Source: an optimization exercise on an open RTL-to-GDS flow (aim: small area). Production flows keep margins and buffers that such runs may drop.
At most, simulation tests tie the RTL to the original design; equivalence was not proved.
Some runs may be left out. An edit can pass the tests and still lose a function that they never use.
Function not checked in runs 4 and 5: the RTL went through the layout flow alone.

==> design/flow/design.v <==
module physic (
    input wire clk,
    input wire rst_n,
    input wire en,  
    input wire p1_move_left, p1_move_right, p1_jump, p1_smash,
    input wire p2_move_left, p2_move_right, p2_jump, p2_smash,
    input wire p1_cover, 
    input wire p2_cover, 
    output wire [9:0] p1_pos_x, p1_pos_y,
    output wire [9:0] p2_pos_x, p2_pos_y,
    output wire [9:0] ball_pos_x, ball_pos_y,
    output wire p1_is_smash,   
    output wire p2_is_smash,   
    output wire ball_is_smash,    
    output reg game_over,
    output reg [1:0] winner,
    output reg valid
);
    localparam signed [15:0] SCALE = 16'd64; 
    localparam signed [15:0] GRAVITY      = 16'd25;    
    localparam signed [15:0] JUMP_FORCE   = 16'd650;   
    localparam signed [15:0] MOVE_SPEED   = 16'd200;   
    localparam signed [15:0] SMASH_X      = 16'd500;   
    localparam signed [15:0] SMASH_Y      = 16'd100;  
    localparam signed [15:0] SMASH_g      = 16'd333;
    localparam signed [15:0] BOUNCE_Y     = -16'd750;  
    localparam signed [15:0] FRICTION = 16'd3;
    localparam signed [19:0] FRICTION_SPEED = 20'd400;
    localparam signed [15:0] SPEED_THRESHOLD = 16'd600; 
    localparam signed [19:0] FLOOR_Y      = 20'd480 * SCALE;
    localparam signed [19:0] SCREEN_W     = 20'd640 * SCALE;
    localparam signed [19:0] BALL_SIZE    = 20'd80  * SCALE;
    localparam signed [19:0] P_H          = 20'd128 * SCALE;
    localparam signed [19:0] P_W          = 20'd128 * SCALE;
    localparam signed [19:0] P1_HIT_START = 20'd64  * SCALE; 
    localparam signed [19:0] P1_HIT_END   = 20'd124 * SCALE;
    localparam signed [19:0] P2_HIT_START = 20'd4   * SCALE; 
    localparam signed [19:0] P2_HIT_END   = 20'd64  * SCALE;
    localparam signed [19:0] HIT_HEAD_H   = 20'd40 * SCALE;
    localparam signed [19:0] NET_H        = 20'd180 * SCALE;
    localparam signed [19:0] NET_X        = 20'd320 * SCALE;
    localparam signed [19:0] BALL_START_L = 20'd120 * SCALE;
    localparam signed [19:0] BALL_START_R = 20'd440 * SCALE;
    reg signed [19:0] p1_x, p1_y, p1_vy;
    reg signed [19:0] p2_x, p2_y, p2_vy;
    reg signed [19:0] ball_x, ball_y, ball_vx, ball_vy;
    reg p1_air, p2_air;
    reg [9:0] cooldown;  
    assign p1_pos_x = p1_x >>> 6;
    assign p1_pos_y = p1_y >>> 6;
    assign p2_pos_x = p2_x >>> 6;
    assign p2_pos_y = p2_y >>> 6;
    assign ball_pos_x = ball_x >>> 6;
    assign ball_pos_y = ball_y >>> 6;
    wire signed [19:0] next_ball_x = ball_x + ball_vx;
    wire signed [19:0] next_ball_y = ball_y + ball_vy + GRAVITY;
    wire p1_hit = (ball_x + BALL_SIZE > p1_x + P1_HIT_START) && (ball_x < p1_x + P1_HIT_END) &&
                  (ball_y + BALL_SIZE > p1_y) && (ball_y < p1_y + P_H);
    wire p2_hit = (ball_x + BALL_SIZE > p2_x + P2_HIT_START) && (ball_x < p2_x + P2_HIT_END) &&
                  (ball_y + BALL_SIZE > p2_y) && (ball_y < p2_y + P_H);
    wire signed [15:0] abs_ball_vx = (ball_vx < 0) ? -ball_vx : ball_vx;
    wire signed [15:0] abs_ball_vy = (ball_vy < 0) ? -ball_vy : ball_vy;
    assign ball_is_smash = (abs_ball_vx > SPEED_THRESHOLD) || (abs_ball_vy > SPEED_THRESHOLD);
    assign p1_is_smash = p1_hit && p1_smash;
    assign p2_is_smash = p2_hit && p2_smash;
    always @(posedge clk or negedge rst_n) begin
        if (!rst_n) begin
            p1_x <= 100 * SCALE; p1_y <= (480 - 128) * SCALE; p1_vy <= 0; p1_air <= 0;
            p2_x <= 520 * SCALE; p2_y <= (480 - 128) * SCALE; p2_vy <= 0; p2_air <= 0;
            ball_x <= BALL_START_L; 
            ball_y <= 50  * SCALE;
            ball_vx <= 0; ball_vy <= 0;
            game_over <= 0; winner <= 0; valid <= 0; cooldown <= 0;
        end 
        else if (en) begin  
            valid <= 1;
            if (p1_move_left && p1_x > 0) p1_x <= p1_x - MOVE_SPEED;
            if (p1_move_right && p1_x < (NET_X - P_W)) p1_x <= p1_x + MOVE_SPEED;
            if (p1_jump && !p1_air) begin p1_vy <= -JUMP_FORCE; p1_air <= 1; end
            else if (p1_air) begin
                p1_vy <= p1_vy + GRAVITY;  
                p1_y <= p1_y + p1_vy;
                if (p1_y >= FLOOR_Y - P_H && p1_vy > 0) begin  
                    p1_y <= FLOOR_Y - P_H; p1_vy <= 0; p1_air <= 0;
                end
            end
            if (p2_move_left && p2_x > (NET_X)) p2_x <= p2_x - MOVE_SPEED;
            if (p2_move_right && p2_x < (SCREEN_W - P_W)) p2_x <= p2_x + MOVE_SPEED;
            if (p2_jump && !p2_air) begin p2_vy <= -JUMP_FORCE; p2_air <= 1; end
            else if (p2_air) begin
                p2_vy <= p2_vy + GRAVITY;
                p2_y <= p2_y + p2_vy;
                if (p2_y >= FLOOR_Y - P_H && p2_vy > 0) begin
                    p2_y <= FLOOR_Y - P_H; p2_vy <= 0; p2_air <= 0;
                end
            end
            if (ball_vx > FRICTION_SPEED) begin
                ball_vx <= ball_vx - FRICTION; 
            end
            else if (ball_vx < -FRICTION_SPEED) begin
                ball_vx <= ball_vx + FRICTION;
            end
            ball_vy <= ball_vy + GRAVITY;
            ball_x <= ball_x + ball_vx;
            ball_y <= ball_y + ball_vy;
            if (cooldown > 0) cooldown <= cooldown - 1;
            else if (p1_hit || p2_hit) begin
                cooldown <= 15;  
                if (p1_hit) begin
                    if ((ball_y + (BALL_SIZE >>> 1)) < (p1_y + HIT_HEAD_H)) begin
                        ball_y <= p1_y - BALL_SIZE;  
                        if (p1_smash) begin
                            if(p1_air) begin
                                ball_vx <= SMASH_X + SMASH_X * ((p1_move_right)?2:1);
                                ball_vy <= SMASH_Y; 
                            end
                            else begin
                                ball_vx <= SMASH_g + SMASH_g * ((p1_move_right)?2:1);
                                ball_vy <= (-SMASH_g) + (-SMASH_g) * ((p1_move_right)?2:1);                                
                            end
                        end
                        else begin
                            if ((ball_x + (BALL_SIZE >>> 1)) > (p1_x + (P_W >>> 1))) 
                                ball_vx <= ball_vx + 5 * SCALE; 
                            else 
                                ball_vx <= ball_vx - 5 * SCALE;
                            if (ball_vy > -8*SCALE) ball_vy <= BOUNCE_Y;
                            else ball_vy <= -ball_vy;
                        end
                    end 
                    else begin
                        if ((ball_x + (BALL_SIZE >>> 1)) > (p1_x + (P_W >>> 1))) begin
                            ball_x <= p1_x + P1_HIT_END + 1;
                            ball_vx <= 16'd400;  
                        end else begin
                            ball_x <= p1_x + P1_HIT_START - BALL_SIZE - 1;
                            ball_vx <= -16'd400;  
                        end
                        if (ball_vy < 0) ball_vy <= 0; 
                    end
                end 
                else if (p2_hit) begin
                    if ((ball_y + (BALL_SIZE >>> 1)) < (p2_y + HIT_HEAD_H)) begin
                        ball_y <= p2_y - BALL_SIZE;
                        if (p2_smash) begin
                            if(p2_air) begin
                                ball_vx <= (-SMASH_X) + (-SMASH_X) * ((p2_move_left)?2:1);
                                ball_vy <= SMASH_Y; 
                            end
                            else begin
                                ball_vx <= (-SMASH_g) + (-SMASH_g) * ((p2_move_left)?2:1);
                                ball_vy <= (-SMASH_g) + (-SMASH_g) * ((p2_move_left)?2:1);
                            end
                        end
                        else begin
                            if ((ball_x + (BALL_SIZE >>> 1)) > (p2_x + (P_W >>> 1))) 
                                ball_vx <= ball_vx + 5 * SCALE;
                            else 
                                ball_vx <= ball_vx - 5 * SCALE;
                            if (ball_vy > -8*SCALE) ball_vy <= BOUNCE_Y;
                            else ball_vy <= -ball_vy;
                        end
                    end
                    else begin
                        if ((ball_x + (BALL_SIZE >>> 1)) > (p2_x + (P_W >>> 1))) begin
                            ball_x <= p2_x + P2_HIT_END + 1;
                            ball_vx <= 16'd400;
                        end else begin
                            ball_x <= p2_x + P2_HIT_START - BALL_SIZE - 1;
                            ball_vx <= -16'd400;
                        end
                        if (ball_vy < 0) ball_vy <= 0;
                    end
                end
            end
            if (ball_x <= 1) begin 
                ball_x <= 2; 
                ball_vx <= -ball_vx; 
            end
            else if (ball_x >= SCREEN_W - BALL_SIZE - 1) begin
                ball_x <= SCREEN_W - BALL_SIZE - 2;
                ball_vx <= -ball_vx;
            end
            if (ball_y >= FLOOR_Y - BALL_SIZE) begin
                game_over <= 1;
                winner <= (ball_x < NET_X) ? 2 : 1;
                ball_y <= FLOOR_Y - BALL_SIZE; ball_vx <= 0; ball_vy <= 0;
            end
            if(ball_y <= 0) begin
                ball_y <= 1;
                ball_vy <= - ball_vy;
            end
            if (next_ball_y + BALL_SIZE > FLOOR_Y - NET_H && next_ball_x + BALL_SIZE > NET_X - 3*SCALE && next_ball_x < NET_X + 3*SCALE) begin
                if ((ball_y + (BALL_SIZE >>> 1) + ((BALL_SIZE >>> 2))) < (FLOOR_Y - NET_H)) begin 
                    if (ball_vy > 0) begin
                        ball_vy <= -ball_vy; 
                    end
                end
                else begin  
                    if ((ball_x + (BALL_SIZE >>> 1)) < NET_X) begin 
                        if (ball_vx > 0) begin
                            ball_vx <= -ball_vx;
                            ball_x <= NET_X - 3*SCALE - BALL_SIZE - 2;
                        end
                    end
                    else begin 
                        if (ball_vx < 0) begin
                            ball_vx <= -ball_vx;
                            ball_x <= NET_X + 3*SCALE + 2;
                        end
                    end
                end
            end
            if (game_over) begin
                p1_x <= 100 * SCALE; p1_y <= (480 - 128) * SCALE; p1_vy <= 0; p1_air <= 0;
                p2_x <= 520 * SCALE; p2_y <= (480 - 128) * SCALE; p2_vy <= 0; p2_air <= 0;
                ball_y <= 50 * SCALE; 
                ball_vx <= 0; 
                ball_vy <= 0;
                if (winner == 1) ball_x <= BALL_START_R;
                else ball_x <= BALL_START_L;
                game_over <= 0;
            end
        end 
        else begin
            valid <= 0;
        end
    end
endmodule
==> design/flow/run.sh <==
#!/bin/bash
# synth_recipe.tcl (not shown) runs the flow's synth.tcl, then flattens the netlist and writes it again
# the make line also repeats each setting of config.mk as NAME=value (left out here)
make -C /OpenROAD-flow-scripts/flow DESIGN_CONFIG=/design/flow/config.mk WORK_HOME=/design/flow/orfs CLKGATE_MAP_FILE= SYNTH_SCRIPT=/design/flow/synth_recipe.tcl finish
==> design/flow/config.mk <==
export PLATFORM = sky130hd
export DESIGN_NAME = physic
export DESIGN_NICKNAME = physic
export VERILOG_FILES = /design/flow/design.v
export SDC_FILE = /design/flow/constraint.sdc
export NUM_CORES = 4
export LEC_CHECK = 0
export CAP_MARGIN = 20
export CORE_MARGIN = 2
export CORE_UTILIZATION = 40
export PLACE_DENSITY = 0.6
export SLEW_MARGIN = 20
==> design/flow/constraint.sdc <==
create_clock -name core_clock -period 10.0 [get_ports {clk}]
set_input_delay 2.0000 -clock core_clock [delete_from_list [all_inputs] [get_ports {clk}]]
set_output_delay 2.0000 -clock core_clock [all_outputs]
set_load 0.01 [all_outputs]
Figure 1. Congestion heat map (run 1).
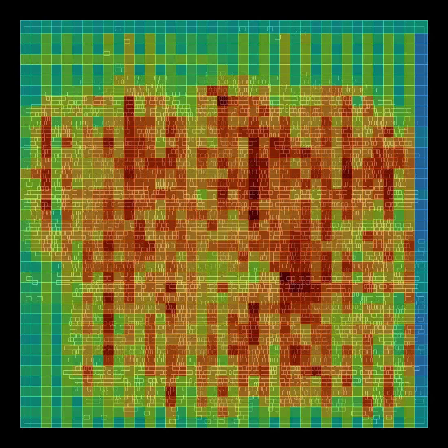
met3 Use GR: 4.22%
busiest grt layer: met2
Core Util, Final: 43.6%
routed length per placed instance: 23.2 um
GR Layer Usage met2: 45.8%

Figure 2. M1 wires (run 1).
Scale bar: 100 um. Supply wires on this layer in gray. Cells faint in the background.
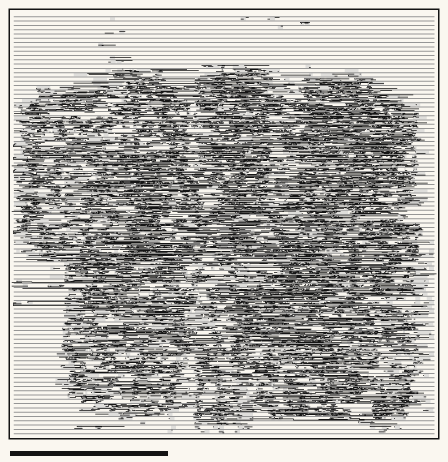
share of all routed wire: 42%
nets with wire on the layer: 3719
main direction: horizontal
wire length on this layer: 45.0 mm
longest straight run: 81.4 um
via count: 28926
grt met1 use: 37.1%

==> summary.txt, run 1 <==
- Outcome: timing/DRC/antenna clean
- Layout cell share with drive strength beyond 1: approximately 5.4%
- Deepest clock path buffer count: 3
- # Max-Cap Violations: 0
- Clock skew: about 0.028 ns
- Vias in the first global route: ~27000
- Sequential area share after synthesis: between 10% and 20%
- Post-DP HPWL: approximately 80000 um
- Crit Path Class: flip-flop to output port
- FFs w/ async S/R, synth: 100%
- Nets: 4000
- I/O pins: 80
- Final wirelength: 107000 um
- Finish-stage setup viols: 0
- WL met1: between 40000 and 50000 um
- Vias/cell: between 6 and 7
- GPL Wtd Cong: 0.974
- Minimum clock period after layout: a little under 8 ns
- Xor/xnor cell area share of the yosys netlist: a little under a tenth
- H-tree levels: 1
- First-pass GRT wire length: approximately 160000 um
- DIE WIDTH: between 200 and 300 um
- Slew Limit Fails: 0
- CTS tree: done
- Synthesized cell area: ~0.028 mm^2
- DRT Pass-1 Iters: 8
- Worst hold-check path type: flip-flop to flip-flop
- Largest family of logic cells by synthesized area: compound AO/OA/AOI/OAI gates
- Fin. Hold Viols: 0
- #FFs+latches synth: 210
- Metal2 WL: 48700 um
- Worst Path Required: about 8 ns
- Initial antenna violation count: 3
- Final std cells w/o fill: 4613
- Yosys warns: 1
- Grt ovf: 0
- Starting DRT DRC Count: 3123
- Cell taking the most area after synthesis: dfrtp_1
- Hold-fix buffers at CTS: 0
- Setup TNS: 0 ns
- Antenna Nets Post-Route: 0
- Most used DFF post-synth: dfrtp_1
- Drc violations: 0
- Post-Synth Simple-Gate Area: between 20% and 30%
- Placed insts: approximately 4600
- RSZ-0062 raised after global routing: no
- Ratio of final minimum period to clock period: 79.6%
- Resized cells post-CTS: 0
- Netlist cell types: 101
- Synth top area share: roughly 17%
- Syn_area_per_cell: about 7.6 um^2
- Core Rows: slightly below 100
- Max-slew headroom: between 20% and 30%
- WL met3: approximately 8600 um
- Die H: between 200 and 300 um
- Top Metal Used: met4
- FMAX: roughly 130 MHz
- CTS buffer count: 30
- Core area: roughly 0.07 mm^2
- Post-synth EDFFs: 0
- Synth area leaders: dfrtp_1 (17%), ha_1 (15%), xnor2_1 (6.2%)
- Initial Utilization: about two fifths
- Compound-Gate Fraction of Synth Area: between 20% and 30%
- I/O Buffers: 77
- Pin count of the biggest net entering global routing: 95
- Post-CTS setup buffer count: 0
- Crit path launch type: flip-flop
- Crit path DAT: between 5 and 6 ns
- Worst skew pair latency: 0.63 ns
- Gate Count Post-Synth: 3749
- Worst Max-Slew Pin Slew: between 1 and 1.5 ns
- Clock Sinks: 210
- Post-synthesis mux area share: ~1.8%
- Adder-cell area share of the yosys netlist: around 15%
- Clock-pin slew on the worst setup and hold paths: approximately 0.060 ns
- Root Buffer: clkbuf_16
- Die area: roughly 0.073 mm^2
- Critical Path Sink Type: output port
- Maximum fanout along the worst path: 8
- Total track usage: 28.0%
Figure 3. Sizing map (run 1).
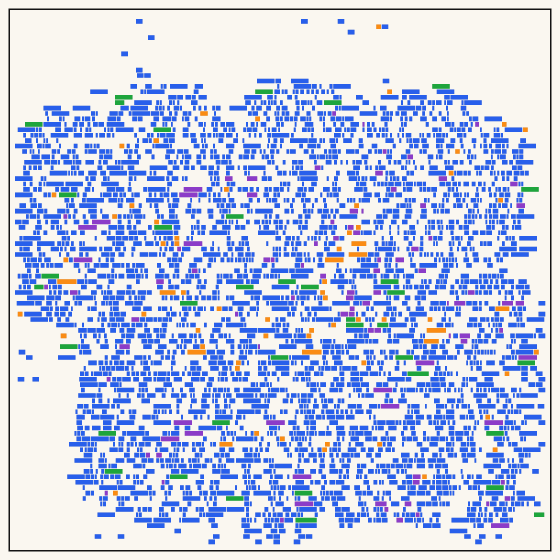
| color | size | cells | share | most used |
|---|---|---|---|---|
| purple | _2 cells | 95 | 2.6% | dfstp_2 |
| orange | _3 and _4 cells | 67 | 1.8% | buf_4 |
| green | _6 and larger | 37 | 1.0% | clkbuf_16 |
| blue | _0 and _1 cells | 3473 | 95% | nand2_1 |
Design Area, Final: 0.0306 mm^2
Area Overhead vs Synth: 7.52%
final setup margin: 2.04 ns

run 1: final timing paths:
check	startpoint	endpoint	slack [ns]	cells past startpoint
max in group asynchronous	rst_n	ball_y[8]$_DFFE_PN0P_	7.17	2
min in group asynchronous	rst_n	p2_x[14]$_DFFE_PN0P_	1.43	1
min reg2reg	cooldown[1]$_DFFE_PN0P_	cooldown[1]$_DFFE_PN0P_	0.52	2
max	p2_y[16]$_DFFE_PN0P_	p2_is_smash	2.04	13
max reg2reg	p2_y[16]$_DFFE_PN0P_	ball_vx[5]$_DFFE_PN0P_	3.47	17
min	cooldown[1]$_DFFE_PN0P_	cooldown[1]$_DFFE_PN0P_	0.52	2
run 1: worst max-delay path, stage by stage, from the launching register on:
cell             delay, ns
dfrtp_1               0.52
clkinv_1              0.30
nor3_1                0.34
nand3_1               0.17
xnor2_1               0.18
ha_1                  0.33
inv_1                 0.06
a2111oi_2             0.82
o22ai_1               0.19
a2111oi_0             0.46
o311ai_1              0.22
a2111o_1              0.62
nor3_1                0.46
clkdlybuf4s50_1       0.63
run 1: registers in the layout, summed over array words and instances, names as in the netlist:
register	flops
ball_vy	20
p2_air	1
game_over	1
p2_y	20
winner	2
p2_vy	20
p2_x	17
p1_air	1
cooldown	10
ball_y	20
p1_y	20
p1_vy	20
ball_vx	20
valid	1
p1_x	17
ball_x	20
run 1: cell usage in the layout, fill, tap and decap left out, types with 30 or more instances in the layout:
cell | netlist | routed
a211oi_1 | 36 | 36
inv_1 | 192 | 192
nand2b_1 | 34 | 34
xnor2_1 | 203 | 203
nor2_1 | 252 | 252
clkbuf_16 | 0 | 30
dfrtp_1 | 192 | 192
o21ai_0 | 299 | 295
nor4_1 | 46 | 45
o211ai_1 | 42 | 42
nand4_1 | 38 | 38
nor3_1 | 112 | 112
nand3_1 | 118 | 118
buf_4 | 64 | 50
clkdlybuf4s50_1 | 0 | 75
nand2_1 | 336 | 336
a21o_1 | 53 | 53
nor2b_1 | 35 | 35
mux2i_1 | 44 | 43
a22oi_1 | 36 | 36
o22ai_1 | 75 | 75
a21oi_1 | 268 | 268
ha_1 | 332 | 332
xor2_1 | 92 | 92
and3_1 | 57 | 57
a31oi_1 | 54 | 53
run 1: synth_stat cells, types with 17 or more instances:
master	number
a2111oi_0	18
a211oi_1	36
a21o_1	53
a21oi_1	268
a221oi_1	20
a22oi_1	36
a31oi_1	54
and2_1	27
and3_1	57
buf_1	18
buf_2	25
buf_4	64
clkbuf_1	151
dfrtp_1	192
dfstp_2	18
ha_1	332
inv_1	192
mux2i_1	44
nand2_1	336
nand2b_1	34
nand3_1	118
nand4_1	38
nor2_1	252
nor2b_1	35
nor3_1	112
nor3b_1	28
nor4_1	46
o211ai_1	42
o21a_1	28
o21ai_0	299
o221ai_1	21
o22ai_1	75
o31ai_1	20
or2_2	17
or3_1	27
xnor2_1	203
xor2_1	92
run 1: final cells by class:
| class | count | area [um^2] |
|---|---|---|
| clock inverters | 13 | 141 |
| inverters | 204 | 766 |
| well taps | 940 | 1180 |
| flip-flops and latches | 210 | 5280 |
| multi-input cells | 3077 | 21300 |
| repair buffers | 126 | 1140 |
| clock buffers | 42 | 826 |
| diodes | 1 | 2.50 |
| fillers | 7137 | 39600 |
run 1: per-stage QoR:
stage | utilization, % | area, um^2 | setup WS (ns) | hold WS [ns]
final | 43.6 | 30600 | 2.04 | 0.517
after global routing | 43.6 | 30600 | 1.75 | 0.568
after CTS | 43.6 | 30600 | 2.09 | 0.517
after detailed placement | 42.2 | 29600 | 2.75 | 0.505
after global placement | 42.2 | 29600 | 2.79 | 0.489
after floorplan | - | 28500 | 4.49 | 0.461
run 1: cell families after synthesis:
| kind of cell | after synthesis |
|---|---|
| AOI/OAI and AO/OA | 1206 |
| buffers and inverters | 462 |
| xor gates and xnor gates | 297 |
| and+or+nand+nor | 1185 |
| muxes | 51 |
| adders and majority gates | 338 |
| DFF | 210 |
Figure 4. Placement density heat map (run 1).
27 x 27 tiles, from black (low) to pale yellow (high), 0 to 100% covered.
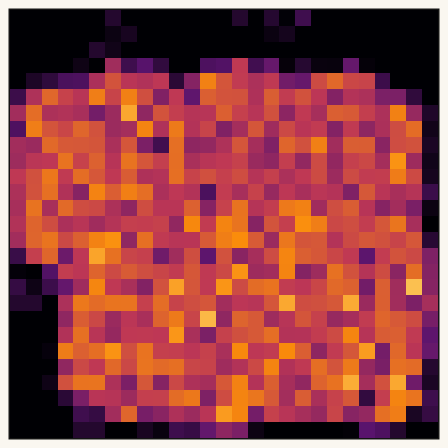

## Run 2: files that changed since run 1, shown whole
==> design/flow/design.v <==
module physic (
    input wire clk,
    input wire rst_n,
    input wire en,
    input wire p1_move_left, p1_move_right, p1_jump, p1_smash,
    input wire p2_move_left, p2_move_right, p2_jump, p2_smash,
    input wire p1_cover,
    input wire p2_cover,
    output wire [9:0] p1_pos_x, p1_pos_y,
    output wire [9:0] p2_pos_x, p2_pos_y,
    output wire [9:0] ball_pos_x, ball_pos_y,
    output wire p1_is_smash,
    output wire p2_is_smash,
    output wire ball_is_smash,
    output reg game_over,
    output reg [1:0] winner,
    output reg valid
);
    function [1:0] fadd;    
        input a, b, ci;
        fadd = {(a & b) | (ci & (a ^ b)), a ^ b ^ ci};
    endfunction
    function bor;           
        input a, b, bi;
        bor = (~a & b) | (~(a ^ b) & bi);
    endfunction
    wire [19:0] K5120 = 20'd5120, K2560 = 20'd2560, K3840 = 20'd3840, K4096 = 20'd4096;
    wire [19:0] K7936 = 20'd7936, K8192 = 20'd8192, K256 = 20'd256, K5145 = 20'd5145;
    wire [19:0] K22528 = 20'd22528;
    reg  [4:0] c;
    wire busy  = |c;
    wire run   = en | busy;
    wire first = ~busy;
    wire last  = (c == 5'd19);
    always @(posedge clk or negedge rst_n)
        if (!rst_n) c <= 5'd0;
        else        c <= (run & ~last) ? c + 5'd1 : 5'd0;
    reg [10:0] x1_r;  reg [14:0] y1_r;  reg [10:0] v1_r;  reg a1;
    reg [12:0] x2_r;  reg [14:0] y2_r;  reg [10:0] v2_r;  reg a2;
    reg [19:0] bx_r, by_r, vx_r, vy_r;
    reg [3:0]  cd;
    reg f_x1L, f_x1R, f_x2L, f_x2R, f_ld1, f_ld2;
    reg f_frp, f_frn, f_h1, f_h2, f_hd1, f_hd2, f_sd1, f_sd2;
    reg f_vym, f_vyn, f_nbt, f_nbl, f_nbr, f_wl, f_wr, f_fl, f_wn, f_ce, f_bsm;
    assign p1_pos_x   = {2'b00, x1_r[10:3]};
    assign p1_pos_y   = {1'b0, y1_r[14:6]};
    assign p2_pos_x   = x2_r[12:3];
    assign p2_pos_y   = {1'b0, y2_r[14:6]};
    assign ball_pos_x = bx_r[15:6];
    assign ball_pos_y = by_r[15:6];
    assign p1_is_smash   = f_h1 & p1_smash;
    assign p2_is_smash   = f_h2 & p2_smash;
    assign ball_is_smash = f_bsm;
    wire wx1 = (c >= 5'd3) & (c <= 5'd13);
    wire wx2 = (c >= 5'd3) & (c <= 5'd15);
    wire wy  = (c <= 5'd14);
    wire wv  = (c <= 5'd9);
    wire ox1 = wx1 & x1_r[0];
    wire ox2 = wx2 & x2_r[0];
    wire oy1 = wy & y1_r[0];
    wire oy2 = wy & y2_r[0];
    wire ov1 = wv ? v1_r[0] : v1_r[10];
    wire ov2 = wv ? v2_r[0] : v2_r[10];
    wire obx = bx_r[0];
    wire oby = by_r[0];
    wire ovx = vx_r[0];
    wire ovy = vy_r[0];
    wire cdz    = (cd == 4'd0);
    wire hit    = cdz & (f_h1 | f_h2);
    wire hp1    = f_h1;
    wire hd     = hp1 ? f_hd1 : f_hd2;
    wire sd     = hp1 ? f_sd1 : f_sd2;
    wire sm     = hp1 ? p1_smash : p2_smash;
    wire air    = hp1 ? a1 : a2;
    wire dirb   = hp1 ? p1_move_right : p2_move_left;
    wire header = hit & hd;
    wire body   = hit & ~hd;
    wire nbs    = f_nbl | f_nbr;
    wire wall   = f_wl | f_wr;
    wire mvR1 = p1_move_right & f_x1R;
    wire mvL1 = p1_move_left & f_x1L & ~mvR1;
    wire mvR2 = p2_move_right & f_x2R;
    wire mvL2 = p2_move_left & f_x2L & ~mvR2;
    wire js1  = p1_jump & ~a1;
    wire js2  = p2_jump & ~a2;
    wire ld1  = a1 & f_ld1;
    wire ld2  = a2 & f_ld2;
    reg [9:0] acy;
    wire [19:0] kx1 = go_k(game_over, mvR1, mvL1, 20'd6400);
    wire [1:0]  sx1 = fadd(~game_over & ox1, kx1[c], ~first & acy[0]);
    wire nx1 = sx1[0];
    wire [19:0] kx2 = go_k(game_over, mvR2, mvL2, 20'd33280);
    wire [1:0]  sx2 = fadd(~game_over & ox2, kx2[c], ~first & acy[1]);
    wire nx2 = sx2[0];
    function [19:0] go_k;
        input g, r, l;
        input [19:0] home;
        go_k = g ? home : r ? 20'd200 : l ? -20'd200 : 20'd0;
    endfunction
    wire y1set = game_over | ld1;
    wire [1:0] sy1 = fadd(~y1set & oy1,
                          y1set ? K22528[c] : (a1 & ov1),
                          ~first & acy[2]);
    wire ny1 = sy1[0];
    wire [19:0] kv1 = y1set ? 20'd0 : js1 ? -20'd650 : a1 ? 20'd25 : 20'd0;
    wire [1:0] sv1 = fadd(~(y1set | js1) & ov1, kv1[c], ~first & acy[3]);
    wire nv1 = sv1[0];
    wire y2set = game_over | ld2;
    wire [1:0] sy2 = fadd(~y2set & oy2,
                          y2set ? K22528[c] : (a2 & ov2),
                          ~first & acy[4]);
    wire ny2 = sy2[0];
    wire [19:0] kv2 = y2set ? 20'd0 : js2 ? -20'd650 : a2 ? 20'd25 : 20'd0;
    wire [1:0] sv2 = fadd(~(y2set | js2) & ov2, kv2[c], ~first & acy[5]);
    wire nv2 = sv2[0];
    reg vxA, vxN;
    reg [19:0] vxK;
    always @* begin
        vxA = 1'b0; vxN = 1'b0; vxK = 20'd0;
        if (game_over) ;
        else if (nbs | (~f_fl & wall)) vxN = 1'b1;
        else if (f_fl) ;
        else if (header & sm) begin
            if (air) vxK = dirb ? 20'd1500 : 20'd1000;
            else     vxK = dirb ? 20'd999  : 20'd666;
            if (~hp1) vxK = -vxK;
        end
        else if (header) begin vxA = 1'b1; vxK = sd ? 20'd320 : -20'd320; end
        else if (body)   vxK = sd ? 20'd400 : -20'd400;
        else if (f_frp)  begin vxA = 1'b1; vxK = -20'd3; end
        else if (f_frn)  begin vxA = 1'b1; vxK = 20'd3; end
        else vxA = 1'b1;
    end
    wire [1:0] svx = fadd(vxA & ovx, vxN ? ~ovx : vxK[c], first ? vxN : acy[6]);
    wire nvx = svx[0];
    reg vyA, vyN;
    reg [19:0] vyK;
    always @* begin
        vyA = 1'b0; vyN = 1'b0; vyK = 20'd0;
        if (game_over) ;
        else if (f_nbt | f_ce) vyN = 1'b1;
        else if (f_fl) ;
        else if (header & sm) vyK = air ? 20'd100 : dirb ? -20'd999 : -20'd666;
        else if (header) begin
            if (f_vym) vyK = -20'd750;
            else       vyN = 1'b1;
        end
        else if (body & f_vyn) ;
        else begin vyA = 1'b1; vyK = 20'd25; end
    end
    wire [1:0] svy = fadd(vyA & ovy, vyN ? ~ovy : vyK[c], first ? vyN : acy[7]);
    wire nvy = svy[0];
    reg [1:0] bxA;    
    reg bxV;          
    reg [19:0] bxK;
    always @* begin
        bxA = 2'd0; bxV = 1'b0; bxK = 20'd0;
        if (game_over)  bxK = (winner == 2'd1) ? 20'd28160 : 20'd7680;
        else if (f_nbl) bxK = 20'd15166;
        else if (f_nbr) bxK = 20'd20674;
        else if (f_wl)  bxK = 20'd2;
        else if (f_wr)  bxK = 20'd35838;
        else if (body) begin
            bxA = hp1 ? 2'd2 : 2'd3;
            if (hp1) bxK = sd ? 20'd7937 : -20'd1025;
            else     bxK = sd ? 20'd4097 : -20'd4865;
        end
        else begin bxA = 2'd1; bxV = 1'b1; end
    end
    wire abx = (bxA == 2'd1) ? obx : (bxA == 2'd2) ? ox1 : (bxA == 2'd3) ? ox2 : 1'b0;
    wire [1:0] sbx = fadd(abx, bxV ? ovx : bxK[c], ~first & acy[8]);
    wire nbx = sbx[0];
    reg [1:0] byA;    
    reg byV;
    reg [19:0] byK;
    always @* begin
        byA = 2'd0; byV = 1'b0; byK = 20'd0;
        if (game_over)  byK = 20'd3200;
        else if (f_ce)  byK = 20'd1;
        else if (f_fl)  byK = 20'd25600;
        else if (header) begin byA = hp1 ? 2'd2 : 2'd3; byK = -20'd5120; end
        else begin byA = 2'd1; byV = 1'b1; end
    end
    wire aby = (byA == 2'd1) ? oby : (byA == 2'd2) ? oy1 : (byA == 2'd3) ? oy2 : 1'b0;
    wire [1:0] sby = fadd(aby, byV ? ovy : byK[c], ~first & acy[9]);
    wire nby = sby[0];
    always @(posedge clk)
        acy <= {sby[1], sbx[1], svy[1], svx[1], sv2[1], sy2[1], sv1[1], sy1[1], sx2[1], sx1[1]};
    reg [15:0] dcy;
    wire [1:0] d0  = fadd(nbx, K5120[c], ~first & dcy[0]);    
    wire [1:0] d1  = fadd(nbx, K2560[c], ~first & dcy[1]);    
    wire [1:0] d2  = fadd(nby, K5120[c], ~first & dcy[2]);    
    wire [1:0] d3  = fadd(nby, K2560[c], ~first & dcy[3]);    
    wire [1:0] d4  = fadd(nby, K3840[c], ~first & dcy[4]);    
    wire [1:0] d5  = fadd(nx1, K4096[c], ~first & dcy[5]);    
    wire [1:0] d6  = fadd(nx1, K7936[c], ~first & dcy[6]);    
    wire [1:0] d7  = fadd(ny1, K8192[c], ~first & dcy[7]);    
    wire [1:0] d8  = fadd(ny1, K2560[c], ~first & dcy[8]);    
    wire [1:0] d9  = fadd(nx2, K256[c], ~first & dcy[9]);    
    wire [1:0] d10 = fadd(nx2, K4096[c], ~first & dcy[10]);   
    wire [1:0] d11 = fadd(ny2, K8192[c], ~first & dcy[11]);   
    wire [1:0] d12 = fadd(ny2, K2560[c], ~first & dcy[12]);   
    wire [1:0] d13 = fadd(nby, nvy, ~first & dcy[13]);                    
    wire [1:0] d14 = fadd(d13[0], K5145[c], ~first & dcy[14]);  
    wire [1:0] d15 = fadd(nbx, nvx, ~first & dcy[15]);                    
    always @(posedge clk)
        dcy <= {d15[1], d14[1], d13[1], d12[1], d11[1], d10[1], d9[1], d8[1],
                d7[1], d6[1], d5[1], d4[1], d3[1], d2[1], d1[1], d0[1]};
    wire xA = d0[0], xB = d1[0], yA = d2[0], yB = d3[0], yC = d4[0];
    wire x1a = d5[0], x1b = d6[0], y1b = d7[0], y1c = d8[0];
    wire x2a = d9[0], x2b = d10[0], y2b = d11[0], y2c = d12[0];
    wire nyA = d14[0], nxs = d15[0];
    reg [24:0] cq;
    wire lst = last;
    wire [19:0] K400 = 20'd400, KM400 = -20'd400, KM512 = -20'd512;
    wire [19:0] K19200 = 20'd19200, K15168 = 20'd15168, K20672 = 20'd20672;
    wire [19:0] K20480 = 20'd20480, K1 = 20'd1, K35839 = 20'd35839, K25600 = 20'd25600;
    wire c0  = bor((x1a) ^ lst, (xA) ^ lst, ~first & cq[0]);         
    wire c1  = bor((nbx) ^ lst, (x1b) ^ lst, ~first & cq[1]);        
    wire c2  = bor((ny1) ^ lst, (yA) ^ lst, ~first & cq[2]);         
    wire c3  = bor((nby) ^ lst, (y1b) ^ lst, ~first & cq[3]);        
    wire c4  = bor((x2a) ^ lst, (xA) ^ lst, ~first & cq[4]);
    wire c5  = bor((nbx) ^ lst, (x2b) ^ lst, ~first & cq[5]);
    wire c6  = bor((ny2) ^ lst, (yA) ^ lst, ~first & cq[6]);
    wire c7  = bor((nby) ^ lst, (y2b) ^ lst, ~first & cq[7]);
    wire c8  = bor((yB) ^ lst, (y1c) ^ lst, ~first & cq[8]);         
    wire c9  = bor((yB) ^ lst, (y2c) ^ lst, ~first & cq[9]);         
    wire c10 = bor((x1a) ^ lst, (xB) ^ lst, ~first & cq[10]);         
    wire c11 = bor((x2b) ^ lst, (xB) ^ lst, ~first & cq[11]);
    wire c12 = bor((K400[c]) ^ lst, (nvx) ^ lst, ~first & cq[12]);    
    wire c13 = bor((nvx) ^ lst, (KM400[c]) ^ lst, ~first & cq[13]);   
    wire c14 = bor((KM512[c]) ^ lst, (nvy) ^ lst, ~first & cq[14]);   
    wire c15 = bor((K19200[c]) ^ lst, (nyA) ^ lst, ~first & cq[15]);  
    wire c16 = bor((K15168[c]) ^ lst, (nxs) ^ lst, ~first & cq[16]);  
    wire c17 = bor((nxs) ^ lst, (K20672[c]) ^ lst, ~first & cq[17]);  
    wire c18 = bor((yC) ^ lst, (K19200[c]) ^ lst, ~first & cq[18]);   
    wire c19 = bor((xB) ^ lst, (K20480[c]) ^ lst, ~first & cq[19]);   
    wire c20 = bor((K1[c]) ^ lst, (nbx) ^ lst, ~first & cq[20]);      
    wire c21 = bor((nbx) ^ lst, (K35839[c]) ^ lst, ~first & cq[21]);  
    wire c22 = bor((nby) ^ lst, (K25600[c]) ^ lst, ~first & cq[22]);  
    wire c23 = bor((nbx) ^ lst, (K20480[c]) ^ lst, ~first & cq[23]);  
    wire c24 = bor((1'b0) ^ lst, (nby) ^ lst, ~first & cq[24]);       
    reg nzx, nzy;
    wire nzx_n = (~first & nzx) | nvx;
    wire nzy_n = (~first & nzy) | nvy;
    reg [5:0] sq;
    wire hold16 = (c >= 5'd16);
    wire [15:0] K600 = 16'd600, K32768 = 16'd32768, K64936 = 16'd64936;
    wire [3:0] cl = c[3:0];
    wire s0 = hold16 ? sq[0] : bor(K600[cl],   nvx, ~first & sq[0]);   
    wire s1 = hold16 ? sq[1] : bor(K32768[cl], nvx, ~first & sq[1]);   
    wire s2 = hold16 ? sq[2] : bor(nvx, K64936[cl], ~first & sq[2]);   
    wire s3 = hold16 ? sq[3] : bor(K600[cl],   nvy, ~first & sq[3]);
    wire s4 = hold16 ? sq[4] : bor(K32768[cl], nvy, ~first & sq[4]);
    wire s5 = hold16 ? sq[5] : bor(nvy, K64936[cl], ~first & sq[5]);
    always @(posedge clk) begin
        cq <= {c24, c23, c22, c21, c20, c19, c18, c17, c16, c15, c14, c13,
               c12, c11, c10, c9, c8, c7, c6, c5, c4, c3, c2, c1, c0};
        nzx <= nzx_n;
        nzy <= nzy_n;
        sq <= {s5, s4, s3, s2, s1, s0};
    end
    wire bsm_x = nvx ? (sq[1] & sq[2]) : (sq[0] & ~vx_r[16]);
    wire bsm_y = nvy ? (sq[4] & sq[5]) : (sq[3] & ~vy_r[16]);
    localparam [19:0] R_X1 = 20'd6400, R_Y = 20'd22528, R_X2 = 20'd33280;
    localparam [19:0] R_BX = 20'd7680, R_BY = 20'd3200;
    always @(posedge clk or negedge rst_n) begin
        if (!rst_n) begin
            x1_r <= R_X1[13:3]; y1_r <= R_Y[14:0]; v1_r <= 11'd0; a1 <= 1'b0;
            x2_r <= R_X2[15:3]; y2_r <= R_Y[14:0]; v2_r <= 11'd0; a2 <= 1'b0;
            bx_r <= R_BX; by_r <= R_BY; vx_r <= 20'd0; vy_r <= 20'd0;
            cd <= 4'd0; game_over <= 1'b0; winner <= 2'd0; valid <= 1'b0;
            f_x1L <= 1'b1; f_x1R <= 1'b1; f_x2L <= 1'b1; f_x2R <= 1'b0;
            f_ld1 <= 1'b0; f_ld2 <= 1'b0;
            f_frp <= 1'b0; f_frn <= 1'b0; f_h1 <= 1'b0; f_h2 <= 1'b0;
            f_hd1 <= 1'b1; f_hd2 <= 1'b1; f_sd1 <= 1'b0; f_sd2 <= 1'b0;
            f_vym <= 1'b1; f_vyn <= 1'b0; f_nbt <= 1'b0; f_nbl <= 1'b0; f_nbr <= 1'b0;
            f_wl <= 1'b0; f_wr <= 1'b0; f_fl <= 1'b0; f_wn <= 1'b1; f_ce <= 1'b0;
            f_bsm <= 1'b0;
        end else begin
            valid <= last;
            if (run) begin
                bx_r <= {nbx, bx_r[19:1]};
                by_r <= {nby, by_r[19:1]};
                vx_r <= {nvx, vx_r[19:1]};
                vy_r <= {nvy, vy_r[19:1]};
                if (wx1) x1_r <= {nx1, x1_r[10:1]};
                if (wx2) x2_r <= {nx2, x2_r[12:1]};
                if (wy) begin
                    y1_r <= {ny1, y1_r[14:1]};
                    y2_r <= {ny2, y2_r[14:1]};
                end
                if (wv) begin
                    v1_r[9:0] <= {nv1, v1_r[9:1]};
                    v2_r[9:0] <= {nv2, v2_r[9:1]};
                end
            end
            if (last) begin
                v1_r[10] <= nv1;
                v2_r[10] <= nv2;
                a1 <= ~game_over & (js1 | (a1 & ~f_ld1));
                a2 <= ~game_over & (js2 | (a2 & ~f_ld2));
                cd <= ~cdz ? cd - 4'd1 : (f_h1 | f_h2) ? 4'd15 : 4'd0;
                game_over <= ~game_over & f_fl;
                winner <= f_fl ? (f_wn ? 2'd2 : 2'd1) : winner;
                f_x1L <= |x1_r;
                f_x1R <= ~(x1_r[10] & x1_r[9]);
                f_x2L <= (x2_r > 13'd2560);
                f_x2R <= ~x2_r[12];
                f_ld1 <= ({nv1, v1_r[9:0]} == 11'd675);
                f_ld2 <= ({nv2, v2_r[9:0]} == 11'd675);
                f_h1  <= c0 & c1 & c2 & c3;
                f_h2  <= c4 & c5 & c6 & c7;
                f_hd1 <= c8;
                f_hd2 <= c9;
                f_sd1 <= c10;
                f_sd2 <= c11;
                f_frp <= c12;
                f_frn <= c13;
                f_vym <= c14;
                f_vyn <= nvy;
                f_nbt <= c15 & c16 & c17 & c18 & ~nvy & nzy_n;
                f_nbl <= c15 & c16 & c17 & ~c18 & c19 & ~nvx & nzx_n;
                f_nbr <= c15 & c16 & c17 & ~c18 & ~c19 & nvx;
                f_wl  <= ~c20;
                f_wr  <= ~c21;
                f_fl  <= ~c22;
                f_wn  <= c23;
                f_ce  <= ~c24;
                f_bsm <= bsm_x | bsm_y;
            end
        end
    end
endmodule
==> design/flow/config.mk <==
export PLATFORM = sky130hd
export DESIGN_NAME = physic
export DESIGN_NICKNAME = physic
export VERILOG_FILES = /design/flow/design.v
export SDC_FILE = /design/flow/constraint.sdc
export NUM_CORES = 4
export LEC_CHECK = 0
export ABC_AREA = 1
export CAP_MARGIN = 20
export CORE_MARGIN = 2
export CORE_UTILIZATION = 60
export CTS_BUF_LIST = sky130_fd_sc_hd__clkbuf_2 sky130_fd_sc_hd__clkbuf_4 sky130_fd_sc_hd__clkbuf_8
export CTS_CLUSTER_DIAMETER = 60
export CTS_CLUSTER_SIZE = 20
export PLACE_DENSITY = 0.7
export SLEW_MARGIN = 20
Figure 5. Placement density heat map (run 2).
15 x 15 tiles, from black (low) to pale yellow (high), 0 to 100% covered.
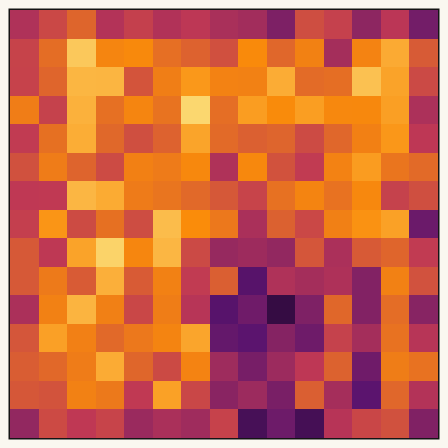
mean over tiles: 59%
tiles over 75% full: 14%
fullest tile: 91%
Core Util, Final: 65.1%
Initial Utilization: 60.7%

Figure 6. Sizing map (run 2).
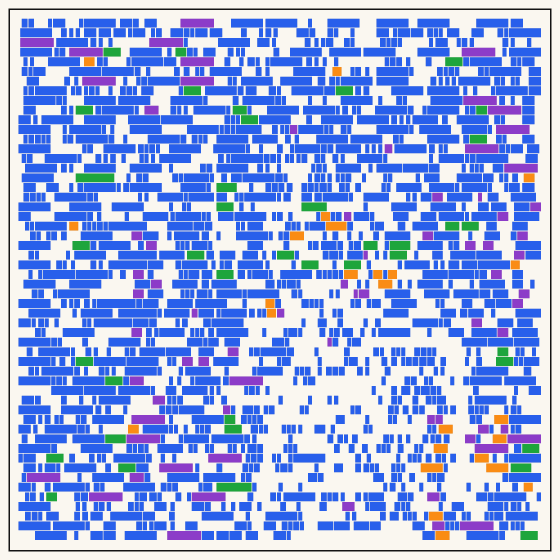
| color | size | cells | share | most used |
|---|---|---|---|---|
| green | _6 and larger | 39 | 2.6% | clkbuf_8 |
| purple | _2 cells | 71 | 4.6% | dfstp_2 |
| orange | _3 and _4 cells | 25 | 1.6% | buf_4 |
| blue | _0 and _1 cells | 1393 | 91% | nand2_1 |
Design Area, Final: 0.0141 mm^2
Area Overhead vs Synth: 7.12%
non-clock buffer total of the final layout: 82
final setup margin: 3.34 ns

Figure 7. Congestion heat map (run 2).
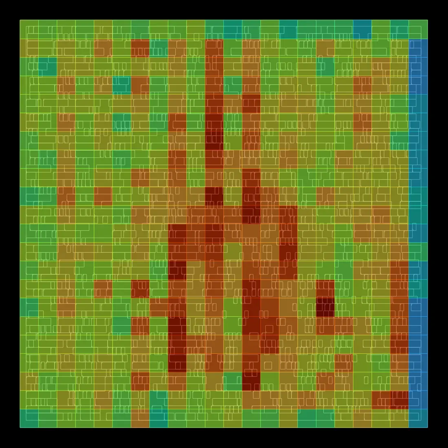
grt met1 use: 36.9%
routed length per placed instance: 16.0 um
total track usage: 25.3%
GR Layer Usage met2: 40.6%
met3 Use GR: 3.42%

==> summary.txt, run 2 <==
- FMAX: around 150 MHz
- Core Rows: 54
- Largest register FFs: 25
- Sequential area share after synthesis: a little under half
- Nets: 1595
- First-pass GRT wire length: a little under 50000 um
- Vias in the first global route: roughly 9500
- Grt ovf: 0
- Deepest clock path buffer count: 3
- Finish-stage setup viols: 0
- Worst hold-check path type: flip-flop to flip-flop
- Post-synth top cells: nand2_1 (248), inv_1 (206), dfrtp_1 (171)
- Gate Count Post-Synth: about 1500
- Yosys warns: 1
- Top reg by flops: cq
- Slowest-stage cell, CP: fa_1
- Syn_area_per_cell: roughly 8.6 um^2
- Initial antenna violation count: 0
- Layout cell share with drive strength beyond 1: under 10%
- Critical path's largest stage delay: between 0.6 and 0.7 ns
- RSZ-0062 raised after global routing: no
- Critical Path Sink Type: flip-flop
- Setup TNS: 0 ns
- Cell taking the most area after synthesis: dfrtp_1
- Post-DP HPWL: 20700 um
- Footprint of the multi-input gates: roughly 0.0054 mm^2
- Antenna Nets Post-Route: 0
- Worst Max-Slew Pin Slew: 0.954 ns
- CTS buffer count: 23
- Starting DRT DRC Count: 692
- Fin. Hold Viols: 0
- Commonest non-fill, non-tap cell in the layout: nand2_1
- # Max-Cap Violations: 0
- I/O Buffers: 73
- Slew Limit Fails: 0
- Die area: around 0.023 mm^2
- Via count: ~9800
- Commonest cells after routing, fill and taps aside: nand2_1 (247), inv_1 (206), dfrtp_1 (171)
- Reg area: 0.00618 mm^2
- Minimum clock period after layout: roughly 6.7 ns
- FFs w/ async S/R, synth: 76.9%
- Number of antenna diodes: 0
- Root Buffer: clkbuf_8
- Most instantiated library cell after synthesis: nand2_1
- Final wirelength: 28900 um
- Placed cell area: about 0.013 mm^2
- Filler cells: ~1900
- Clock skew: approximately 0.041 ns
- Most used DFF post-synth: dfrtp_1
- Max-slew headroom: between 30 and 40%
- Outcome: timing/DRC/antenna clean
- Crit path launch type: input pin
- Ratio of final minimum period to clock period: roughly two thirds
- Crit Path Class: input pin to flip-flop
- Drc violations: 0
- Synth area leaders: dfrtp_1 (33%), dfxtp_1 (8.1%), nand2_1 (7.1%)
- Post-CTS setup buffer count: 0
- Worst Path Required: 10.49 ns
- #FFs+latches synth: roughly 260
- Worst skew pair latency: approximately 0.58 ns
- I/O pins: 80
- Netlist cell types: 57
- Pin count of the biggest net entering global routing: roughly 120
- Clock-pin slew on the worst setup and hold paths: about 0.11 ns
- DIE WIDTH: roughly 150 um
- Synth top area share: 32.6%
- Resized cells post-CTS: 0
- GPL Wtd Cong: between 0.9 and 1
- Maximum fanout along the worst path: 6
- DRT Pass-1 Iters: 4
- Die H: 152 um
- H-tree levels: 1
- Post-synth EDFFs: 6
- Clock Sinks: ~260
- Hold-fix buffers at CTS: 0
- Synthesized cell area: roughly 0.013 mm^2
- Core area: around 0.022 mm^2
- CTS tree: done
- Crit path DAT: a little over 7 ns
- Vias/cell: roughly 5.4
run 2: changes by cell type after synthesis, moves of 97 or more:
cell	change
a21oi_1	-170
nor3_1	-97
o21ai_0	-166
xnor2_1	-194
clkbuf_1	-137
ha_1	-288
run 2: worst max-delay path: cells and delay by family:
kind | cells | cell delay [ns]
AO/OA/AOI/OAI | 4 | 0.92
XOR/XNOR | 1 | 0.25
adder cells (fa/ha/maj) | 4 | 1.75
buffers and inverters | 7 | 1.13
AND/OR/NAND/NOR | 13 | 1.08
run 2: per-stage QoR:
stage / hold WS (ns) / setup WS (ns) / std cells
after floorplan: 0.417 / 4.05 / 1528
after global placement: 0.429 / 2.87 / 1766
after detailed placement: 0.434 / 2.78 / 1766
after CTS: 0.463 / 3.38 / 1807
after global routing: 0.504 / 2.86 / 1808
final: 0.460 / 3.34 / 1808
run 2: path summary, 6_finish.rpt:
kind,slack [ns],depth (start not counted),startpoint,end
hold reg to reg,0.46,2,nzy$_DFF_P_,nzy$_DFF_P_
max in group asynchronous,7.31,2,rst_n,v1_r[3]$_DFFE_PN0P_
min in group asynchronous,1.37,1,rst_n,game_over$_DFFE_PN0P_
hold / removal,0.46,2,nzy$_DFF_P_,nzy$_DFF_P_
setup / recovery,3.34,29,p2_move_left,f_nbr$_DFFE_PN0P_
setup reg to reg,4.39,28,f_h1$_DFFE_PN0P_,f_nbr$_DFFE_PN0P_
run 2: cell families after synthesis:
logic type / Yosys count / synth area share, %
flip-flops: 255 / 47.0
multiplexers: 4 / 0.333
AO/OA/AOI/OAI: 320 / 13.8
XOR/XNOR: 22 / 1.47
AND/OR/NAND/NOR: 518 / 17.0
other: 1 / 0.0286
buffers and inverters: 335 / 12.2
adder cells (fa/ha/maj): 70 / 8.16
run 2: per-layer routing:
metal  GRT usage (%)  share of wire, %  vias up
met2            40.6                46      222
met4            6.45               2.7        0
li1                -                 -     4831
met1            36.9                46     4655
met3            3.42               5.2       45
met5               0                 0        -
run 2: area by class of cell:
class | count | area share (%)
multi-input combinational | 938 | 38.3
clock buffer | 24 | 2.30
clock inverter | 17 | 1.53
sequential | 255 | 43.9
tap | 280 | 2.49
timing repair buffer | 82 | 5.84
inverter | 212 | 5.66
Figure 8. Routed metal per tile (run 2).
30 x 30 tiles, from black (low) to pale yellow (high), scaled to the fullest tile. Values are wire area over tile area, all layers added.
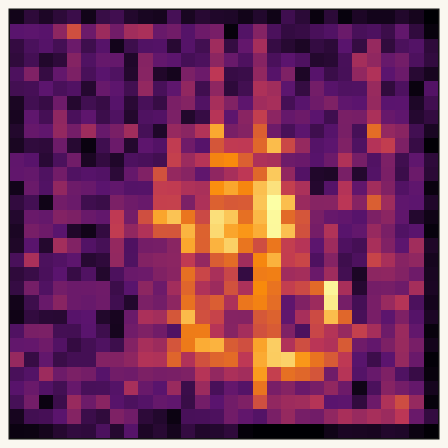

==> run 2 -> run 3 <==
==> design/flow/config.mk (replaced) <==
export PLATFORM = sky130hd
export DESIGN_NAME = physic
export DESIGN_NICKNAME = physic
export VERILOG_FILES = /design/flow/design.v
export SDC_FILE = /design/flow/constraint.sdc
export NUM_CORES = 4
export LEC_CHECK = 0
export ABC_AREA = 1
export CAP_MARGIN = 20
export CORE_MARGIN = 2
export CORE_UTILIZATION = 40
export PLACE_DENSITY = 0.6
export SLEW_MARGIN = 20
Figure 9. Routed metal per tile (run 3).
37 x 37 tiles, from black (low) to pale yellow (high), scaled to the fullest tile. Values are wire area over tile area, all layers added.
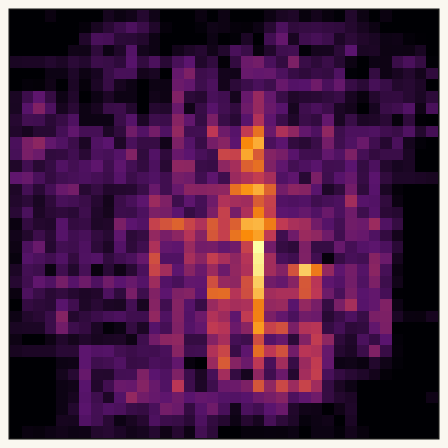
nearly empty tiles: 16%
emptiest ninth of the die: upper left
tiles over half the peak: 5.5%
densest ninth of the die: center
total track usage: 18.5%
routed length per placed instance: 15.5 um
final wirelength: 30700 um
via count: 9758

Figure 10. Congestion heat map (run 3).
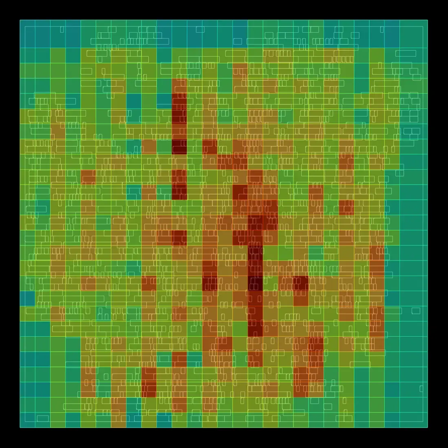
GR Layer Usage met2: 29.0%
met3 Use GR: 2.32%
grt met1 use: 26.5%
Core Util, Final: 45.5%

Figure 11. M1 wires (run 3).
Scale bar: 50 um. Supply wires on this layer in gray. Cells faint in the background.
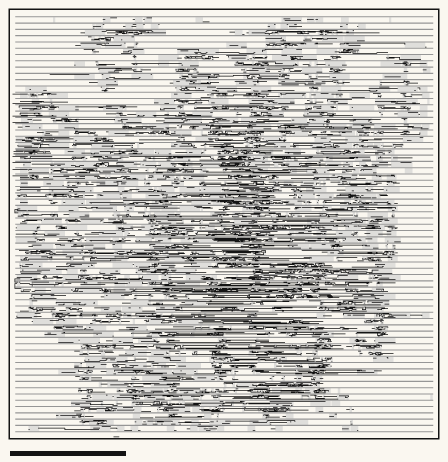
nets with wire on the layer: 1495
longest straight run: 75.0 um
wire length on this layer: 14500 um

==> summary.txt, run 3 <==
- First-pass GRT wire length: around 50000 um
- Fin. Hold Viols: 0
- Grt ovf: 0
- Placed insts: 1930
- Critical path's largest stage delay: about 0.67 ns
- Synth top area share: around a third
- Post-CTS setup buffer count: 0
- Resized cells post-CTS: 0
- RSZ-0062 raised after global routing: no
- Post-synth EDFFs: 6
- Starting DRT DRC Count: roughly 630
- Die area: 0.0343 mm^2
- Crit path launch type: input pin
- Maximum fanout along the worst path: 6
- Cell taking the most area after synthesis: dfrtp_1
- Initial antenna violation count: 0
- Most used DFF post-synth: dfrtp_1
- Nets: around 1600
- Largest register FFs: 25
- R2R Path End: f_nbt$_DFFE_PN0P_
- Finish-stage setup viols: 0
- Crit path DAT: between 7 and 8 ns
- Die H: ~190 um
- Ratio of final minimum period to clock period: between 60 and 70%
- Crit Path Class: input pin to flip-flop
- Yosys warns: 1
- Slowest-stage cell, CP: fa_1
- Root Buffer: clkbuf_16
- Max-slew headroom: a little over a third
- Most instantiated library cell after synthesis: nand2_1
- Netlist cell types: 57
- Min-delay src: nzy$_DFF_P_
- Reg area: ~0.0062 mm^2
- CTS buffer count: 29
- Layout cell share with drive strength beyond 1: roughly a tenth
- Worst hold-check path type: flip-flop to flip-flop
- GPL Wtd Cong: about 0.94
- CTS tree: done
- Setup TNS: 0 ns
- Post-DP HPWL: 22100 um
- FMAX: roughly 150 MHz
- Critical Path Sink Type: flip-flop
- Hold depth: 2
- Area Overhead vs Synth: 12.5%
- FF-to-FF setup slack: 4.05 ns
- DRT Pass-1 Iters: 5
- Synth area leaders: dfrtp_1 (33%), dfxtp_1 (8.1%), nand2_1 (7.1%)
- Initial Utilization: around two fifths
- #FFs+latches synth: 255
- Footprint of the multi-input gates: between 0.005 and 0.006 mm^2
- Worst reg2reg path startpoint: c[0]$_DFF_PN0_
- Deepest clock path buffer count: 3
- Vias in the first global route: 9421
- Final std cells w/o fill: approximately 2000
- Sequential area share after synthesis: 47.0%
- Synthesized cell area: 0.0131 mm^2
- Syn_area_per_cell: ~8.6 um^2
- # Max-Cap Violations: 0
- Clock skew: 0.0123 ns
- Pin count of the biggest net entering global routing: approximately 120
- Commonest non-fill, non-tap cell in the layout: nand2_1
- Worst Path Required: around 10 ns
- Worst skew pair latency: 0.56 ns
- Commonest cells after routing, fill and taps aside: nand2_1 (247), inv_1 (206), dfrtp_1 (171)
- Post-synth top cells: nand2_1 (248), inv_1 (206), dfrtp_1 (171)
- I/O Buffers: 73
- Core area: between 0.03 and 0.04 mm^2
- Outcome: timing/DRC/antenna clean
- DIE WIDTH: roughly 190 um
- Clock-pin slew on the worst setup and hold paths: roughly 0.060 ns
- H-tree levels: 1
- Antenna Nets Post-Route: 0
- Core Rows: 66
- Slew Limit Fails: 0
- R2R depth: 16
- Clock Sinks: ~260
- Minimum clock period after layout: between 6 and 7 ns
- Top reg by flops: cq
- Hold_ws: around 0.46 ns
- FFs w/ async S/R, synth: 76.9%
- Hold Path Sink: nzy$_DFF_P_
- Drc violations: 0
- Gate Count Post-Synth: 1525
- Filler cells: 3188
- Worst Max-Slew Pin Slew: 0.961 ns
- Vias/cell: roughly 4.9
- I/O pins: 80
- Number of antenna diodes: 0
- Hold-fix buffers at CTS: 0
[run 3: cell counts after synthesis]
Identical to the previous run, type by type.
[run 3: per-layer routing]
layer | track usage, % | routed length (um)
met1 | 26.5 | 14500
met2 | 29.0 | 14000
met3 | 2.32 | 1250
met4 | 6.03 | 974
met5 | 0 | 0
[run 3: worst max-delay path by stage]
stage,start,to,slack [ns],cells after the start
floorplan,p2_move_left,f_nbr$_DFFE_PN0P_,4.05,28
global placement,p2_move_left,f_nbr$_DFFE_PN0P_,2.85,29
detailed placement,p2_move_left,f_nbr$_DFFE_PN0P_,2.76,29
CTS,p2_move_left,f_nbr$_DFFE_PN0P_,3.35,29
global route,p2_move_left,f_nbr$_DFFE_PN0P_,2.89,29
finish,p2_move_left,f_nbr$_DFFE_PN0P_,3.35,29
[run 3: area by class of cell]
cell class | count | area share [%]
clock buffers | 39 | 5.64
flip-flops and latches | 255 | 41.8
inverters | 212 | 5.39
multi-input cells | 938 | 36.4
repair buffers | 83 | 5.48
well taps | 442 | 3.74
clock inverters | 15 | 1.51
[run 3: stage by stage]
stage / setup WS (ns) / instance area (um^2) / utilization, %
2_1_floorplan: 4.05 / 13100 / -
3_3_place_gp: 2.85 / 13700 / 42.3
3_5_place_dp: 2.76 / 13700 / 42.3
4_1_cts: 3.35 / 14800 / 45.5
5_1_grt: 2.89 / 14800 / 45.5
6_report: 3.35 / 14800 / 45.5
[run 3: kinds of logic after synthesis]
logic type               share of synthesized area [%]
AO/OA/AOI/OAI                                     13.8
XOR/XNOR                                          1.47
adder cells (fa/ha/maj)                           8.16
buffers and inverters                             12.2
flip-flops                                        47.0
multiplexers                                     0.333
other                                           0.0286
AND/OR/NAND/NOR                                   17.0
[run 3: critical path: cells and delay by family]
kind,cells,cell delay [ns]
AND/OR/NAND/NOR,13,1.05
buffers and inverters,7,1.11
XOR/XNOR,1,0.24
adder cells (fa/ha/maj),4,1.78
AO/OA/AOI/OAI,4,0.88
Figure 12. Sizing map (run 3).
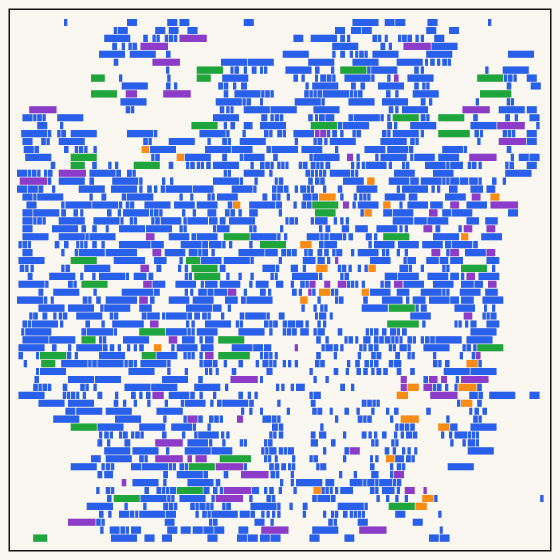

==> run 4: a larger rewrite; changed files in full <==
removed: design/flow/run.sh
==> design/flow/design.v <==
module physic (
    input wire clk,
    input wire rst_n,
    input wire en,
    input wire p1_move_left, p1_move_right, p1_jump, p1_smash,
    input wire p2_move_left, p2_move_right, p2_jump, p2_smash,
    input wire p1_cover,
    input wire p2_cover,
    output wire [9:0] p1_pos_x, p1_pos_y,
    output wire [9:0] p2_pos_x, p2_pos_y,
    output wire [9:0] ball_pos_x, ball_pos_y,
    output wire p1_is_smash,
    output wire p2_is_smash,
    output wire ball_is_smash,
    output reg game_over,
    output reg [1:0] winner,
    output reg valid
);
    function [1:0] fadd;    
        input a, b, ci;
        fadd = {(a & b) | (ci & (a ^ b)), a ^ b ^ ci};
    endfunction
    function bor;           
        input a, b, bi;
        bor = (~a & b) | (~(a ^ b) & bi);
    endfunction
    wire [19:0] K5145 = 20'd5145;
    wire [19:0] K22528 = 20'd22528;
    reg  [4:0] c;
    wire busy  = |c;
    wire run   = en | busy;
    wire first = ~busy;
    wire last  = (c == 5'd19);
    always @(posedge clk or negedge rst_n)
        if (!rst_n) c <= 5'd0;
        else        c <= (run & ~last) ? c + 5'd1 : 5'd0;
    reg [10:0] x1_r;  reg [14:0] y1_r;  reg [10:0] v1_r;  reg a1;
    reg [12:0] x2_r;  reg [14:0] y2_r;  reg [10:0] v2_r;  reg a2;
    reg [19:0] bx_r, by_r, vx_r, vy_r;
    reg [3:0]  cd;
    reg f_x1L, f_x1R, f_x2L, f_x2R, f_ld1, f_ld2;
    reg f_frp, f_frn, f_h1, f_h2, f_hd1, f_hd2, f_sd1, f_sd2;
    reg f_vym, f_vyn, f_nbt, f_nbl, f_nbr, f_wl, f_wr, f_fl, f_wn, f_ce, f_bsm;
    assign p1_pos_x   = {2'b00, x1_r[10:3]};
    assign p1_pos_y   = {1'b0, y1_r[14:6]};
    assign p2_pos_x   = x2_r[12:3];
    assign p2_pos_y   = {1'b0, y2_r[14:6]};
    assign ball_pos_x = bx_r[15:6];
    assign ball_pos_y = by_r[15:6];
    assign p1_is_smash   = f_h1 & p1_smash;
    assign p2_is_smash   = f_h2 & p2_smash;
    assign ball_is_smash = f_bsm;
    wire wx1 = (c >= 5'd3) & (c <= 5'd13);
    wire wx2 = (c >= 5'd3) & (c <= 5'd15);
    wire wy  = (c <= 5'd14);
    wire wv  = (c <= 5'd9);
    wire ox1 = wx1 & x1_r[0];
    wire ox2 = wx2 & x2_r[0];
    wire oy1 = wy & y1_r[0];
    wire oy2 = wy & y2_r[0];
    wire ov1 = wv ? v1_r[0] : v1_r[10];
    wire ov2 = wv ? v2_r[0] : v2_r[10];
    wire obx = bx_r[0];
    wire oby = by_r[0];
    wire ovx = vx_r[0];
    wire ovy = vy_r[0];
    wire cdz    = (cd == 4'd0);
    wire hit    = cdz & (f_h1 | f_h2);
    wire hp1    = f_h1;
    wire hd     = hp1 ? f_hd1 : f_hd2;
    wire sd     = hp1 ? f_sd1 : f_sd2;
    wire sm     = hp1 ? p1_smash : p2_smash;
    wire air    = hp1 ? a1 : a2;
    wire dirb   = hp1 ? p1_move_right : p2_move_left;
    wire header = hit & hd;
    wire body   = hit & ~hd;
    wire nbs    = f_nbl | f_nbr;
    wire wall   = f_wl | f_wr;
    wire mvR1 = p1_move_right & f_x1R;
    wire mvL1 = p1_move_left & f_x1L & ~mvR1;
    wire mvR2 = p2_move_right & f_x2R;
    wire mvL2 = p2_move_left & f_x2L & ~mvR2;
    wire js1  = p1_jump & ~a1;
    wire js2  = p2_jump & ~a2;
    wire ld1  = a1 & f_ld1;
    wire ld2  = a2 & f_ld2;
    reg [9:0] acy;
    wire [19:0] kx1 = go_k(game_over, mvR1, mvL1, 20'd6400);
    wire [1:0]  sx1 = fadd(~game_over & ox1, kx1[c], ~first & acy[0]);
    wire nx1 = sx1[0];
    wire [19:0] kx2 = go_k(game_over, mvR2, mvL2, 20'd33280);
    wire [1:0]  sx2 = fadd(~game_over & ox2, kx2[c], ~first & acy[1]);
    wire nx2 = sx2[0];
    function [19:0] go_k;
        input g, r, l;
        input [19:0] home;
        go_k = g ? home : r ? 20'd200 : l ? -20'd200 : 20'd0;
    endfunction
    wire y1set = game_over | ld1;
    wire [1:0] sy1 = fadd(~y1set & oy1,
                          y1set ? K22528[c] : (a1 & ov1),
                          ~first & acy[2]);
    wire ny1 = sy1[0];
    wire [19:0] kv1 = y1set ? 20'd0 : js1 ? -20'd650 : a1 ? 20'd25 : 20'd0;
    wire [1:0] sv1 = fadd(~(y1set | js1) & ov1, kv1[c], ~first & acy[3]);
    wire nv1 = sv1[0];
    wire y2set = game_over | ld2;
    wire [1:0] sy2 = fadd(~y2set & oy2,
                          y2set ? K22528[c] : (a2 & ov2),
                          ~first & acy[4]);
    wire ny2 = sy2[0];
    wire [19:0] kv2 = y2set ? 20'd0 : js2 ? -20'd650 : a2 ? 20'd25 : 20'd0;
    wire [1:0] sv2 = fadd(~(y2set | js2) & ov2, kv2[c], ~first & acy[5]);
    wire nv2 = sv2[0];
    reg vxA, vxN;
    reg [19:0] vxK;
    always @* begin
        vxA = 1'b0; vxN = 1'b0; vxK = 20'd0;
        if (game_over) ;
        else if (nbs | (~f_fl & wall)) vxN = 1'b1;
        else if (f_fl) ;
        else if (header & sm) begin
            if (air) vxK = dirb ? 20'd1500 : 20'd1000;
            else     vxK = dirb ? 20'd999  : 20'd666;
            if (~hp1) vxK = -vxK;
        end
        else if (header) begin vxA = 1'b1; vxK = sd ? 20'd320 : -20'd320; end
        else if (body)   vxK = sd ? 20'd400 : -20'd400;
        else if (f_frp)  begin vxA = 1'b1; vxK = -20'd3; end
        else if (f_frn)  begin vxA = 1'b1; vxK = 20'd3; end
        else vxA = 1'b1;
    end
    wire [1:0] svx = fadd(vxA & ovx, vxN ? ~ovx : vxK[c], first ? vxN : acy[6]);
    wire nvx = svx[0];
    reg vyA, vyN;
    reg [19:0] vyK;
    always @* begin
        vyA = 1'b0; vyN = 1'b0; vyK = 20'd0;
        if (game_over) ;
        else if (f_nbt | f_ce) vyN = 1'b1;
        else if (f_fl) ;
        else if (header & sm) vyK = air ? 20'd100 : dirb ? -20'd999 : -20'd666;
        else if (header) begin
            if (f_vym) vyK = -20'd750;
            else       vyN = 1'b1;
        end
        else if (body & f_vyn) ;
        else begin vyA = 1'b1; vyK = 20'd25; end
    end
    wire [1:0] svy = fadd(vyA & ovy, vyN ? ~ovy : vyK[c], first ? vyN : acy[7]);
    wire nvy = svy[0];
    reg [1:0] bxA;    
    reg bxV;          
    reg [19:0] bxK;
    always @* begin
        bxA = 2'd0; bxV = 1'b0; bxK = 20'd0;
        if (game_over)  bxK = (winner == 2'd1) ? 20'd28160 : 20'd7680;
        else if (f_nbl) bxK = 20'd15166;
        else if (f_nbr) bxK = 20'd20674;
        else if (f_wl)  bxK = 20'd2;
        else if (f_wr)  bxK = 20'd35838;
        else if (body) begin
            bxA = hp1 ? 2'd2 : 2'd3;
            if (hp1) bxK = sd ? 20'd7937 : -20'd1025;
            else     bxK = sd ? 20'd4097 : -20'd4865;
        end
        else begin bxA = 2'd1; bxV = 1'b1; end
    end
    wire abx = (bxA == 2'd1) ? obx : (bxA == 2'd2) ? ox1 : (bxA == 2'd3) ? ox2 : 1'b0;
    wire [1:0] sbx = fadd(abx, bxV ? ovx : bxK[c], ~first & acy[8]);
    wire nbx = sbx[0];
    reg [1:0] byA;    
    reg byV;
    reg [19:0] byK;
    always @* begin
        byA = 2'd0; byV = 1'b0; byK = 20'd0;
        if (game_over)  byK = 20'd3200;
        else if (f_ce)  byK = 20'd1;
        else if (f_fl)  byK = 20'd25600;
        else if (header) begin byA = hp1 ? 2'd2 : 2'd3; byK = -20'd5120; end
        else begin byA = 2'd1; byV = 1'b1; end
    end
    wire aby = (byA == 2'd1) ? oby : (byA == 2'd2) ? oy1 : (byA == 2'd3) ? oy2 : 1'b0;
    wire [1:0] sby = fadd(aby, byV ? ovy : byK[c], ~first & acy[9]);
    wire nby = sby[0];
    always @(posedge clk)
        acy <= {sby[1], sbx[1], svy[1], svx[1], sv2[1], sy2[1], sv1[1], sy1[1], sx2[1], sx1[1]};
    reg [2:0] dcy;
    wire [1:0] d13 = fadd(nby, nvy, ~first & dcy[0]);            
    wire [1:0] d14 = fadd(d13[0], K5145[c], ~first & dcy[1]);    
    wire [1:0] d15 = fadd(nbx, nvx, ~first & dcy[2]);            
    wire nyA = d14[0], nxs = d15[0];
    function maj;
        input a, b, ci;
        maj = (a & b) | (ci & (a | b));
    endfunction
    reg [3:0] scy;
    wire e0 = nbx ^ nx1 ^ (~first & scy[0]);       
    wire e1 = nby ^ ny1 ^ (~first & scy[1]);       
    wire e2 = nbx ^ nx2 ^ (~first & scy[2]);       
    wire e3 = nby ^ ny2 ^ (~first & scy[3]);       
    wire e0h = nbx | scy[0], e1h = nby | scy[1], e2h = nbx | scy[2], e3h = nby | scy[3];
    reg [9:0] gq;
    wire [20:0] KM1024 = -21'd1024, K7936 = 21'd7936, K1536 = 21'd1536, KM5120 = -21'd5120;
    wire [20:0] K8192 = 21'd8192, KM4864 = -21'd4864, K4096 = 21'd4096;
    wire g0 = (last ? maj(KM1024[20], ~e0h, bor(KM1024[c], e0, gq[0])) : bor(KM1024[c], e0, ~first & gq[0]));    
    wire g1 = (last ? maj(e0h, ~K7936[20], bor(e0, K7936[c], gq[1])) : bor(e0, K7936[c], ~first & gq[1]));     
    wire g2 = (last ? maj(K1536[20], ~e0h, bor(K1536[c], e0, gq[2])) : bor(K1536[c], e0, ~first & gq[2]));     
    wire g3 = (last ? maj(KM5120[20], ~e1h, bor(KM5120[c], e1, gq[3])) : bor(KM5120[c], e1, ~first & gq[3]));    
    wire g4 = (last ? maj(e1h, ~K8192[20], bor(e1, K8192[c], gq[4])) : bor(e1, K8192[c], ~first & gq[4]));     
    wire g5 = (last ? maj(KM4864[20], ~e2h, bor(KM4864[c], e2, gq[5])) : bor(KM4864[c], e2, ~first & gq[5]));    
    wire g6 = (last ? maj(e2h, ~K4096[20], bor(e2, K4096[c], gq[6])) : bor(e2, K4096[c], ~first & gq[6]));     
    wire g7 = (last ? maj(K1536[20], ~e2h, bor(K1536[c], e2, gq[7])) : bor(K1536[c], e2, ~first & gq[7]));     
    wire g8 = (last ? maj(KM5120[20], ~e3h, bor(KM5120[c], e3, gq[8])) : bor(KM5120[c], e3, ~first & gq[8]));    
    wire g9 = (last ? maj(e3h, ~K8192[20], bor(e3, K8192[c], gq[9])) : bor(e3, K8192[c], ~first & gq[9]));     
    reg [17:0] cq;
    wire lst = last;
    wire [19:0] K400 = 20'd400, KM400 = -20'd400, KM512 = -20'd512;
    wire [19:0] K19200 = 20'd19200, K15168 = 20'd15168, K20672 = 20'd20672;
    wire [19:0] K1 = 20'd1, K35839 = 20'd35839, K25600 = 20'd25600, K20480 = 20'd20480;
    wire [19:0] K15360 = 20'd15360, K17920 = 20'd17920;
    wire [19:0] KW5120 = 20'd519168, KW2560 = 20'd521728, KW3840 = 20'd520448;
    wire c12 = bor((K400[c]) ^ lst, (nvx) ^ lst, ~first & cq[0]);    
    wire c13 = bor((nvx) ^ lst, (KM400[c]) ^ lst, ~first & cq[1]);   
    wire c14 = bor((KM512[c]) ^ lst, (nvy) ^ lst, ~first & cq[2]);   
    wire c15 = bor((K19200[c]) ^ lst, (nyA) ^ lst, ~first & cq[3]);  
    wire c16 = bor((K15168[c]) ^ lst, (nxs) ^ lst, ~first & cq[4]);  
    wire c17 = bor((nxs) ^ lst, (K20672[c]) ^ lst, ~first & cq[5]);  
    wire c18 = bor((nby) ^ lst, (K15360[c]) ^ lst, ~first & cq[6]);  
    wire c19 = bor((nbx) ^ lst, (K17920[c]) ^ lst, ~first & cq[7]);  
    wire c20 = bor((K1[c]) ^ lst, (nbx) ^ lst, ~first & cq[8]);      
    wire c21 = bor((nbx) ^ lst, (K35839[c]) ^ lst, ~first & cq[9]);  
    wire c22 = bor((nby) ^ lst, (K25600[c]) ^ lst, ~first & cq[10]);  
    wire c23 = bor((nbx) ^ lst, (K20480[c]) ^ lst, ~first & cq[11]);  
    wire c24 = bor((1'b0) ^ lst, (nby) ^ lst, ~first & cq[12]);       
    wire c25 = bor((nbx) ^ lst, (KW5120[c]) ^ lst, ~first & cq[13]);  
    wire c26 = bor((nbx) ^ lst, (KW2560[c]) ^ lst, ~first & cq[14]);  
    wire c27 = bor((nby) ^ lst, (KW5120[c]) ^ lst, ~first & cq[15]);  
    wire c28 = bor((nby) ^ lst, (KW2560[c]) ^ lst, ~first & cq[16]);  
    wire c29 = bor((nby) ^ lst, (KW3840[c]) ^ lst, ~first & cq[17]);  
    wire h1a = c25 & g0;            
    wire h1b = g1;                  
    wire h1c = c27 & g3;            
    wire h1d = g4;                  
    wire h2a = c25 & g5;            
    wire h2b = g6;                  
    wire h2c = c27 & g8;
    wire h2d = g9;
    wire hd1n = ~c28 | e1h;         
    wire hd2n = ~c28 | e3h;
    wire sd1n = c26 & g2;           
    wire sd2n = c26 & g7;           
    wire ntop = ~c29 | c18;         
    wire nlft = ~c26 | c19;         
    reg nzx, nzy;
    wire nzx_n = (~first & nzx) | nvx;
    wire nzy_n = (~first & nzy) | nvy;
    reg [5:0] sq;
    wire lo16 = ~c[4];
    wire wx = lo16 & nvx, wyv = lo16 & nvy;
    wire [19:0] K600 = 20'd600, K32768 = 20'd32768, K64936 = 20'd64936;
    wire s0 = bor(K600[c],   wx, ~first & sq[0]);   
    wire s1 = bor(K32768[c], wx, ~first & sq[1]);   
    wire s2 = bor(wx, K64936[c], ~first & sq[2]);   
    wire s3 = bor(K600[c],   wyv, ~first & sq[3]);
    wire s4 = bor(K32768[c], wyv, ~first & sq[4]);
    wire s5 = bor(wyv, K64936[c], ~first & sq[5]);
    always @(posedge clk) begin
        dcy <= {d15[1], d14[1], d13[1]};
        scy <= {bor(nby, ny2, ~first & scy[3]), bor(nbx, nx2, ~first & scy[2]),
                bor(nby, ny1, ~first & scy[1]), bor(nbx, nx1, ~first & scy[0])};
        gq <= {g9, g8, g7, g6, g5, g4, g3, g2, g1, g0};
        cq <= {c29, c28, c27, c26, c25, c24, c23, c22, c21, c20, c19, c18, c17, c16, c15, c14, c13, c12};
        nzx <= nzx_n;
        nzy <= nzy_n;
        sq <= {s5, s4, s3, s2, s1, s0};
    end
    wire bsm_x = nvx ? (sq[1] & sq[2]) : (sq[0] & ~vx_r[16]);
    wire bsm_y = nvy ? (sq[4] & sq[5]) : (sq[3] & ~vy_r[16]);
    localparam [19:0] R_X1 = 20'd6400, R_Y = 20'd22528, R_X2 = 20'd33280;
    localparam [19:0] R_BX = 20'd7680, R_BY = 20'd3200;
    always @(posedge clk or negedge rst_n) begin
        if (!rst_n) begin
            x1_r <= R_X1[13:3]; y1_r <= R_Y[14:0]; v1_r <= 11'd0; a1 <= 1'b0;
            x2_r <= R_X2[15:3]; y2_r <= R_Y[14:0]; v2_r <= 11'd0; a2 <= 1'b0;
            bx_r <= R_BX; by_r <= R_BY; vx_r <= 20'd0; vy_r <= 20'd0;
            cd <= 4'd0; game_over <= 1'b0; winner <= 2'd0; valid <= 1'b0;
            f_x1L <= 1'b1; f_x1R <= 1'b1; f_x2L <= 1'b1; f_x2R <= 1'b0;
            f_ld1 <= 1'b0; f_ld2 <= 1'b0;
            f_frp <= 1'b0; f_frn <= 1'b0; f_h1 <= 1'b0; f_h2 <= 1'b0;
            f_hd1 <= 1'b1; f_hd2 <= 1'b1; f_sd1 <= 1'b0; f_sd2 <= 1'b0;
            f_vym <= 1'b1; f_vyn <= 1'b0; f_nbt <= 1'b0; f_nbl <= 1'b0; f_nbr <= 1'b0;
            f_wl <= 1'b0; f_wr <= 1'b0; f_fl <= 1'b0; f_wn <= 1'b1; f_ce <= 1'b0;
            f_bsm <= 1'b0;
        end else begin
            valid <= last;
            if (run) begin
                bx_r <= {nbx, bx_r[19:1]};
                by_r <= {nby, by_r[19:1]};
                vx_r <= {nvx, vx_r[19:1]};
                vy_r <= {nvy, vy_r[19:1]};
                if (wx1) x1_r <= {nx1, x1_r[10:1]};
                if (wx2) x2_r <= {nx2, x2_r[12:1]};
                if (wy) begin
                    y1_r <= {ny1, y1_r[14:1]};
                    y2_r <= {ny2, y2_r[14:1]};
                end
                if (wv) begin
                    v1_r[9:0] <= {nv1, v1_r[9:1]};
                    v2_r[9:0] <= {nv2, v2_r[9:1]};
                end
            end
            if (last) begin
                v1_r[10] <= nv1;
                v2_r[10] <= nv2;
                a1 <= ~game_over & (js1 | (a1 & ~f_ld1));
                a2 <= ~game_over & (js2 | (a2 & ~f_ld2));
                cd <= ~cdz ? cd - 4'd1 : (f_h1 | f_h2) ? 4'd15 : 4'd0;
                game_over <= ~game_over & f_fl;
                winner <= f_fl ? (f_wn ? 2'd2 : 2'd1) : winner;
                f_x1L <= |x1_r;
                f_x1R <= ~(x1_r[10] & x1_r[9]);
                f_x2L <= (x2_r > 13'd2560);
                f_x2R <= ~x2_r[12];
                f_ld1 <= ({nv1, v1_r[9:0]} == 11'd675);
                f_ld2 <= ({nv2, v2_r[9:0]} == 11'd675);
                f_h1  <= h1a & h1b & h1c & h1d;
                f_h2  <= h2a & h2b & h2c & h2d;
                f_hd1 <= hd1n;
                f_hd2 <= hd2n;
                f_sd1 <= sd1n;
                f_sd2 <= sd2n;
                f_frp <= c12;
                f_frn <= c13;
                f_vym <= c14;
                f_vyn <= nvy;
                f_nbt <= c15 & c16 & c17 & ntop & ~nvy & nzy_n;
                f_nbl <= c15 & c16 & c17 & ~ntop & nlft & ~nvx & nzx_n;
                f_nbr <= c15 & c16 & c17 & ~ntop & ~nlft & nvx;
                f_wl  <= ~c20;
                f_wr  <= ~c21;
                f_fl  <= ~c22;
                f_wn  <= c23;
                f_ce  <= ~c24;
                f_bsm <= bsm_x | bsm_y;
            end
        end
    end
endmodule
==> design/flow/flow/run.sh <==
#!/bin/bash
# Own layout flow: the standard flow (standard.sh, unchanged synthesis and steps), with
# the smallest buffer for the port buffers and clock tree synthesis without dummy loads.
set -euo pipefail
export BUFFER_PORTS_ARGS="-buffer_cell sky130_fd_sc_hd__buf_1"
export CTS_ARGS="-sink_clustering_enable -repair_clock_nets -dont_use_dummy_load -buf_list sky130_fd_sc_hd__clkbuf_4 -sink_clustering_size 12 -sink_clustering_max_diameter 40"
bash standard.sh > standard_flow.log 2>&1
==> design/flow/standard.sh <==
#!/bin/bash
# synth_recipe.tcl (not shown) runs the flow's synth.tcl, then flattens the netlist and writes it again
# the make line also repeats each setting of config.mk as NAME=value (left out here)
make -C /OpenROAD-flow-scripts/flow DESIGN_CONFIG=/design/flow/config.mk WORK_HOME=/design/flow/orfs CLKGATE_MAP_FILE= SYNTH_SCRIPT=/design/flow/synth_recipe.tcl "${@:-finish}"
==> design/flow/config.mk <==
export PLATFORM = sky130hd
export DESIGN_NAME = physic
export DESIGN_NICKNAME = physic
export VERILOG_FILES = /design/flow/design.v
export SDC_FILE = /design/flow/constraint.sdc
export NUM_CORES = 4
export LEC_CHECK = 0
export ABC_AREA = 1
export CAP_MARGIN = 20
export CORE_MARGIN = 2
export CORE_UTILIZATION = 60
export PLACE_DENSITY = 0.7
export SLEW_MARGIN = 20
Figure 13. Sizing map (run 4).
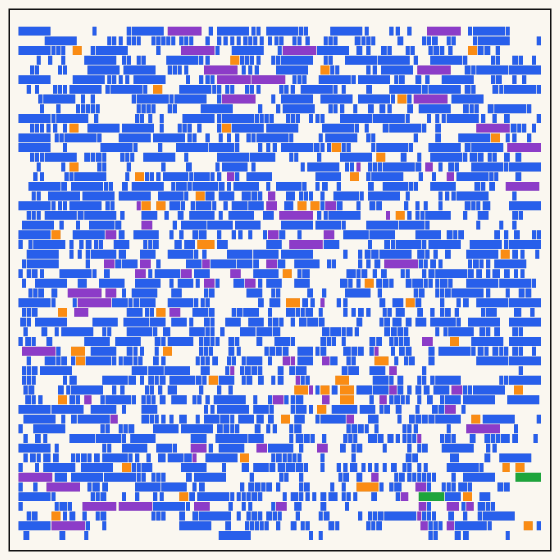
| color | size | cells | share |
|---|---|---|---|
| blue | _0 and _1 cells | 1457 | 91% |
| purple | _2 cells | 85 | 5.3% |
| green | _6 and larger | 2 | 0.13% |
| orange | _3 and _4 cells | 54 | 3.4% |
final setup margin: 3.54 ns
Area Overhead vs Synth: 1.54%
Design Area, Final: 0.0132 mm^2

Figure 14. Congestion heat map (run 4).
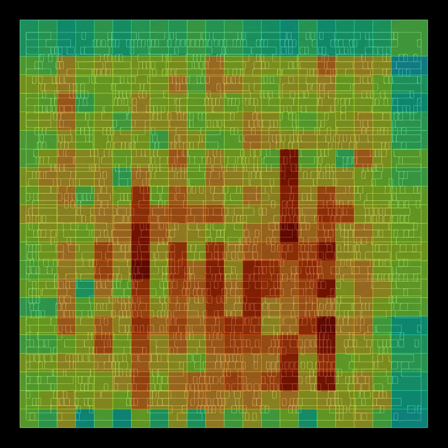
met3 Use GR: 4.61%
GR Layer Usage met2: 43.1%
routed length per placed instance: 16.1 um

Figure 15. Routed metal per tile (run 4).
30 x 30 tiles, from black (low) to pale yellow (high), scaled to the fullest tile. Values are wire area over tile area, all layers added.
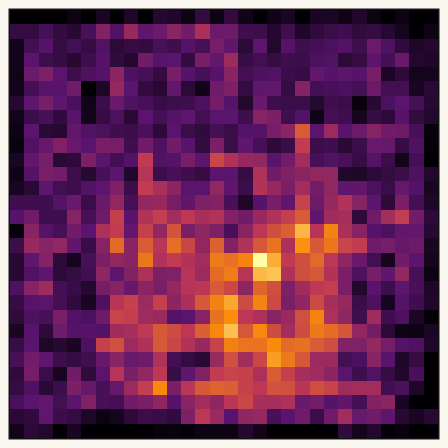
tiles over half the peak: 13%
nearly empty tiles: 4.3%
fullest tile: 0.77
mean over tiles: 0.21
via count: 10259
final wirelength: 30200 um
total track usage: 27.4%

==> summary.txt, run 4 <==
- Post-synth top cells: nand2_1 (470), dfrtp_1 (171), inv_1 (167)
- Yosys warns: 1
- Most instantiated library cell after synthesis: nand2_1
- CP most frequent cell: nand2_1
- Largest family of logic cells by synthesized area: simple AND/OR/NAND/NOR gates
- Critical path's largest stage delay: ~0.74 ns
- Grt ovf: 0
- Worst skew pair latency: 0.65 ns
- Die area: ~0.023 mm^2
- Placed insts: 1838
- Worst Max-Slew Pin Slew: ~0.95 ns
- Nets: 1685
- Post-DP HPWL: 21100 um
- Setup TNS: 0 ns
- Core Rows: 53
- Crit path launch type: input pin
- Max-slew headroom: between 30% and 40%
- Synth top area share: between 30 and 40%
- Clock skew: ~0.088 ns
- GPL Wtd Cong: 0.935
- Sequential area share after synthesis: a little under half
- Synth area leaders: dfrtp_1 (33%), nand2_1 (14%), dfxtp_1 (8.1%)
- Minimum clock period after layout: 6.46 ns
- Adder-cell area share of the yosys netlist: roughly 8%
- CTS buffer count: 35
- Die H: approximately 150 um
- Fin. Hold Viols: 0
- Post-CTS setup buffer count: 0
- Most used DFF post-synth: dfrtp_1
- Synthesized cell area: roughly 0.013 mm^2
- Core area: approximately 0.021 mm^2
- Worst hold-check path type: flip-flop to flip-flop
- Layout cell share with drive strength beyond 1: 8.82%
- FMAX: between 150 and 200 MHz
- Gate Count Post-Synth: roughly 1600
- First-pass GRT wire length: between 40000 and 50000 um
- Netlist cell types: 59
- Delay-heaviest family, CP: adder cells
- Maximum fanout along the worst path: 7
- Outcome: timing/DRC/antenna clean
- Crit Path Class: input pin to flip-flop
- Starting DRT DRC Count: around 900
- Core Util, Final: 62.6%
- CTS tree: done
- Initial Utilization: just over 60%
- Pin count of the biggest net entering global routing: about 140
- Clock-pin slew on the worst setup and hold paths: between 0.1 and 0.15 ns
- Finish-stage setup viols: 0
- #FFs+latches synth: ~250
- Final std cells w/o fill: between 1500 and 2000
- FF-to-FF setup slack: roughly 4.2 ns
- Cell taking the most area after synthesis: dfrtp_1
- Commonest non-fill, non-tap cell in the layout: nand2_1
- Commonest cells after routing, fill and taps aside: nand2_1 (468), dfrtp_1 (171), inv_1 (167)
- H-tree levels: 2
- Critical Path Sink Type: flip-flop
- Vias in the first global route: around 9700
- Post-Synth Simple-Gate Area: around 22%
- Xor/xnor cell area share of the yosys netlist: less than 1%
- RSZ-0062 raised after global routing: no
- Hold-fix buffers at CTS: 0
- DIE WIDTH: 151 um
- Vias/cell: about 5.5
- CP bufs+invs: 5
- Resized cells post-CTS: 0
- Initial antenna violation count: 1
- # Max-Cap Violations: 0
- Worst Path Required: about 11 ns
- Root Buffer: clkbuf_4
- I/O Buffers: 73
- Syn_area_per_cell: ~8.1 um^2
- Ratio of final minimum period to clock period: roughly 65%
- FFs w/ async S/R, synth: about four fifths
- Compound-Gate Fraction of Synth Area: roughly an eighth
- Crit path DAT: between 7 and 8 ns
- I/O pins: 80
- DRT Pass-1 Iters: 6
- Drc violations: 0
- Deepest clock path buffer count: 3
- Post-synth EDFFs: 0
- Clock Sinks: between 200 and 250
- Antenna Nets Post-Route: 0
- Slowest-stage cell, CP: fa_1
- Slew Limit Fails: 0
- Post-synthesis mux area share: less than 1%
-- run 4: final timing paths --
check	endpoint	cells past startpoint	startpoint
worst min register to register	vx_r[1]$_DFFE_PN0N_	2	vx_r[2]$_DFFE_PN0N_
worst max register to register	f_nbl$_DFFE_PN0P_	21	c[1]$_DFF_PN0_
worst max-delay path	f_nbl$_DFFE_PN0P_	27	p2_move_left
max in group asynchronous	vy_r[15]$_DFFE_PN0N_	2	rst_n
worst min-delay path	vx_r[1]$_DFFE_PN0N_	2	vx_r[2]$_DFFE_PN0N_
min in group asynchronous	x2_r[5]$_DFFE_PN0P_	1	rst_n
-- run 4: cell type report --
class	count	area, um^2
tap	275	344
multi-input combinational	1051	5600
inverter	181	682
sequential	249	6000
timing repair buffer	82	358
fill	1968	7910
antenna	2	5.00
clock buffer	35	263
-- run 4: cells by family after synthesis --
| group | count (synthesis) |
|---|---|
| and+or+nand+nor | 700 |
| buffers and inverters | 307 |
| AOI/OAI and AO/OA | 269 |
| DFF | 249 |
| adders and majority gates | 72 |
| xor gates and xnor gates | 5 |
| other | 1 |
| muxes | 1 |
-- run 4: per-layer routing --
| layer | vias up | wire, um | global-route usage, % |
|---|---|---|---|
| li1 | 5052 | - | - |
| met1 | 4815 | 13600 | 38.7 |
| met2 | 319 | 13700 | 43.1 |
| met3 | 73 | 1910 | 4.61 |
| met4 | 0 | 986 | 9.30 |
| met5 | - | 0 | 0 |
-- run 4: through the flow --
step                setup WS, ns  instance area [um^2]  hold slack (ns)
floorplan                   3.93                 13100            0.419
global placement            3.00                 13000            0.429
detailed placement          3.01                 13000            0.434
CTS                         3.66                 13200            0.431
global route                3.23                 13200            0.462
finish                      3.54                 13200            0.428
-- run 4: worst register-to-register path: cells and delay by family, from the launching register on --
kind	cells	cell delay (ns)
adders and majority gates	5	2.50
buffers and inverters	6	1.27
xor gates and xnor gates	1	0.14
DFF	1	0.79
AOI/OAI and AO/OA	4	0.47
and+or+nand+nor	5	0.63
Figure 16. M1 wires (run 4).
Scale bar: 50 um. Supply wires on this layer in gray. Cells faint in the background.
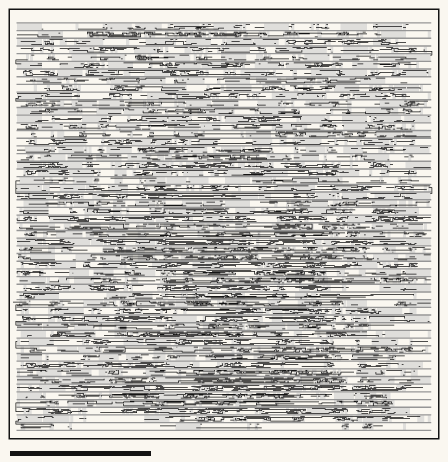

==> run 4 -> run 5 <==
==> design/flow/flow/run.sh (replaced) <==
#!/bin/bash
# Own layout flow: the standard flow (standard.sh, unchanged synthesis and steps), with
# the smallest buffer for the port buffers and clock tree synthesis without dummy loads.
set -euo pipefail
export BUFFER_PORTS_ARGS="-buffer_cell sky130_fd_sc_hd__buf_1"
export CTS_ARGS="-sink_clustering_enable -repair_clock_nets -dont_use_dummy_load -buf_list sky130_fd_sc_hd__clkbuf_8 -sink_clustering_size 20 -sink_clustering_max_diameter 50"
bash standard.sh > standard_flow.log 2>&1
Figure 17. M1 wires (run 5).
Scale bar: 50 um. Supply wires on this layer in gray. Cells faint in the background.
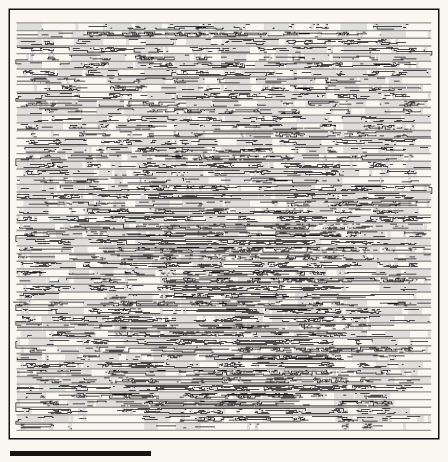
wire length on this layer: 13600 um
longest straight run: 55.2 um
main direction: horizontal
grt met1 use: 38.8%
final wirelength: 30200 um

Figure 18. Placement density heat map (run 5).
15 x 15 tiles, from black (low) to pale yellow (high), 0 to 100% covered.
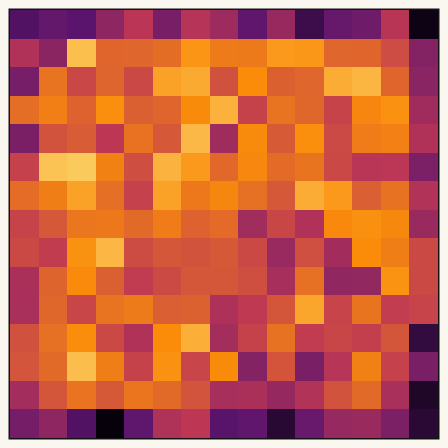
fullest tile: 88%
nearly empty tiles: 0.40%
mean over tiles: 57%
emptiest ninth of the die: lower right
tiles over 75% full: 14%
Core Util, Final: 63.2%
core area: 0.0212 mm^2
Initial Utilization: 61.7%

Figure 19. Routed metal per tile (run 5).
30 x 30 tiles, from black (low) to pale yellow (high), scaled to the fullest tile. Values are wire area over tile area, all layers added.
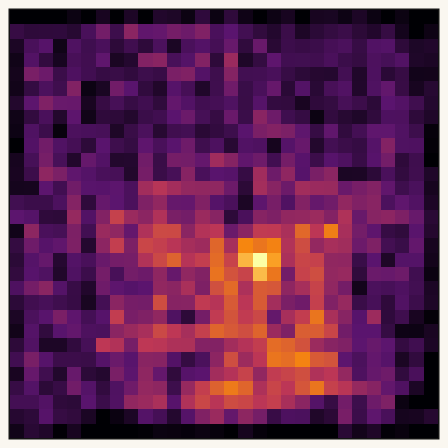
tiles over half the peak: 9.4%
fullest tile: 0.84
nearly empty tiles: 4.7%
total track usage: 27.2%
routed length per placed instance: 16.2 um
via count: 10218

==> summary.txt, run 5 <==
- Outcome: timing/DRC/antenna clean
- Drc violations: 0
- Clock skew: 0.0608 ns
- Post-synth EDFFs: 0
- Worst skew pair latency: a little under 0.6 ns
- R2R depth: 20
- FFs w/ async S/R, synth: about four fifths
- Post-DP HPWL: between 20000 and 25000 um
- Crit path launch type: input pin
- CTS buffer count: 28
- Setup TNS: 0 ns
- Clock Sinks: around 250
- Synthesized cell area: between 0.01 and 0.015 mm^2
- Clock-pin slew on the worst setup and hold paths: about 0.070 ns
- First-pass GRT wire length: a little under 50000 um
- Critical Path Sink Type: flip-flop
- Number of antenna diodes: 0
- Commonest non-fill, non-tap cell in the layout: nand2_1
- Worst Max-Slew Pin Slew: about 1.0 ns
- Post-Synth Simple-Gate Area: 22.1%
- Layout cell share with drive strength beyond 1: 8.42%
- Netlist cell types: 59
- Largest family of logic cells by synthesized area: simple AND/OR/NAND/NOR gates
- Ratio of final minimum period to clock period: approximately 65%
- Fin. Hold Viols: 0
- Finish-stage setup viols: 0
- Synth top area share: ~33%
- Antenna Nets Post-Route: 0
- Initial antenna violation count: 0
- # Max-Cap Violations: 0
- #FFs+latches synth: 249
- Syn_area_per_cell: a little over 8 um^2
- Worst reg2reg path startpoint: c[1]$_DFF_PN0_
- I/O pins: 80
- Resized cells post-CTS: 0
- Root Buffer: clkbuf_8
- Adder-cell area share of the yosys netlist: 7.88%
- Most instantiated library cell after synthesis: nand2_1
- Vias/cell: between 5 and 6
- Maximum fanout along the worst path: 7
- Die H: around 150 um
- H-tree levels: 1
- DIE WIDTH: roughly 150 um
- Setup crit end: f_nbl$_DFFE_PN0P_
- Post-CTS setup buffer count: 0
- Compound-Gate Fraction of Synth Area: 12.2%
- RSZ-0062 raised after global routing: no
- Hold-fix buffers at CTS: 0
- Crit path launch: p2_move_left
- FMAX: roughly 150 MHz
- Minimum clock period after layout: around 6.5 ns
- Area Overhead vs Synth: 2.45%
- Pin count of the biggest net entering global routing: 144
- Xor/xnor cell area share of the yosys netlist: less than 1%
- Max-slew headroom: about a third
- Post-synth top cells: nand2_1 (470), dfrtp_1 (171), inv_1 (167)
- Yosys warns: 1
- I/O Buffers: 73
- Synth area leaders: dfrtp_1 (33%), nand2_1 (14%), dfxtp_1 (8.1%)
- Vias in the first global route: ~9600
- Cell taking the most area after synthesis: dfrtp_1
- Core Rows: 53
- GPL Wtd Cong: 0.935
- Nets: approximately 1700
- Slew Limit Fails: 0
- R2R Path End: f_nbl$_DFFE_PN0P_
- Crit Path Class: input pin to flip-flop
- Crit path DAT: 7.03 ns
- Sequential area share after synthesis: 46.0%
- CTS tree: done
- Grt ovf: 0
- DRT Pass-1 Iters: 5
- Worst Path Required: approximately 10 ns
- FF-to-FF setup slack: 4.17 ns
- Die area: 0.0229 mm^2
- Gate Count Post-Synth: roughly 1600
- Most used DFF post-synth: dfrtp_1
- Hold_ws: between 0.4 and 0.5 ns
- Deepest clock path buffer count: 3
- Post-synthesis mux area share: less than 1%
- Starting DRT DRC Count: 817
- Commonest cells after routing, fill and taps aside: nand2_1 (468), dfrtp_1 (171), inv_1 (167)
- Worst hold-check path type: flip-flop to flip-flop
run 5: cell counts after synthesis:
No cell type changed its count.
run 5: worst max-delay path: stages:
cell and delay, ns:
buf_1 0.16, inv_1 0.11, o21ai_0 0.43, inv_1 0.14, ha_1 0.33, or2_2 0.30, nand2_1 0.08, nand2_1 0.05
a21oi_1 0.14, a21oi_1 0.09, o21ai_0 0.10, nand3_1 0.10, nand2_1 0.09, nand2_1 0.05, nand2_1 0.06, nand2_1 0.07
fa_1 0.74, inv_1 0.16, fa_1 0.49, xnor2_1 0.28, inv_1 0.08, ha_1 0.28, a31o_2 0.16, nand3_1 0.13
nor2_2 0.22, o21ai_1 0.11, o22ai_2 0.09
run 5: worst min-delay path by stage:
stage                          end  slack, ns  cells after the start            startpoint
2_1_floorplan          nzx$_DFF_P_       0.42                      2           nzx$_DFF_P_
3_3_place_gp           nzx$_DFF_P_       0.43                      2           nzx$_DFF_P_
3_5_place_dp           nzx$_DFF_P_       0.43                      2           nzx$_DFF_P_
4_1_cts                nzx$_DFF_P_       0.45                      2           nzx$_DFF_P_
5_1_grt        bx_r[9]$_DFFE_PN1N_       0.48                      2  bx_r[10]$_DFFE_PN1N_
6_report               nzx$_DFF_P_       0.45                      2           nzx$_DFF_P_
run 5: routing by layer:
layer,routed length (um),vias up,GRT usage (%)
li1,-,5023,-
met5,0,-,0
met1,13600,4816,38.8
met4,1030,0,8.97
met2,13800,309,42.8
met3,1830,70,4.01
run 5: cell families after synthesis:
logic type               Yosys count
AND/OR/NAND/NOR                  700
buffers and inverters            307
AO/OA/AOI/OAI                    269
flip-flops                       249
adder cells (fa/ha/maj)           72
XOR/XNOR                           5
other                              1
multiplexers                       1
run 5: layout make-up:
cell class | instances | area, um^2
multi-input cells | 1051 | 5600
clock buffers | 28 | 385
inverters | 181 | 682
flip-flops and latches | 249 | 6000
fillers | 1946 | 7790
well taps | 275 | 344
repair buffers | 82 | 358
run 5: metrics by stage:
stage | setup WS (ns) | area (um^2) | cells
2_1_floorplan | 3.93 | 13100 | 1607
3_3_place_gp | 3.00 | 13000 | 1838
3_5_place_dp | 3.01 | 13000 | 1838
4_1_cts | 3.57 | 13400 | 1866
5_1_grt | 3.14 | 13400 | 1866
6_report | 3.46 | 13400 | 1866
Figure 20. Congestion heat map (run 5).
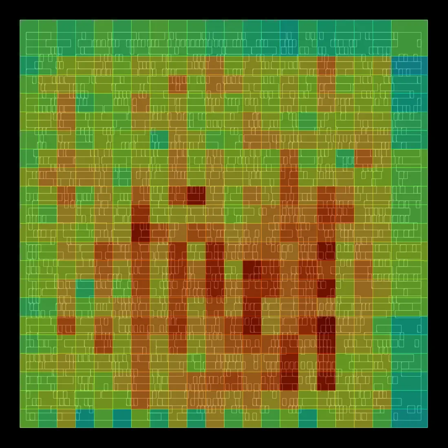

--- run 6: outline of the changes from run 5 ---
design/flow/design.v: 349 -> 370 lines; modules unchanged: 0
  physic: edited, 349 -> 370 lines
==> design/flow/flow/run.sh (replaced) <==
#!/bin/bash
# Own layout flow: the standard flow (standard.sh, unchanged synthesis and steps), with
# the smallest buffer for the port buffers and clock tree synthesis without dummy loads.
set -euo pipefail
export BUFFER_PORTS_ARGS="-buffer_cell sky130_fd_sc_hd__buf_1"
export CTS_ARGS="-sink_clustering_enable -repair_clock_nets -dont_use_dummy_load -buf_list {sky130_fd_sc_hd__clkbuf_2 sky130_fd_sc_hd__clkbuf_4} -sink_clustering_size 8 -sink_clustering_max_diameter 30"
bash standard.sh > standard_flow.log 2>&1
Figure 21. Congestion heat map (run 6).
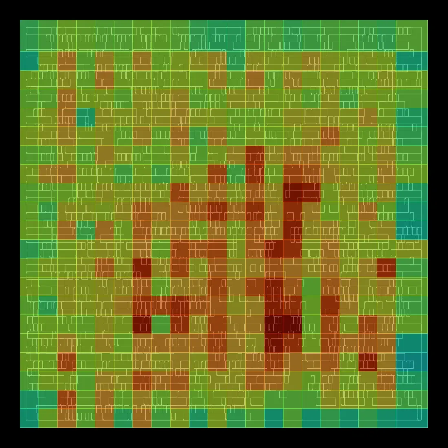
routed length per placed instance: 15.2 um
GR Layer Usage met2: 40.6%
total track usage: 25.9%
grt met1 use: 35.6%

Figure 22. Sizing map (run 6).
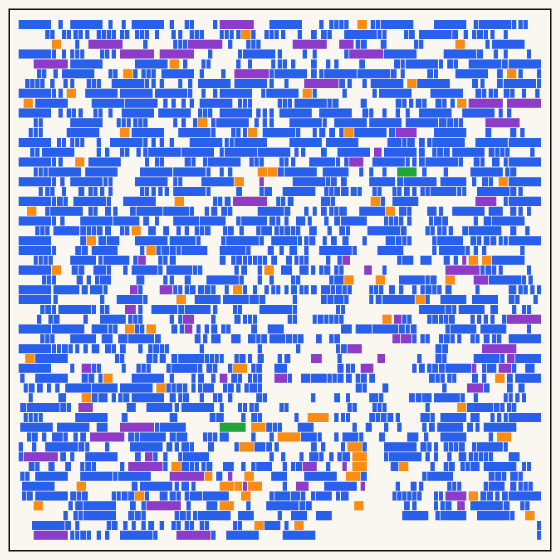
| color | size | cells | share |
|---|---|---|---|
| purple | _2 cells | 65 | 4.1% |
| orange | _3 and _4 cells | 74 | 4.6% |
| green | _6 and larger | 2 | 0.13% |
| blue | _0 and _1 cells | 1459 | 91% |
final setup margin: 4.59 ns
Design Area, Final: 0.0130 mm^2
Area Overhead vs Synth: 1.89%

Figure 23. M1 wires (run 6).
Scale bar: 50 um. Supply wires on this layer in gray. Cells faint in the background.
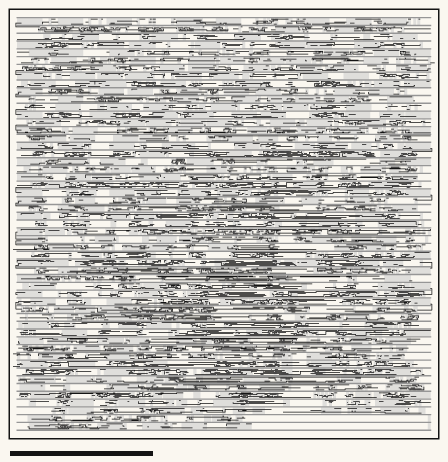
nets with wire on the layer: 1503
wire length on this layer: 13000 um
main direction: horizontal
share of all routed wire: 46%
longest straight run: 58.0 um
via count: 9974
final wirelength: 28400 um

==> summary.txt, run 6 <==
- Clock-pin slew on the worst setup and hold paths: approximately 0.070 ns
- Pin count of the biggest net entering global routing: 83
- Sequential area share after synthesis: between 40 and 50%
- Synthesized cell area: about 0.013 mm^2
- Placed insts: ~1800
- Clock Sinks: between 200 and 250
- Synth area leaders: dfrtp_1 (34%), nand2_1 (15%), dfxtp_1 (8.3%)
- I/O Buffers: 73
- Hold-fix buffers at CTS: 0
- Outcome: timing/DRC/antenna clean
- Minimum clock period after layout: about 5.4 ns
- Maximum fanout along the worst path: 6
- Worst Max-Slew Pin Slew: 0.953 ns
- Finish-stage setup viols: 0
- Nets: roughly 1600
- CP most frequent cell: nand2_1
- Hold depth: 2
- Slowest-stage cell, CP: fa_1
- I/O pins: 80
- Filler cells: 1919
- Yosys warns: 1
- Gate Count Post-Synth: approximately 1600
- Most used DFF post-synth: dfrtp_1
- Worst reg2reg path startpoint: c[1]$_DFF_PN0_
- Syn_area_per_cell: around 8.0 um^2
- Drc violations: 0
- Deepest clock path buffer count: 3
- DRT Pass-1 Iters: 6
- Starting DRT DRC Count: 557
- Final std cells w/o fill: between 1500 and 2000
- Worst skew pair latency: about 0.67 ns
- Most instantiated library cell after synthesis: nand2_1
- Worst Path Required: 10.57 ns
- Slew Limit Fails: 0
- Antenna Nets Post-Route: 0
- Post-DP HPWL: 19600 um
- Post-synth top cells: nand2_1 (513), dfrtp_1 (171), inv_1 (170)
- Min-delay src: vx_r[4]$_DFFE_PN0N_
- Core Rows: 53
- Initial antenna violation count: 1
- First-pass GRT wire length: around 46000 um
- DIE WIDTH: ~150 um
- Post-CTS setup buffer count: 0
- Crit Path Class: input pin to flip-flop
- Commonest cells after routing, fill and taps aside: nand2_1 (512), dfrtp_1 (171), inv_1 (170)
- Layout cell share with drive strength beyond 1: roughly 8.8%
- CTS tree: done
- Grt ovf: 0
- Worst hold-check path type: flip-flop to flip-flop
- Critical path's largest stage delay: approximately 0.67 ns
- #FFs+latches synth: 249
- RSZ-0062 raised after global routing: no
- Cell taking the most area after synthesis: dfrtp_1
- CTS buffer count: 50
- Post-synth EDFFs: 0
- FF-to-FF setup slack: 4.61 ns
- Crit path DAT: 5.98 ns
- Resized cells post-CTS: 0
- Vias/cell: around 5.3
- Die H: between 100 and 150 um
- Clock skew: 0.105 ns
- Core area: roughly 0.021 mm^2
- FFs w/ async S/R, synth: approximately four fifths
- Ratio of final minimum period to clock period: 54.1%
- Hold Path Sink: vx_r[3]$_DFFE_PN0N_
- GPL Wtd Cong: roughly 0.99
- Commonest non-fill, non-tap cell in the layout: nand2_1
- Netlist cell types: between 60 and 70
- Max-slew headroom: a little over a third
- Root Buffer: clkbuf_4
- Critical Path Sink Type: flip-flop
- R2R depth: 21
- H-tree levels: 2
- Initial Utilization: between 60% and 70%
- Fin. Hold Viols: 0
- Crit path launch type: input pin
- Vias in the first global route: slightly above 9000
- Setup TNS: 0 ns
- Die area: 0.0224 mm^2
- FMAX: between 150 and 200 MHz
- Synth top area share: around a third
- R2R Path End: f_nbr$_DFFE_PN0P_
- # Max-Cap Violations: 0
-- run 6: worst max path at each step --
stage | cells after the start | slack (ns) | startpoint | to
2_1_floorplan | 25 | 4.65 | p1_smash | f_nbr$_DFFE_PN0P_
3_3_place_gp | 26 | 4.06 | p1_smash | f_nbr$_DFFE_PN0P_
3_5_place_dp | 26 | 4.02 | p1_smash | f_nbr$_DFFE_PN0P_
4_1_cts | 26 | 4.67 | p1_smash | f_nbr$_DFFE_PN0P_
5_1_grt | 21 | 4.30 | c[1]$_DFF_PN0_ | f_nbr$_DFFE_PN0P_
6_report | 26 | 4.59 | p1_smash | f_nbr$_DFFE_PN0P_
-- run 6: cell type report --
cell class	instances	area, um^2	area share [%]
flip-flops and latches	249	6000	46.3
multi-input cells	1040	5200	40.2
inverters	179	677	5.23
clock buffers	50	375	2.90
repair buffers	82	353	2.72
well taps	275	344	2.66
diodes	1	2.50	0.0193
-- run 6: cells by family after synthesis --
group | synth area share (%)
DFF | 47.2
xor gates and xnor gates | 0.335
and+or+nand+nor | 25.1
adders and majority gates | 4.11
AOI/OAI and AO/OA | 10.5
muxes | 0.699
other | 0.0295
buffers and inverters | 12.0
-- run 6: metal layers --
metal / routed length, um / vias to the layer above / global-route usage [%]
li1: - / 4981 / -
met5: 0 / - / 0
met4: 784 / 0 / 8.90
met3: 1910 / 61 / 6.07
met2: 12800 / 266 / 40.6
met1: 13000 / 4666 / 35.6
-- run 6: stage by stage --
step / hold slack (ns) / worst slack (ns) / util (%) / cell area [um^2]
floorplan: 0.419 / 4.65 / - / 12700
global placement: 0.430 / 4.06 / 60.1 / 12600
detailed placement: 0.432 / 4.02 / 60.1 / 12600
CTS: 0.445 / 4.67 / 61.9 / 12900
global route: 0.461 / 4.30 / 62.0 / 13000
finish: 0.442 / 4.59 / 62.0 / 13000
-- run 6: worst max-delay path: cells and delay by family --
| family | cells | cell delay (ns) |
|---|---|---|
| AO/OA/AOI/OAI | 1 | 0.13 |
| adder cells (fa/ha/maj) | 3 | 1.72 |
| buffers and inverters | 4 | 0.36 |
| AND/OR/NAND/NOR | 18 | 1.75 |
Figure 24. Routed metal per tile (run 6).
30 x 30 tiles, from black (low) to pale yellow (high), scaled to the fullest tile. Values are wire area over tile area, all layers added.
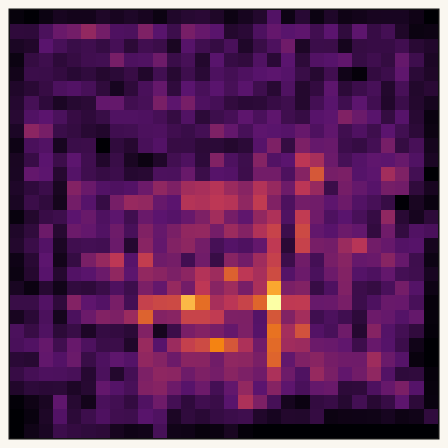

==> run 6 -> run 7 <==
==> design/flow/flow/run.sh (replaced) <==
#!/bin/bash
# Own layout flow: the standard flow (standard.sh, unchanged synthesis and steps), with
# the smallest buffer for the port buffers and clock tree synthesis without dummy loads.
set -euo pipefail
export BUFFER_PORTS_ARGS="-buffer_cell sky130_fd_sc_hd__buf_1"
export CTS_ARGS="-sink_clustering_enable -repair_clock_nets -dont_use_dummy_load -buf_list sky130_fd_sc_hd__clkbuf_4 -sink_clustering_size 10 -sink_clustering_max_diameter 35"
bash standard.sh > standard_flow.log 2>&1
Figure 25. Routed metal per tile (run 7).
30 x 30 tiles, from black (low) to pale yellow (high), scaled to the fullest tile. Values are wire area over tile area, all layers added.
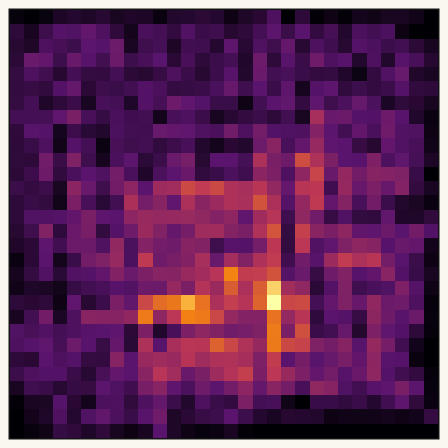
mean over tiles: 0.21
nearly empty tiles: 3.4%
fullest tile: 0.87
tiles over half the peak: 4.8%
routed length per placed instance: 15.2 um
final wirelength: 28400 um
total track usage: 25.9%

Figure 26. Placement density heat map (run 7).
15 x 15 tiles, from black (low) to pale yellow (high), 0 to 100% covered.
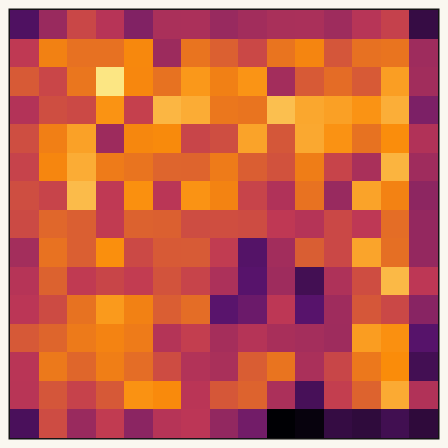
tiles over 75% full: 14%
emptiest ninth of the die: lower right
nearly empty tiles: 0.40%
fullest tile: 95%
Core Util, Final: 61.8%
Initial Utilization: 60.9%
core area: 0.0209 mm^2

==> summary.txt, run 7 <==
- Die area: 0.0224 mm^2
- Crit path DAT: about 6 ns
- Worst hold-check path type: flip-flop to flip-flop
- Synthesized cell area: about 0.013 mm^2
- Fin. Hold Viols: 0
- Vias/cell: between 5 and 6
- Most instantiated library cell after synthesis: nand2_1
- Clock Sinks: ~250
- DIE WIDTH: between 100 and 150 um
- Netlist cell types: 64
- Pin count of the biggest net entering global routing: between 80 and 90
- Area Overhead vs Synth: 1.50%
- Slew Limit Fails: 0
- GPL Wtd Cong: between 0.9 and 1
- Clock-pin slew on the worst setup and hold paths: roughly 0.10 ns
- Core Rows: 53
- Commonest cells after routing, fill and taps aside: nand2_1 (512), dfrtp_1 (171), inv_1 (170)
- Footprint of the multi-input gates: approximately 0.0052 mm^2
- Post-synth EDFFs: 0
- Finish-stage setup viols: 0
- Resized cells post-CTS: 0
- Maximum fanout along the worst path: 6
- Cell taking the most area after synthesis: dfrtp_1
- DRT Pass-1 Iters: 5
- Post-synth top cells: nand2_1 (513), dfrtp_1 (171), inv_1 (170)
- RSZ-0062 raised after global routing: no
- Vias in the first global route: around 9200
- CTS tree: done
- Placed insts: between 1500 and 2000
- Initial antenna violation count: 1
- Yosys warns: 1
- #FFs+latches synth: about 250
- I/O Buffers: 73
- Crit path launch type: input pin
- CP most frequent cell: nand2_1
- Gate Count Post-Synth: 1590
- Sequential area share after synthesis: between 40% and 50%
- Final std cells w/o fill: approximately 1900
- Commonest non-fill, non-tap cell in the layout: nand2_1
- Ratio of final minimum period to clock period: roughly 54%
- Most used DFF post-synth: dfrtp_1
- FF-to-FF setup slack: 4.62 ns
- Filler cells: approximately 1900
- Worst Max-Slew Pin Slew: 0.953 ns
- Root Buffer: clkbuf_4
- Synth top area share: between 30% and 40%
- Die H: 150 um
- Worst skew pair latency: approximately 0.64 ns
- Via count: 9955
- H-tree levels: 2
- Grt ovf: 0
- Hold-fix buffers at CTS: 0
- Minimum clock period after layout: 5.43 ns
- Critical Path Sink Type: flip-flop
- First-pass GRT wire length: about 46000 um
- Outcome: timing/DRC/antenna clean
- Deepest clock path buffer count: 3
- Layout cell share with drive strength beyond 1: under 10%
- Nets: about 1600
- Max-slew headroom: roughly 36%
- Setup TNS: 0 ns
- Syn_area_per_cell: about 8 um^2
- Clock skew: between 0.09 and 0.1 ns
- Worst reg2reg path startpoint: c[1]$_DFF_PN0_
- Drc violations: 0
- Hold depth: 2
- I/O pins: 80
- CTS buffer count: 43
- Setup crit end: f_nbr$_DFFE_PN0P_
- R2R Path End: f_nbr$_DFFE_PN0P_
- Antenna Nets Post-Route: 0
- Critical path's largest stage delay: roughly 0.7 ns
- Reg area: about 0.006 mm^2
- Post-DP HPWL: just under 20000 um
- FFs w/ async S/R, synth: ~79%
- R2R depth: 21
- Starting DRT DRC Count: roughly 600
- Post-CTS setup buffer count: 0
- Crit path launch: p1_smash
- Worst Path Required: about 11 ns
- Design Area, Final: 0.0129 mm^2
- Synth area leaders: dfrtp_1 (34%), nand2_1 (15%), dfxtp_1 (8.3%)
- FMAX: 184 MHz
- Slowest-stage cell, CP: fa_1
- Crit Path Class: input pin to flip-flop
- # Max-Cap Violations: 0
- Placed cell area: ~0.013 mm^2
Figure 27. Congestion heat map (run 7).
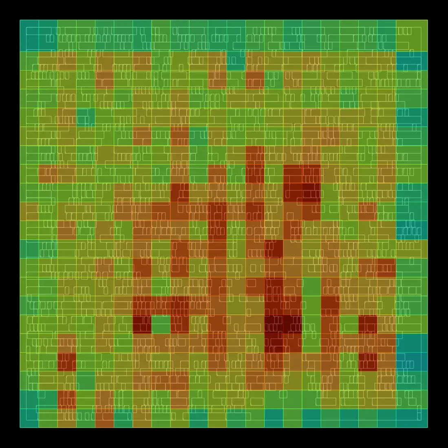
met3 Use GR: 5.46%
grt met1 use: 36.3%
GR Layer Usage met2: 40.7%

-- run 7: per-stage QoR --
| step | hold WS (ns) | worst slack (ns) |
|---|---|---|
| finish | 0.447 | 4.57 |
| CTS | 0.453 | 4.66 |
| floorplan | 0.419 | 4.65 |
| global route | 0.463 | 4.30 |
| global placement | 0.430 | 4.06 |
| detailed placement | 0.432 | 4.02 |
-- run 7: worst max-delay path: cells and delay by family --
family | cells | cell delay (ns)
compound gates | 1 | 0.14
fa+ha+maj | 3 | 1.73
buf+inv | 4 | 0.37
simple gates | 18 | 1.75
-- run 7: kinds of logic after synthesis --
family	Yosys count	synth area share (%)
simple gates	759	25.1
compound gates	231	10.5
buf+inv	304	12.0
xor+xnor	4	0.335
other cells	1	0.0295
fa+ha+maj	34	4.11
mux	8	0.699
flops	249	47.2
-- run 7: worst min-delay path by stage --
| stage | startpoint | endpoint | slack, ns |
|---|---|---|---|
| after floorplan | nzx$_DFF_P_ | nzx$_DFF_P_ | 0.42 |
| after global placement | nzx$_DFF_P_ | nzx$_DFF_P_ | 0.43 |
| after detailed placement | nzx$_DFF_P_ | nzx$_DFF_P_ | 0.43 |
| after CTS | by_r[5]$_DFFE_PN0N_ | by_r[4]$_DFFE_PN0N_ | 0.45 |
| after global routing | by_r[19]$_DFFE_PN0N_ | by_r[18]$_DFFE_PN0N_ | 0.46 |
| final | by_r[5]$_DFFE_PN0N_ | by_r[4]$_DFFE_PN0N_ | 0.45 |
-- run 7: per-layer routing --
metal / vias to the layer above / wire length, um / track usage, %
li1: 4970 / - / -
met1: 4684 / 13100 / 36.3
met2: 243 / 12800 / 40.7
met3: 58 / 1790 / 5.46
met4: 0 / 727 / 7.86
met5: - / 0 / 0
-- run 7: area by class of cell --
class                      instances  area share, %
tap                              275           2.67
inverter                         179           5.25
antenna                            2         0.0388
clock buffer                      43           2.50
multi-input combinational       1040           40.3
timing repair buffer              82           2.73
sequential                       249           46.5
Figure 28. Sizing map (run 7).
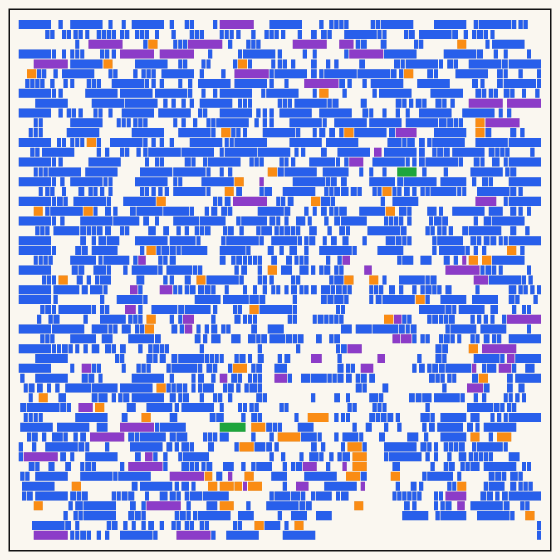

==> run 8: too many edits to list; what changed since run 7 <==
design/flow/design.v: 370 -> 362 lines; modules unchanged: 0
  physic: edited, 370 -> 362 lines
==> design/flow/flow/run.sh (replaced) <==
#!/bin/bash
# Own layout flow: the standard flow (standard.sh, unchanged synthesis and steps), with
# the smallest buffer for the port buffers and clock tree synthesis without dummy loads.
set -euo pipefail
export BUFFER_PORTS_ARGS="-buffer_cell sky130_fd_sc_hd__buf_1"
export CTS_ARGS="-sink_clustering_enable -repair_clock_nets -dont_use_dummy_load -buf_list sky130_fd_sc_hd__clkbuf_4 -sink_clustering_size 16 -sink_clustering_max_diameter 45"
bash standard.sh > standard_flow.log 2>&1
Figure 29. Sizing map (run 8).
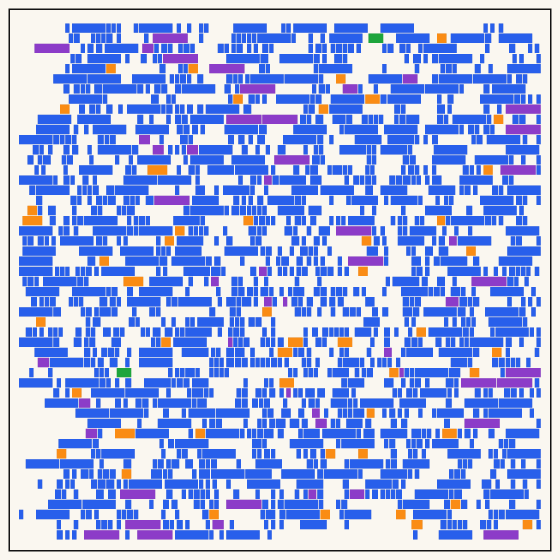
| color | size | cells | share | most used |
|---|---|---|---|---|
| green | _6 and larger | 2 | 0.13% | buf_6 |
| purple | _2 cells | 50 | 3.4% | dfstp_2 |
| orange | _3 and _4 cells | 48 | 3.2% | clkbuf_4 |
| blue | _0 and _1 cells | 1386 | 93% | nand2_1 |
Design Area, Final: 0.0120 mm^2
non-clock buffer total of the final layout: 78

Figure 30. Congestion heat map (run 8).
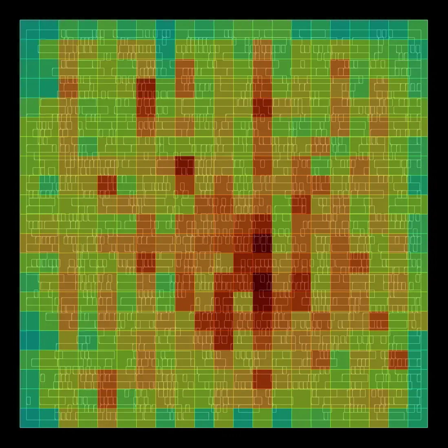
Core Util, Final: 61.7%
GR Layer Usage met2: 38.8%
total track usage: 24.7%
routed length per placed instance: 14.5 um

==> summary.txt, run 8 <==
- Post-DP HPWL: 17700 um
- Maximum fanout along the worst path: 5
- Most used DFF post-synth: dfrtp_1
- Antenna Nets Post-Route: 0
- Final wirelength: ~25000 um
- First-pass GRT wire length: 43400 um
- Deepest clock path buffer count: 3
- Netlist cell types: 55
- Die H: 145 um
- Commonest cells after routing, fill and taps aside: nand2_1 (318), inv_1 (205), dfrtp_1 (171)
- Minimum clock period after layout: roughly 5.2 ns
- Sequential area share after synthesis: 46.4%
- Hold-fix buffers at CTS: 0
- RSZ-0062 raised after global routing: no
- Cell taking the most area after synthesis: dfrtp_1
- Core Rows: 51
- Placed insts: roughly 1700
- Post-synth EDFFs: 0
- Worst Max-Slew Pin Slew: between 0.8 and 0.9 ns
- Yosys warns: 1
- Clock skew: slightly above 0.07 ns
- Setup TNS: 0 ns
- Vias/cell: about 5.3
- Worst hold-check path type: flip-flop to flip-flop
- Ratio of final minimum period to clock period: around 52%
- Synth top area share: 35.9%
- Outcome: timing/DRC/antenna clean
- FFs w/ async S/R, synth: ~87%
- Nets: approximately 1500
- #FFs+latches synth: ~230
- Max-slew headroom: between 40 and 50%
- Via count: around 9300
- Synth area leaders: dfrtp_1 (36%), nand2_1 (10%), inv_1 (6.5%)
- Commonest non-fill, non-tap cell in the layout: nand2_1
- Die area: approximately 0.021 mm^2
- Initial antenna violation count: 1
- Post-CTS setup buffer count: 0
- Slew Limit Fails: 0
- Starting DRT DRC Count: around 570
- Layout cell share with drive strength beyond 1: under 10%
- Hold_ws: roughly 0.46 ns
- Area Overhead vs Synth: 0.693%
- Crit Path Class: input pin to flip-flop
- Root Buffer: clkbuf_4
- Fin. Hold Viols: 0
- Synthesized cell area: between 0.01 and 0.015 mm^2
- Worst skew pair latency: between 0.7 and 0.8 ns
- DIE WIDTH: 145 um
- Critical Path Sink Type: flip-flop
- Post-synth top cells: nand2_1 (318), inv_1 (205), dfrtp_1 (171)
- Final std cells w/o fill: 1753
- Gate Count Post-Synth: 1484
- Syn_area_per_cell: approximately 8 um^2
- DRT Pass-1 Iters: 5
- Drc violations: 0
- H-tree levels: 1
- I/O Buffers: 73
- Worst Path Required: ~11 ns
- I/O pins: 80
- Clock Sinks: around 230
- # Max-Cap Violations: 0
- GPL Wtd Cong: 0.944
- Vias in the first global route: just under 9000
- Clock-pin slew on the worst setup and hold paths: about 0.10 ns
- Crit path DAT: about 5.9 ns
- Finish-stage setup viols: 0
- Pin count of the biggest net entering global routing: ~120
- CTS tree: done
- CTS buffer count: 31
- Grt ovf: 0
- Crit path launch type: input pin
- Most instantiated library cell after synthesis: nand2_1
- FMAX: between 150 and 200 MHz
- Resized cells post-CTS: 0
Figure 31. Placement density heat map (run 8).
14 x 14 tiles, from black (low) to pale yellow (high), 0 to 100% covered.
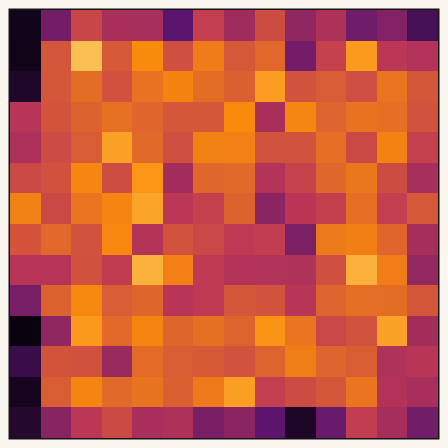
mean over tiles: 56%
fullest tile: 86%
tiles over 75% full: 6.1%
core area: 0.0195 mm^2
Initial Utilization: 61.2%

-- run 8: changes by cell type in the layout (fill, tap and decap cells not counted), moves of 12 or more --
cell      delta
inv_1       +35
nor3_1      +19
nand2_1    -194
o21ai_0     +26
dfxtp_1     -23
nor4_1      +12
nor2_1      +35
o21ai_1     +17
nand4_1     +12
clkbuf_4    -12
-- run 8: layout make-up --
type,instances,area (um^2)
timing repair buffer,78,323
clock buffer,31,233
sequential,226,5540
inverter,213,805
antenna,2,5.00
fill,1817,7460
multi-input combinational,938,4770
tap,265,332
-- run 8: final timing paths --
| check | from | endpoint | slack [ns] | cells past startpoint |
|---|---|---|---|---|
| hold / removal | vx_r[3]$_DFFE_PN0N_ | vx_r[2]$_DFFE_PN0N_ | 0.46 | 2 |
| setup / recovery | p1_smash | f_nbl$_DFFE_PN0P_ | 4.78 | 25 |
| min in group asynchronous | rst_n | x2_r[3]$_DFFE_PN0P_ | 1.43 | 1 |
| max in group asynchronous | rst_n | vx_r[14]$_DFFE_PN0N_ | 7.31 | 2 |
| setup reg to reg | c[2]$_DFF_PN0_ | f_nbl$_DFFE_PN0P_ | 4.93 | 20 |
| hold reg to reg | vx_r[3]$_DFFE_PN0N_ | vx_r[2]$_DFFE_PN0N_ | 0.46 | 2 |
-- run 8: metrics by stage --
| stage | worst slack, ns | area, um^2 |
|---|---|---|
| CTS | 4.86 | 12000 |
| detailed placement | 4.11 | 11800 |
| floorplan | 4.67 | 11900 |
| global placement | 4.19 | 11800 |
| finish | 4.78 | 12000 |
| global route | 4.45 | 12000 |
-- run 8: critical path: stages --
cell,delay (ns)
buf_1,0.07
nand2_1,0.06
inv_1,0.11
a21oi_1,0.19
inv_1,0.09
nor2_2,0.19
nand3_1,0.09
nand2_1,0.08
inv_1,0.04
nand2_1,0.07
o21ai_0,0.09
nand2_1,0.07
nand2_1,0.06
fa_1,0.60
inv_1,0.14
fa_1,0.56
inv_1,0.06
fa_1,0.47
inv_1,0.11
nor2_1,0.06
o21ai_0,0.17
nand2_1,0.09
nor2_1,0.22
nand4_1,0.11
nand2_1,0.08
-- run 8: layer usage --
layer | wire length [um] | track usage (%) | vias to the layer above
li1 | - | - | 4722
met4 | 1010 | 9.85 | 0
met2 | 11500 | 38.8 | 213
met5 | 0 | 0 | -
met3 | 1170 | 3.68 | 61
met1 | 11700 | 34.9 | 4340
-- run 8: logic make-up (layout without fill, tap and decap cells) --
| logic type | count (synthesis) | count (layout) | share of synthesized area [%] |
|---|---|---|---|
| and+or+nand+nor | 624 | 624 | 22.3 |
| buffers and inverters | 323 | 322 | 13.7 |
| AOI/OAI and AO/OA | 272 | 272 | 12.7 |
| DFF | 226 | 226 | 46.4 |
| adders and majority gates | 27 | 27 | 3.84 |
| muxes | 6 | 6 | 0.693 |
| xor gates and xnor gates | 5 | 5 | 0.367 |
| other | 1 | 6 | 0.0315 |

-- re-timing with driven ports --
How much do the figures lean on ideal ports? The routed layouts below were timed once more, with nothing changed but the port constraints. Step 1: set_driving_cell puts a clkbuf_16 on clk and a buf_2 on each other input, an assumption about the parent block. Step 2 moves the port delays by t, midway between the first and last clock arrival at a register: inputs arrive t later, outputs are due t later. That takes back most of the time a late clock gives input paths. Slacks: ideal ports / drivers / drivers and shift; pairs: ideal ports / drivers.
| run | shift t [ns] | slack for setup (ns) | hold slack, ns | worst setup path at the end | clock arrival spread, ns |
|---|---|---|---|---|---|
| run 1 | 0.680 | 2.043 / 1.982 / 2.662 | 0.517 / 0.517 / 0.517 | register to output | 0.029 / 0.029 |
| run 2 | 0.607 | 3.337 / 3.358 / 2.752 | 0.460 / 0.460 / 0.460 | input to register | 0.041 / 0.041 |
| run 3 | 0.599 | 3.348 / 3.365 / 2.767 | 0.464 / 0.464 / 0.464 | input to register | 0.012 / 0.013 |
| run 4 | 0.657 | 3.540 / 3.547 / 2.890 | 0.428 / 0.428 / 0.428 | input to register | 0.109 / 0.109 |
| run 5 | 0.592 | 3.456 / 3.462 / 2.871 | 0.452 / 0.452 / 0.452 | input to register | 0.061 / 0.061 |
| run 6 | 0.664 | 4.589 / 4.611 / 3.947 | 0.442 / 0.442 / 0.442 | input to register | 0.106 / 0.106 |
| run 7 | 0.636 | 4.570 / 4.589 / 3.953 | 0.447 / 0.447 / 0.447 | input to register | 0.098 / 0.098 |
| run 8 | 0.721 | 4.779 / 4.796 / 4.075 | 0.462 / 0.462 / 0.462 | input to register | 0.072 / 0.072 |
After both steps every run listed still meets setup and hold. The setup slack of run 8, which loses most, moves by +0.017 ns with the drivers and by -0.704 ns with both steps.
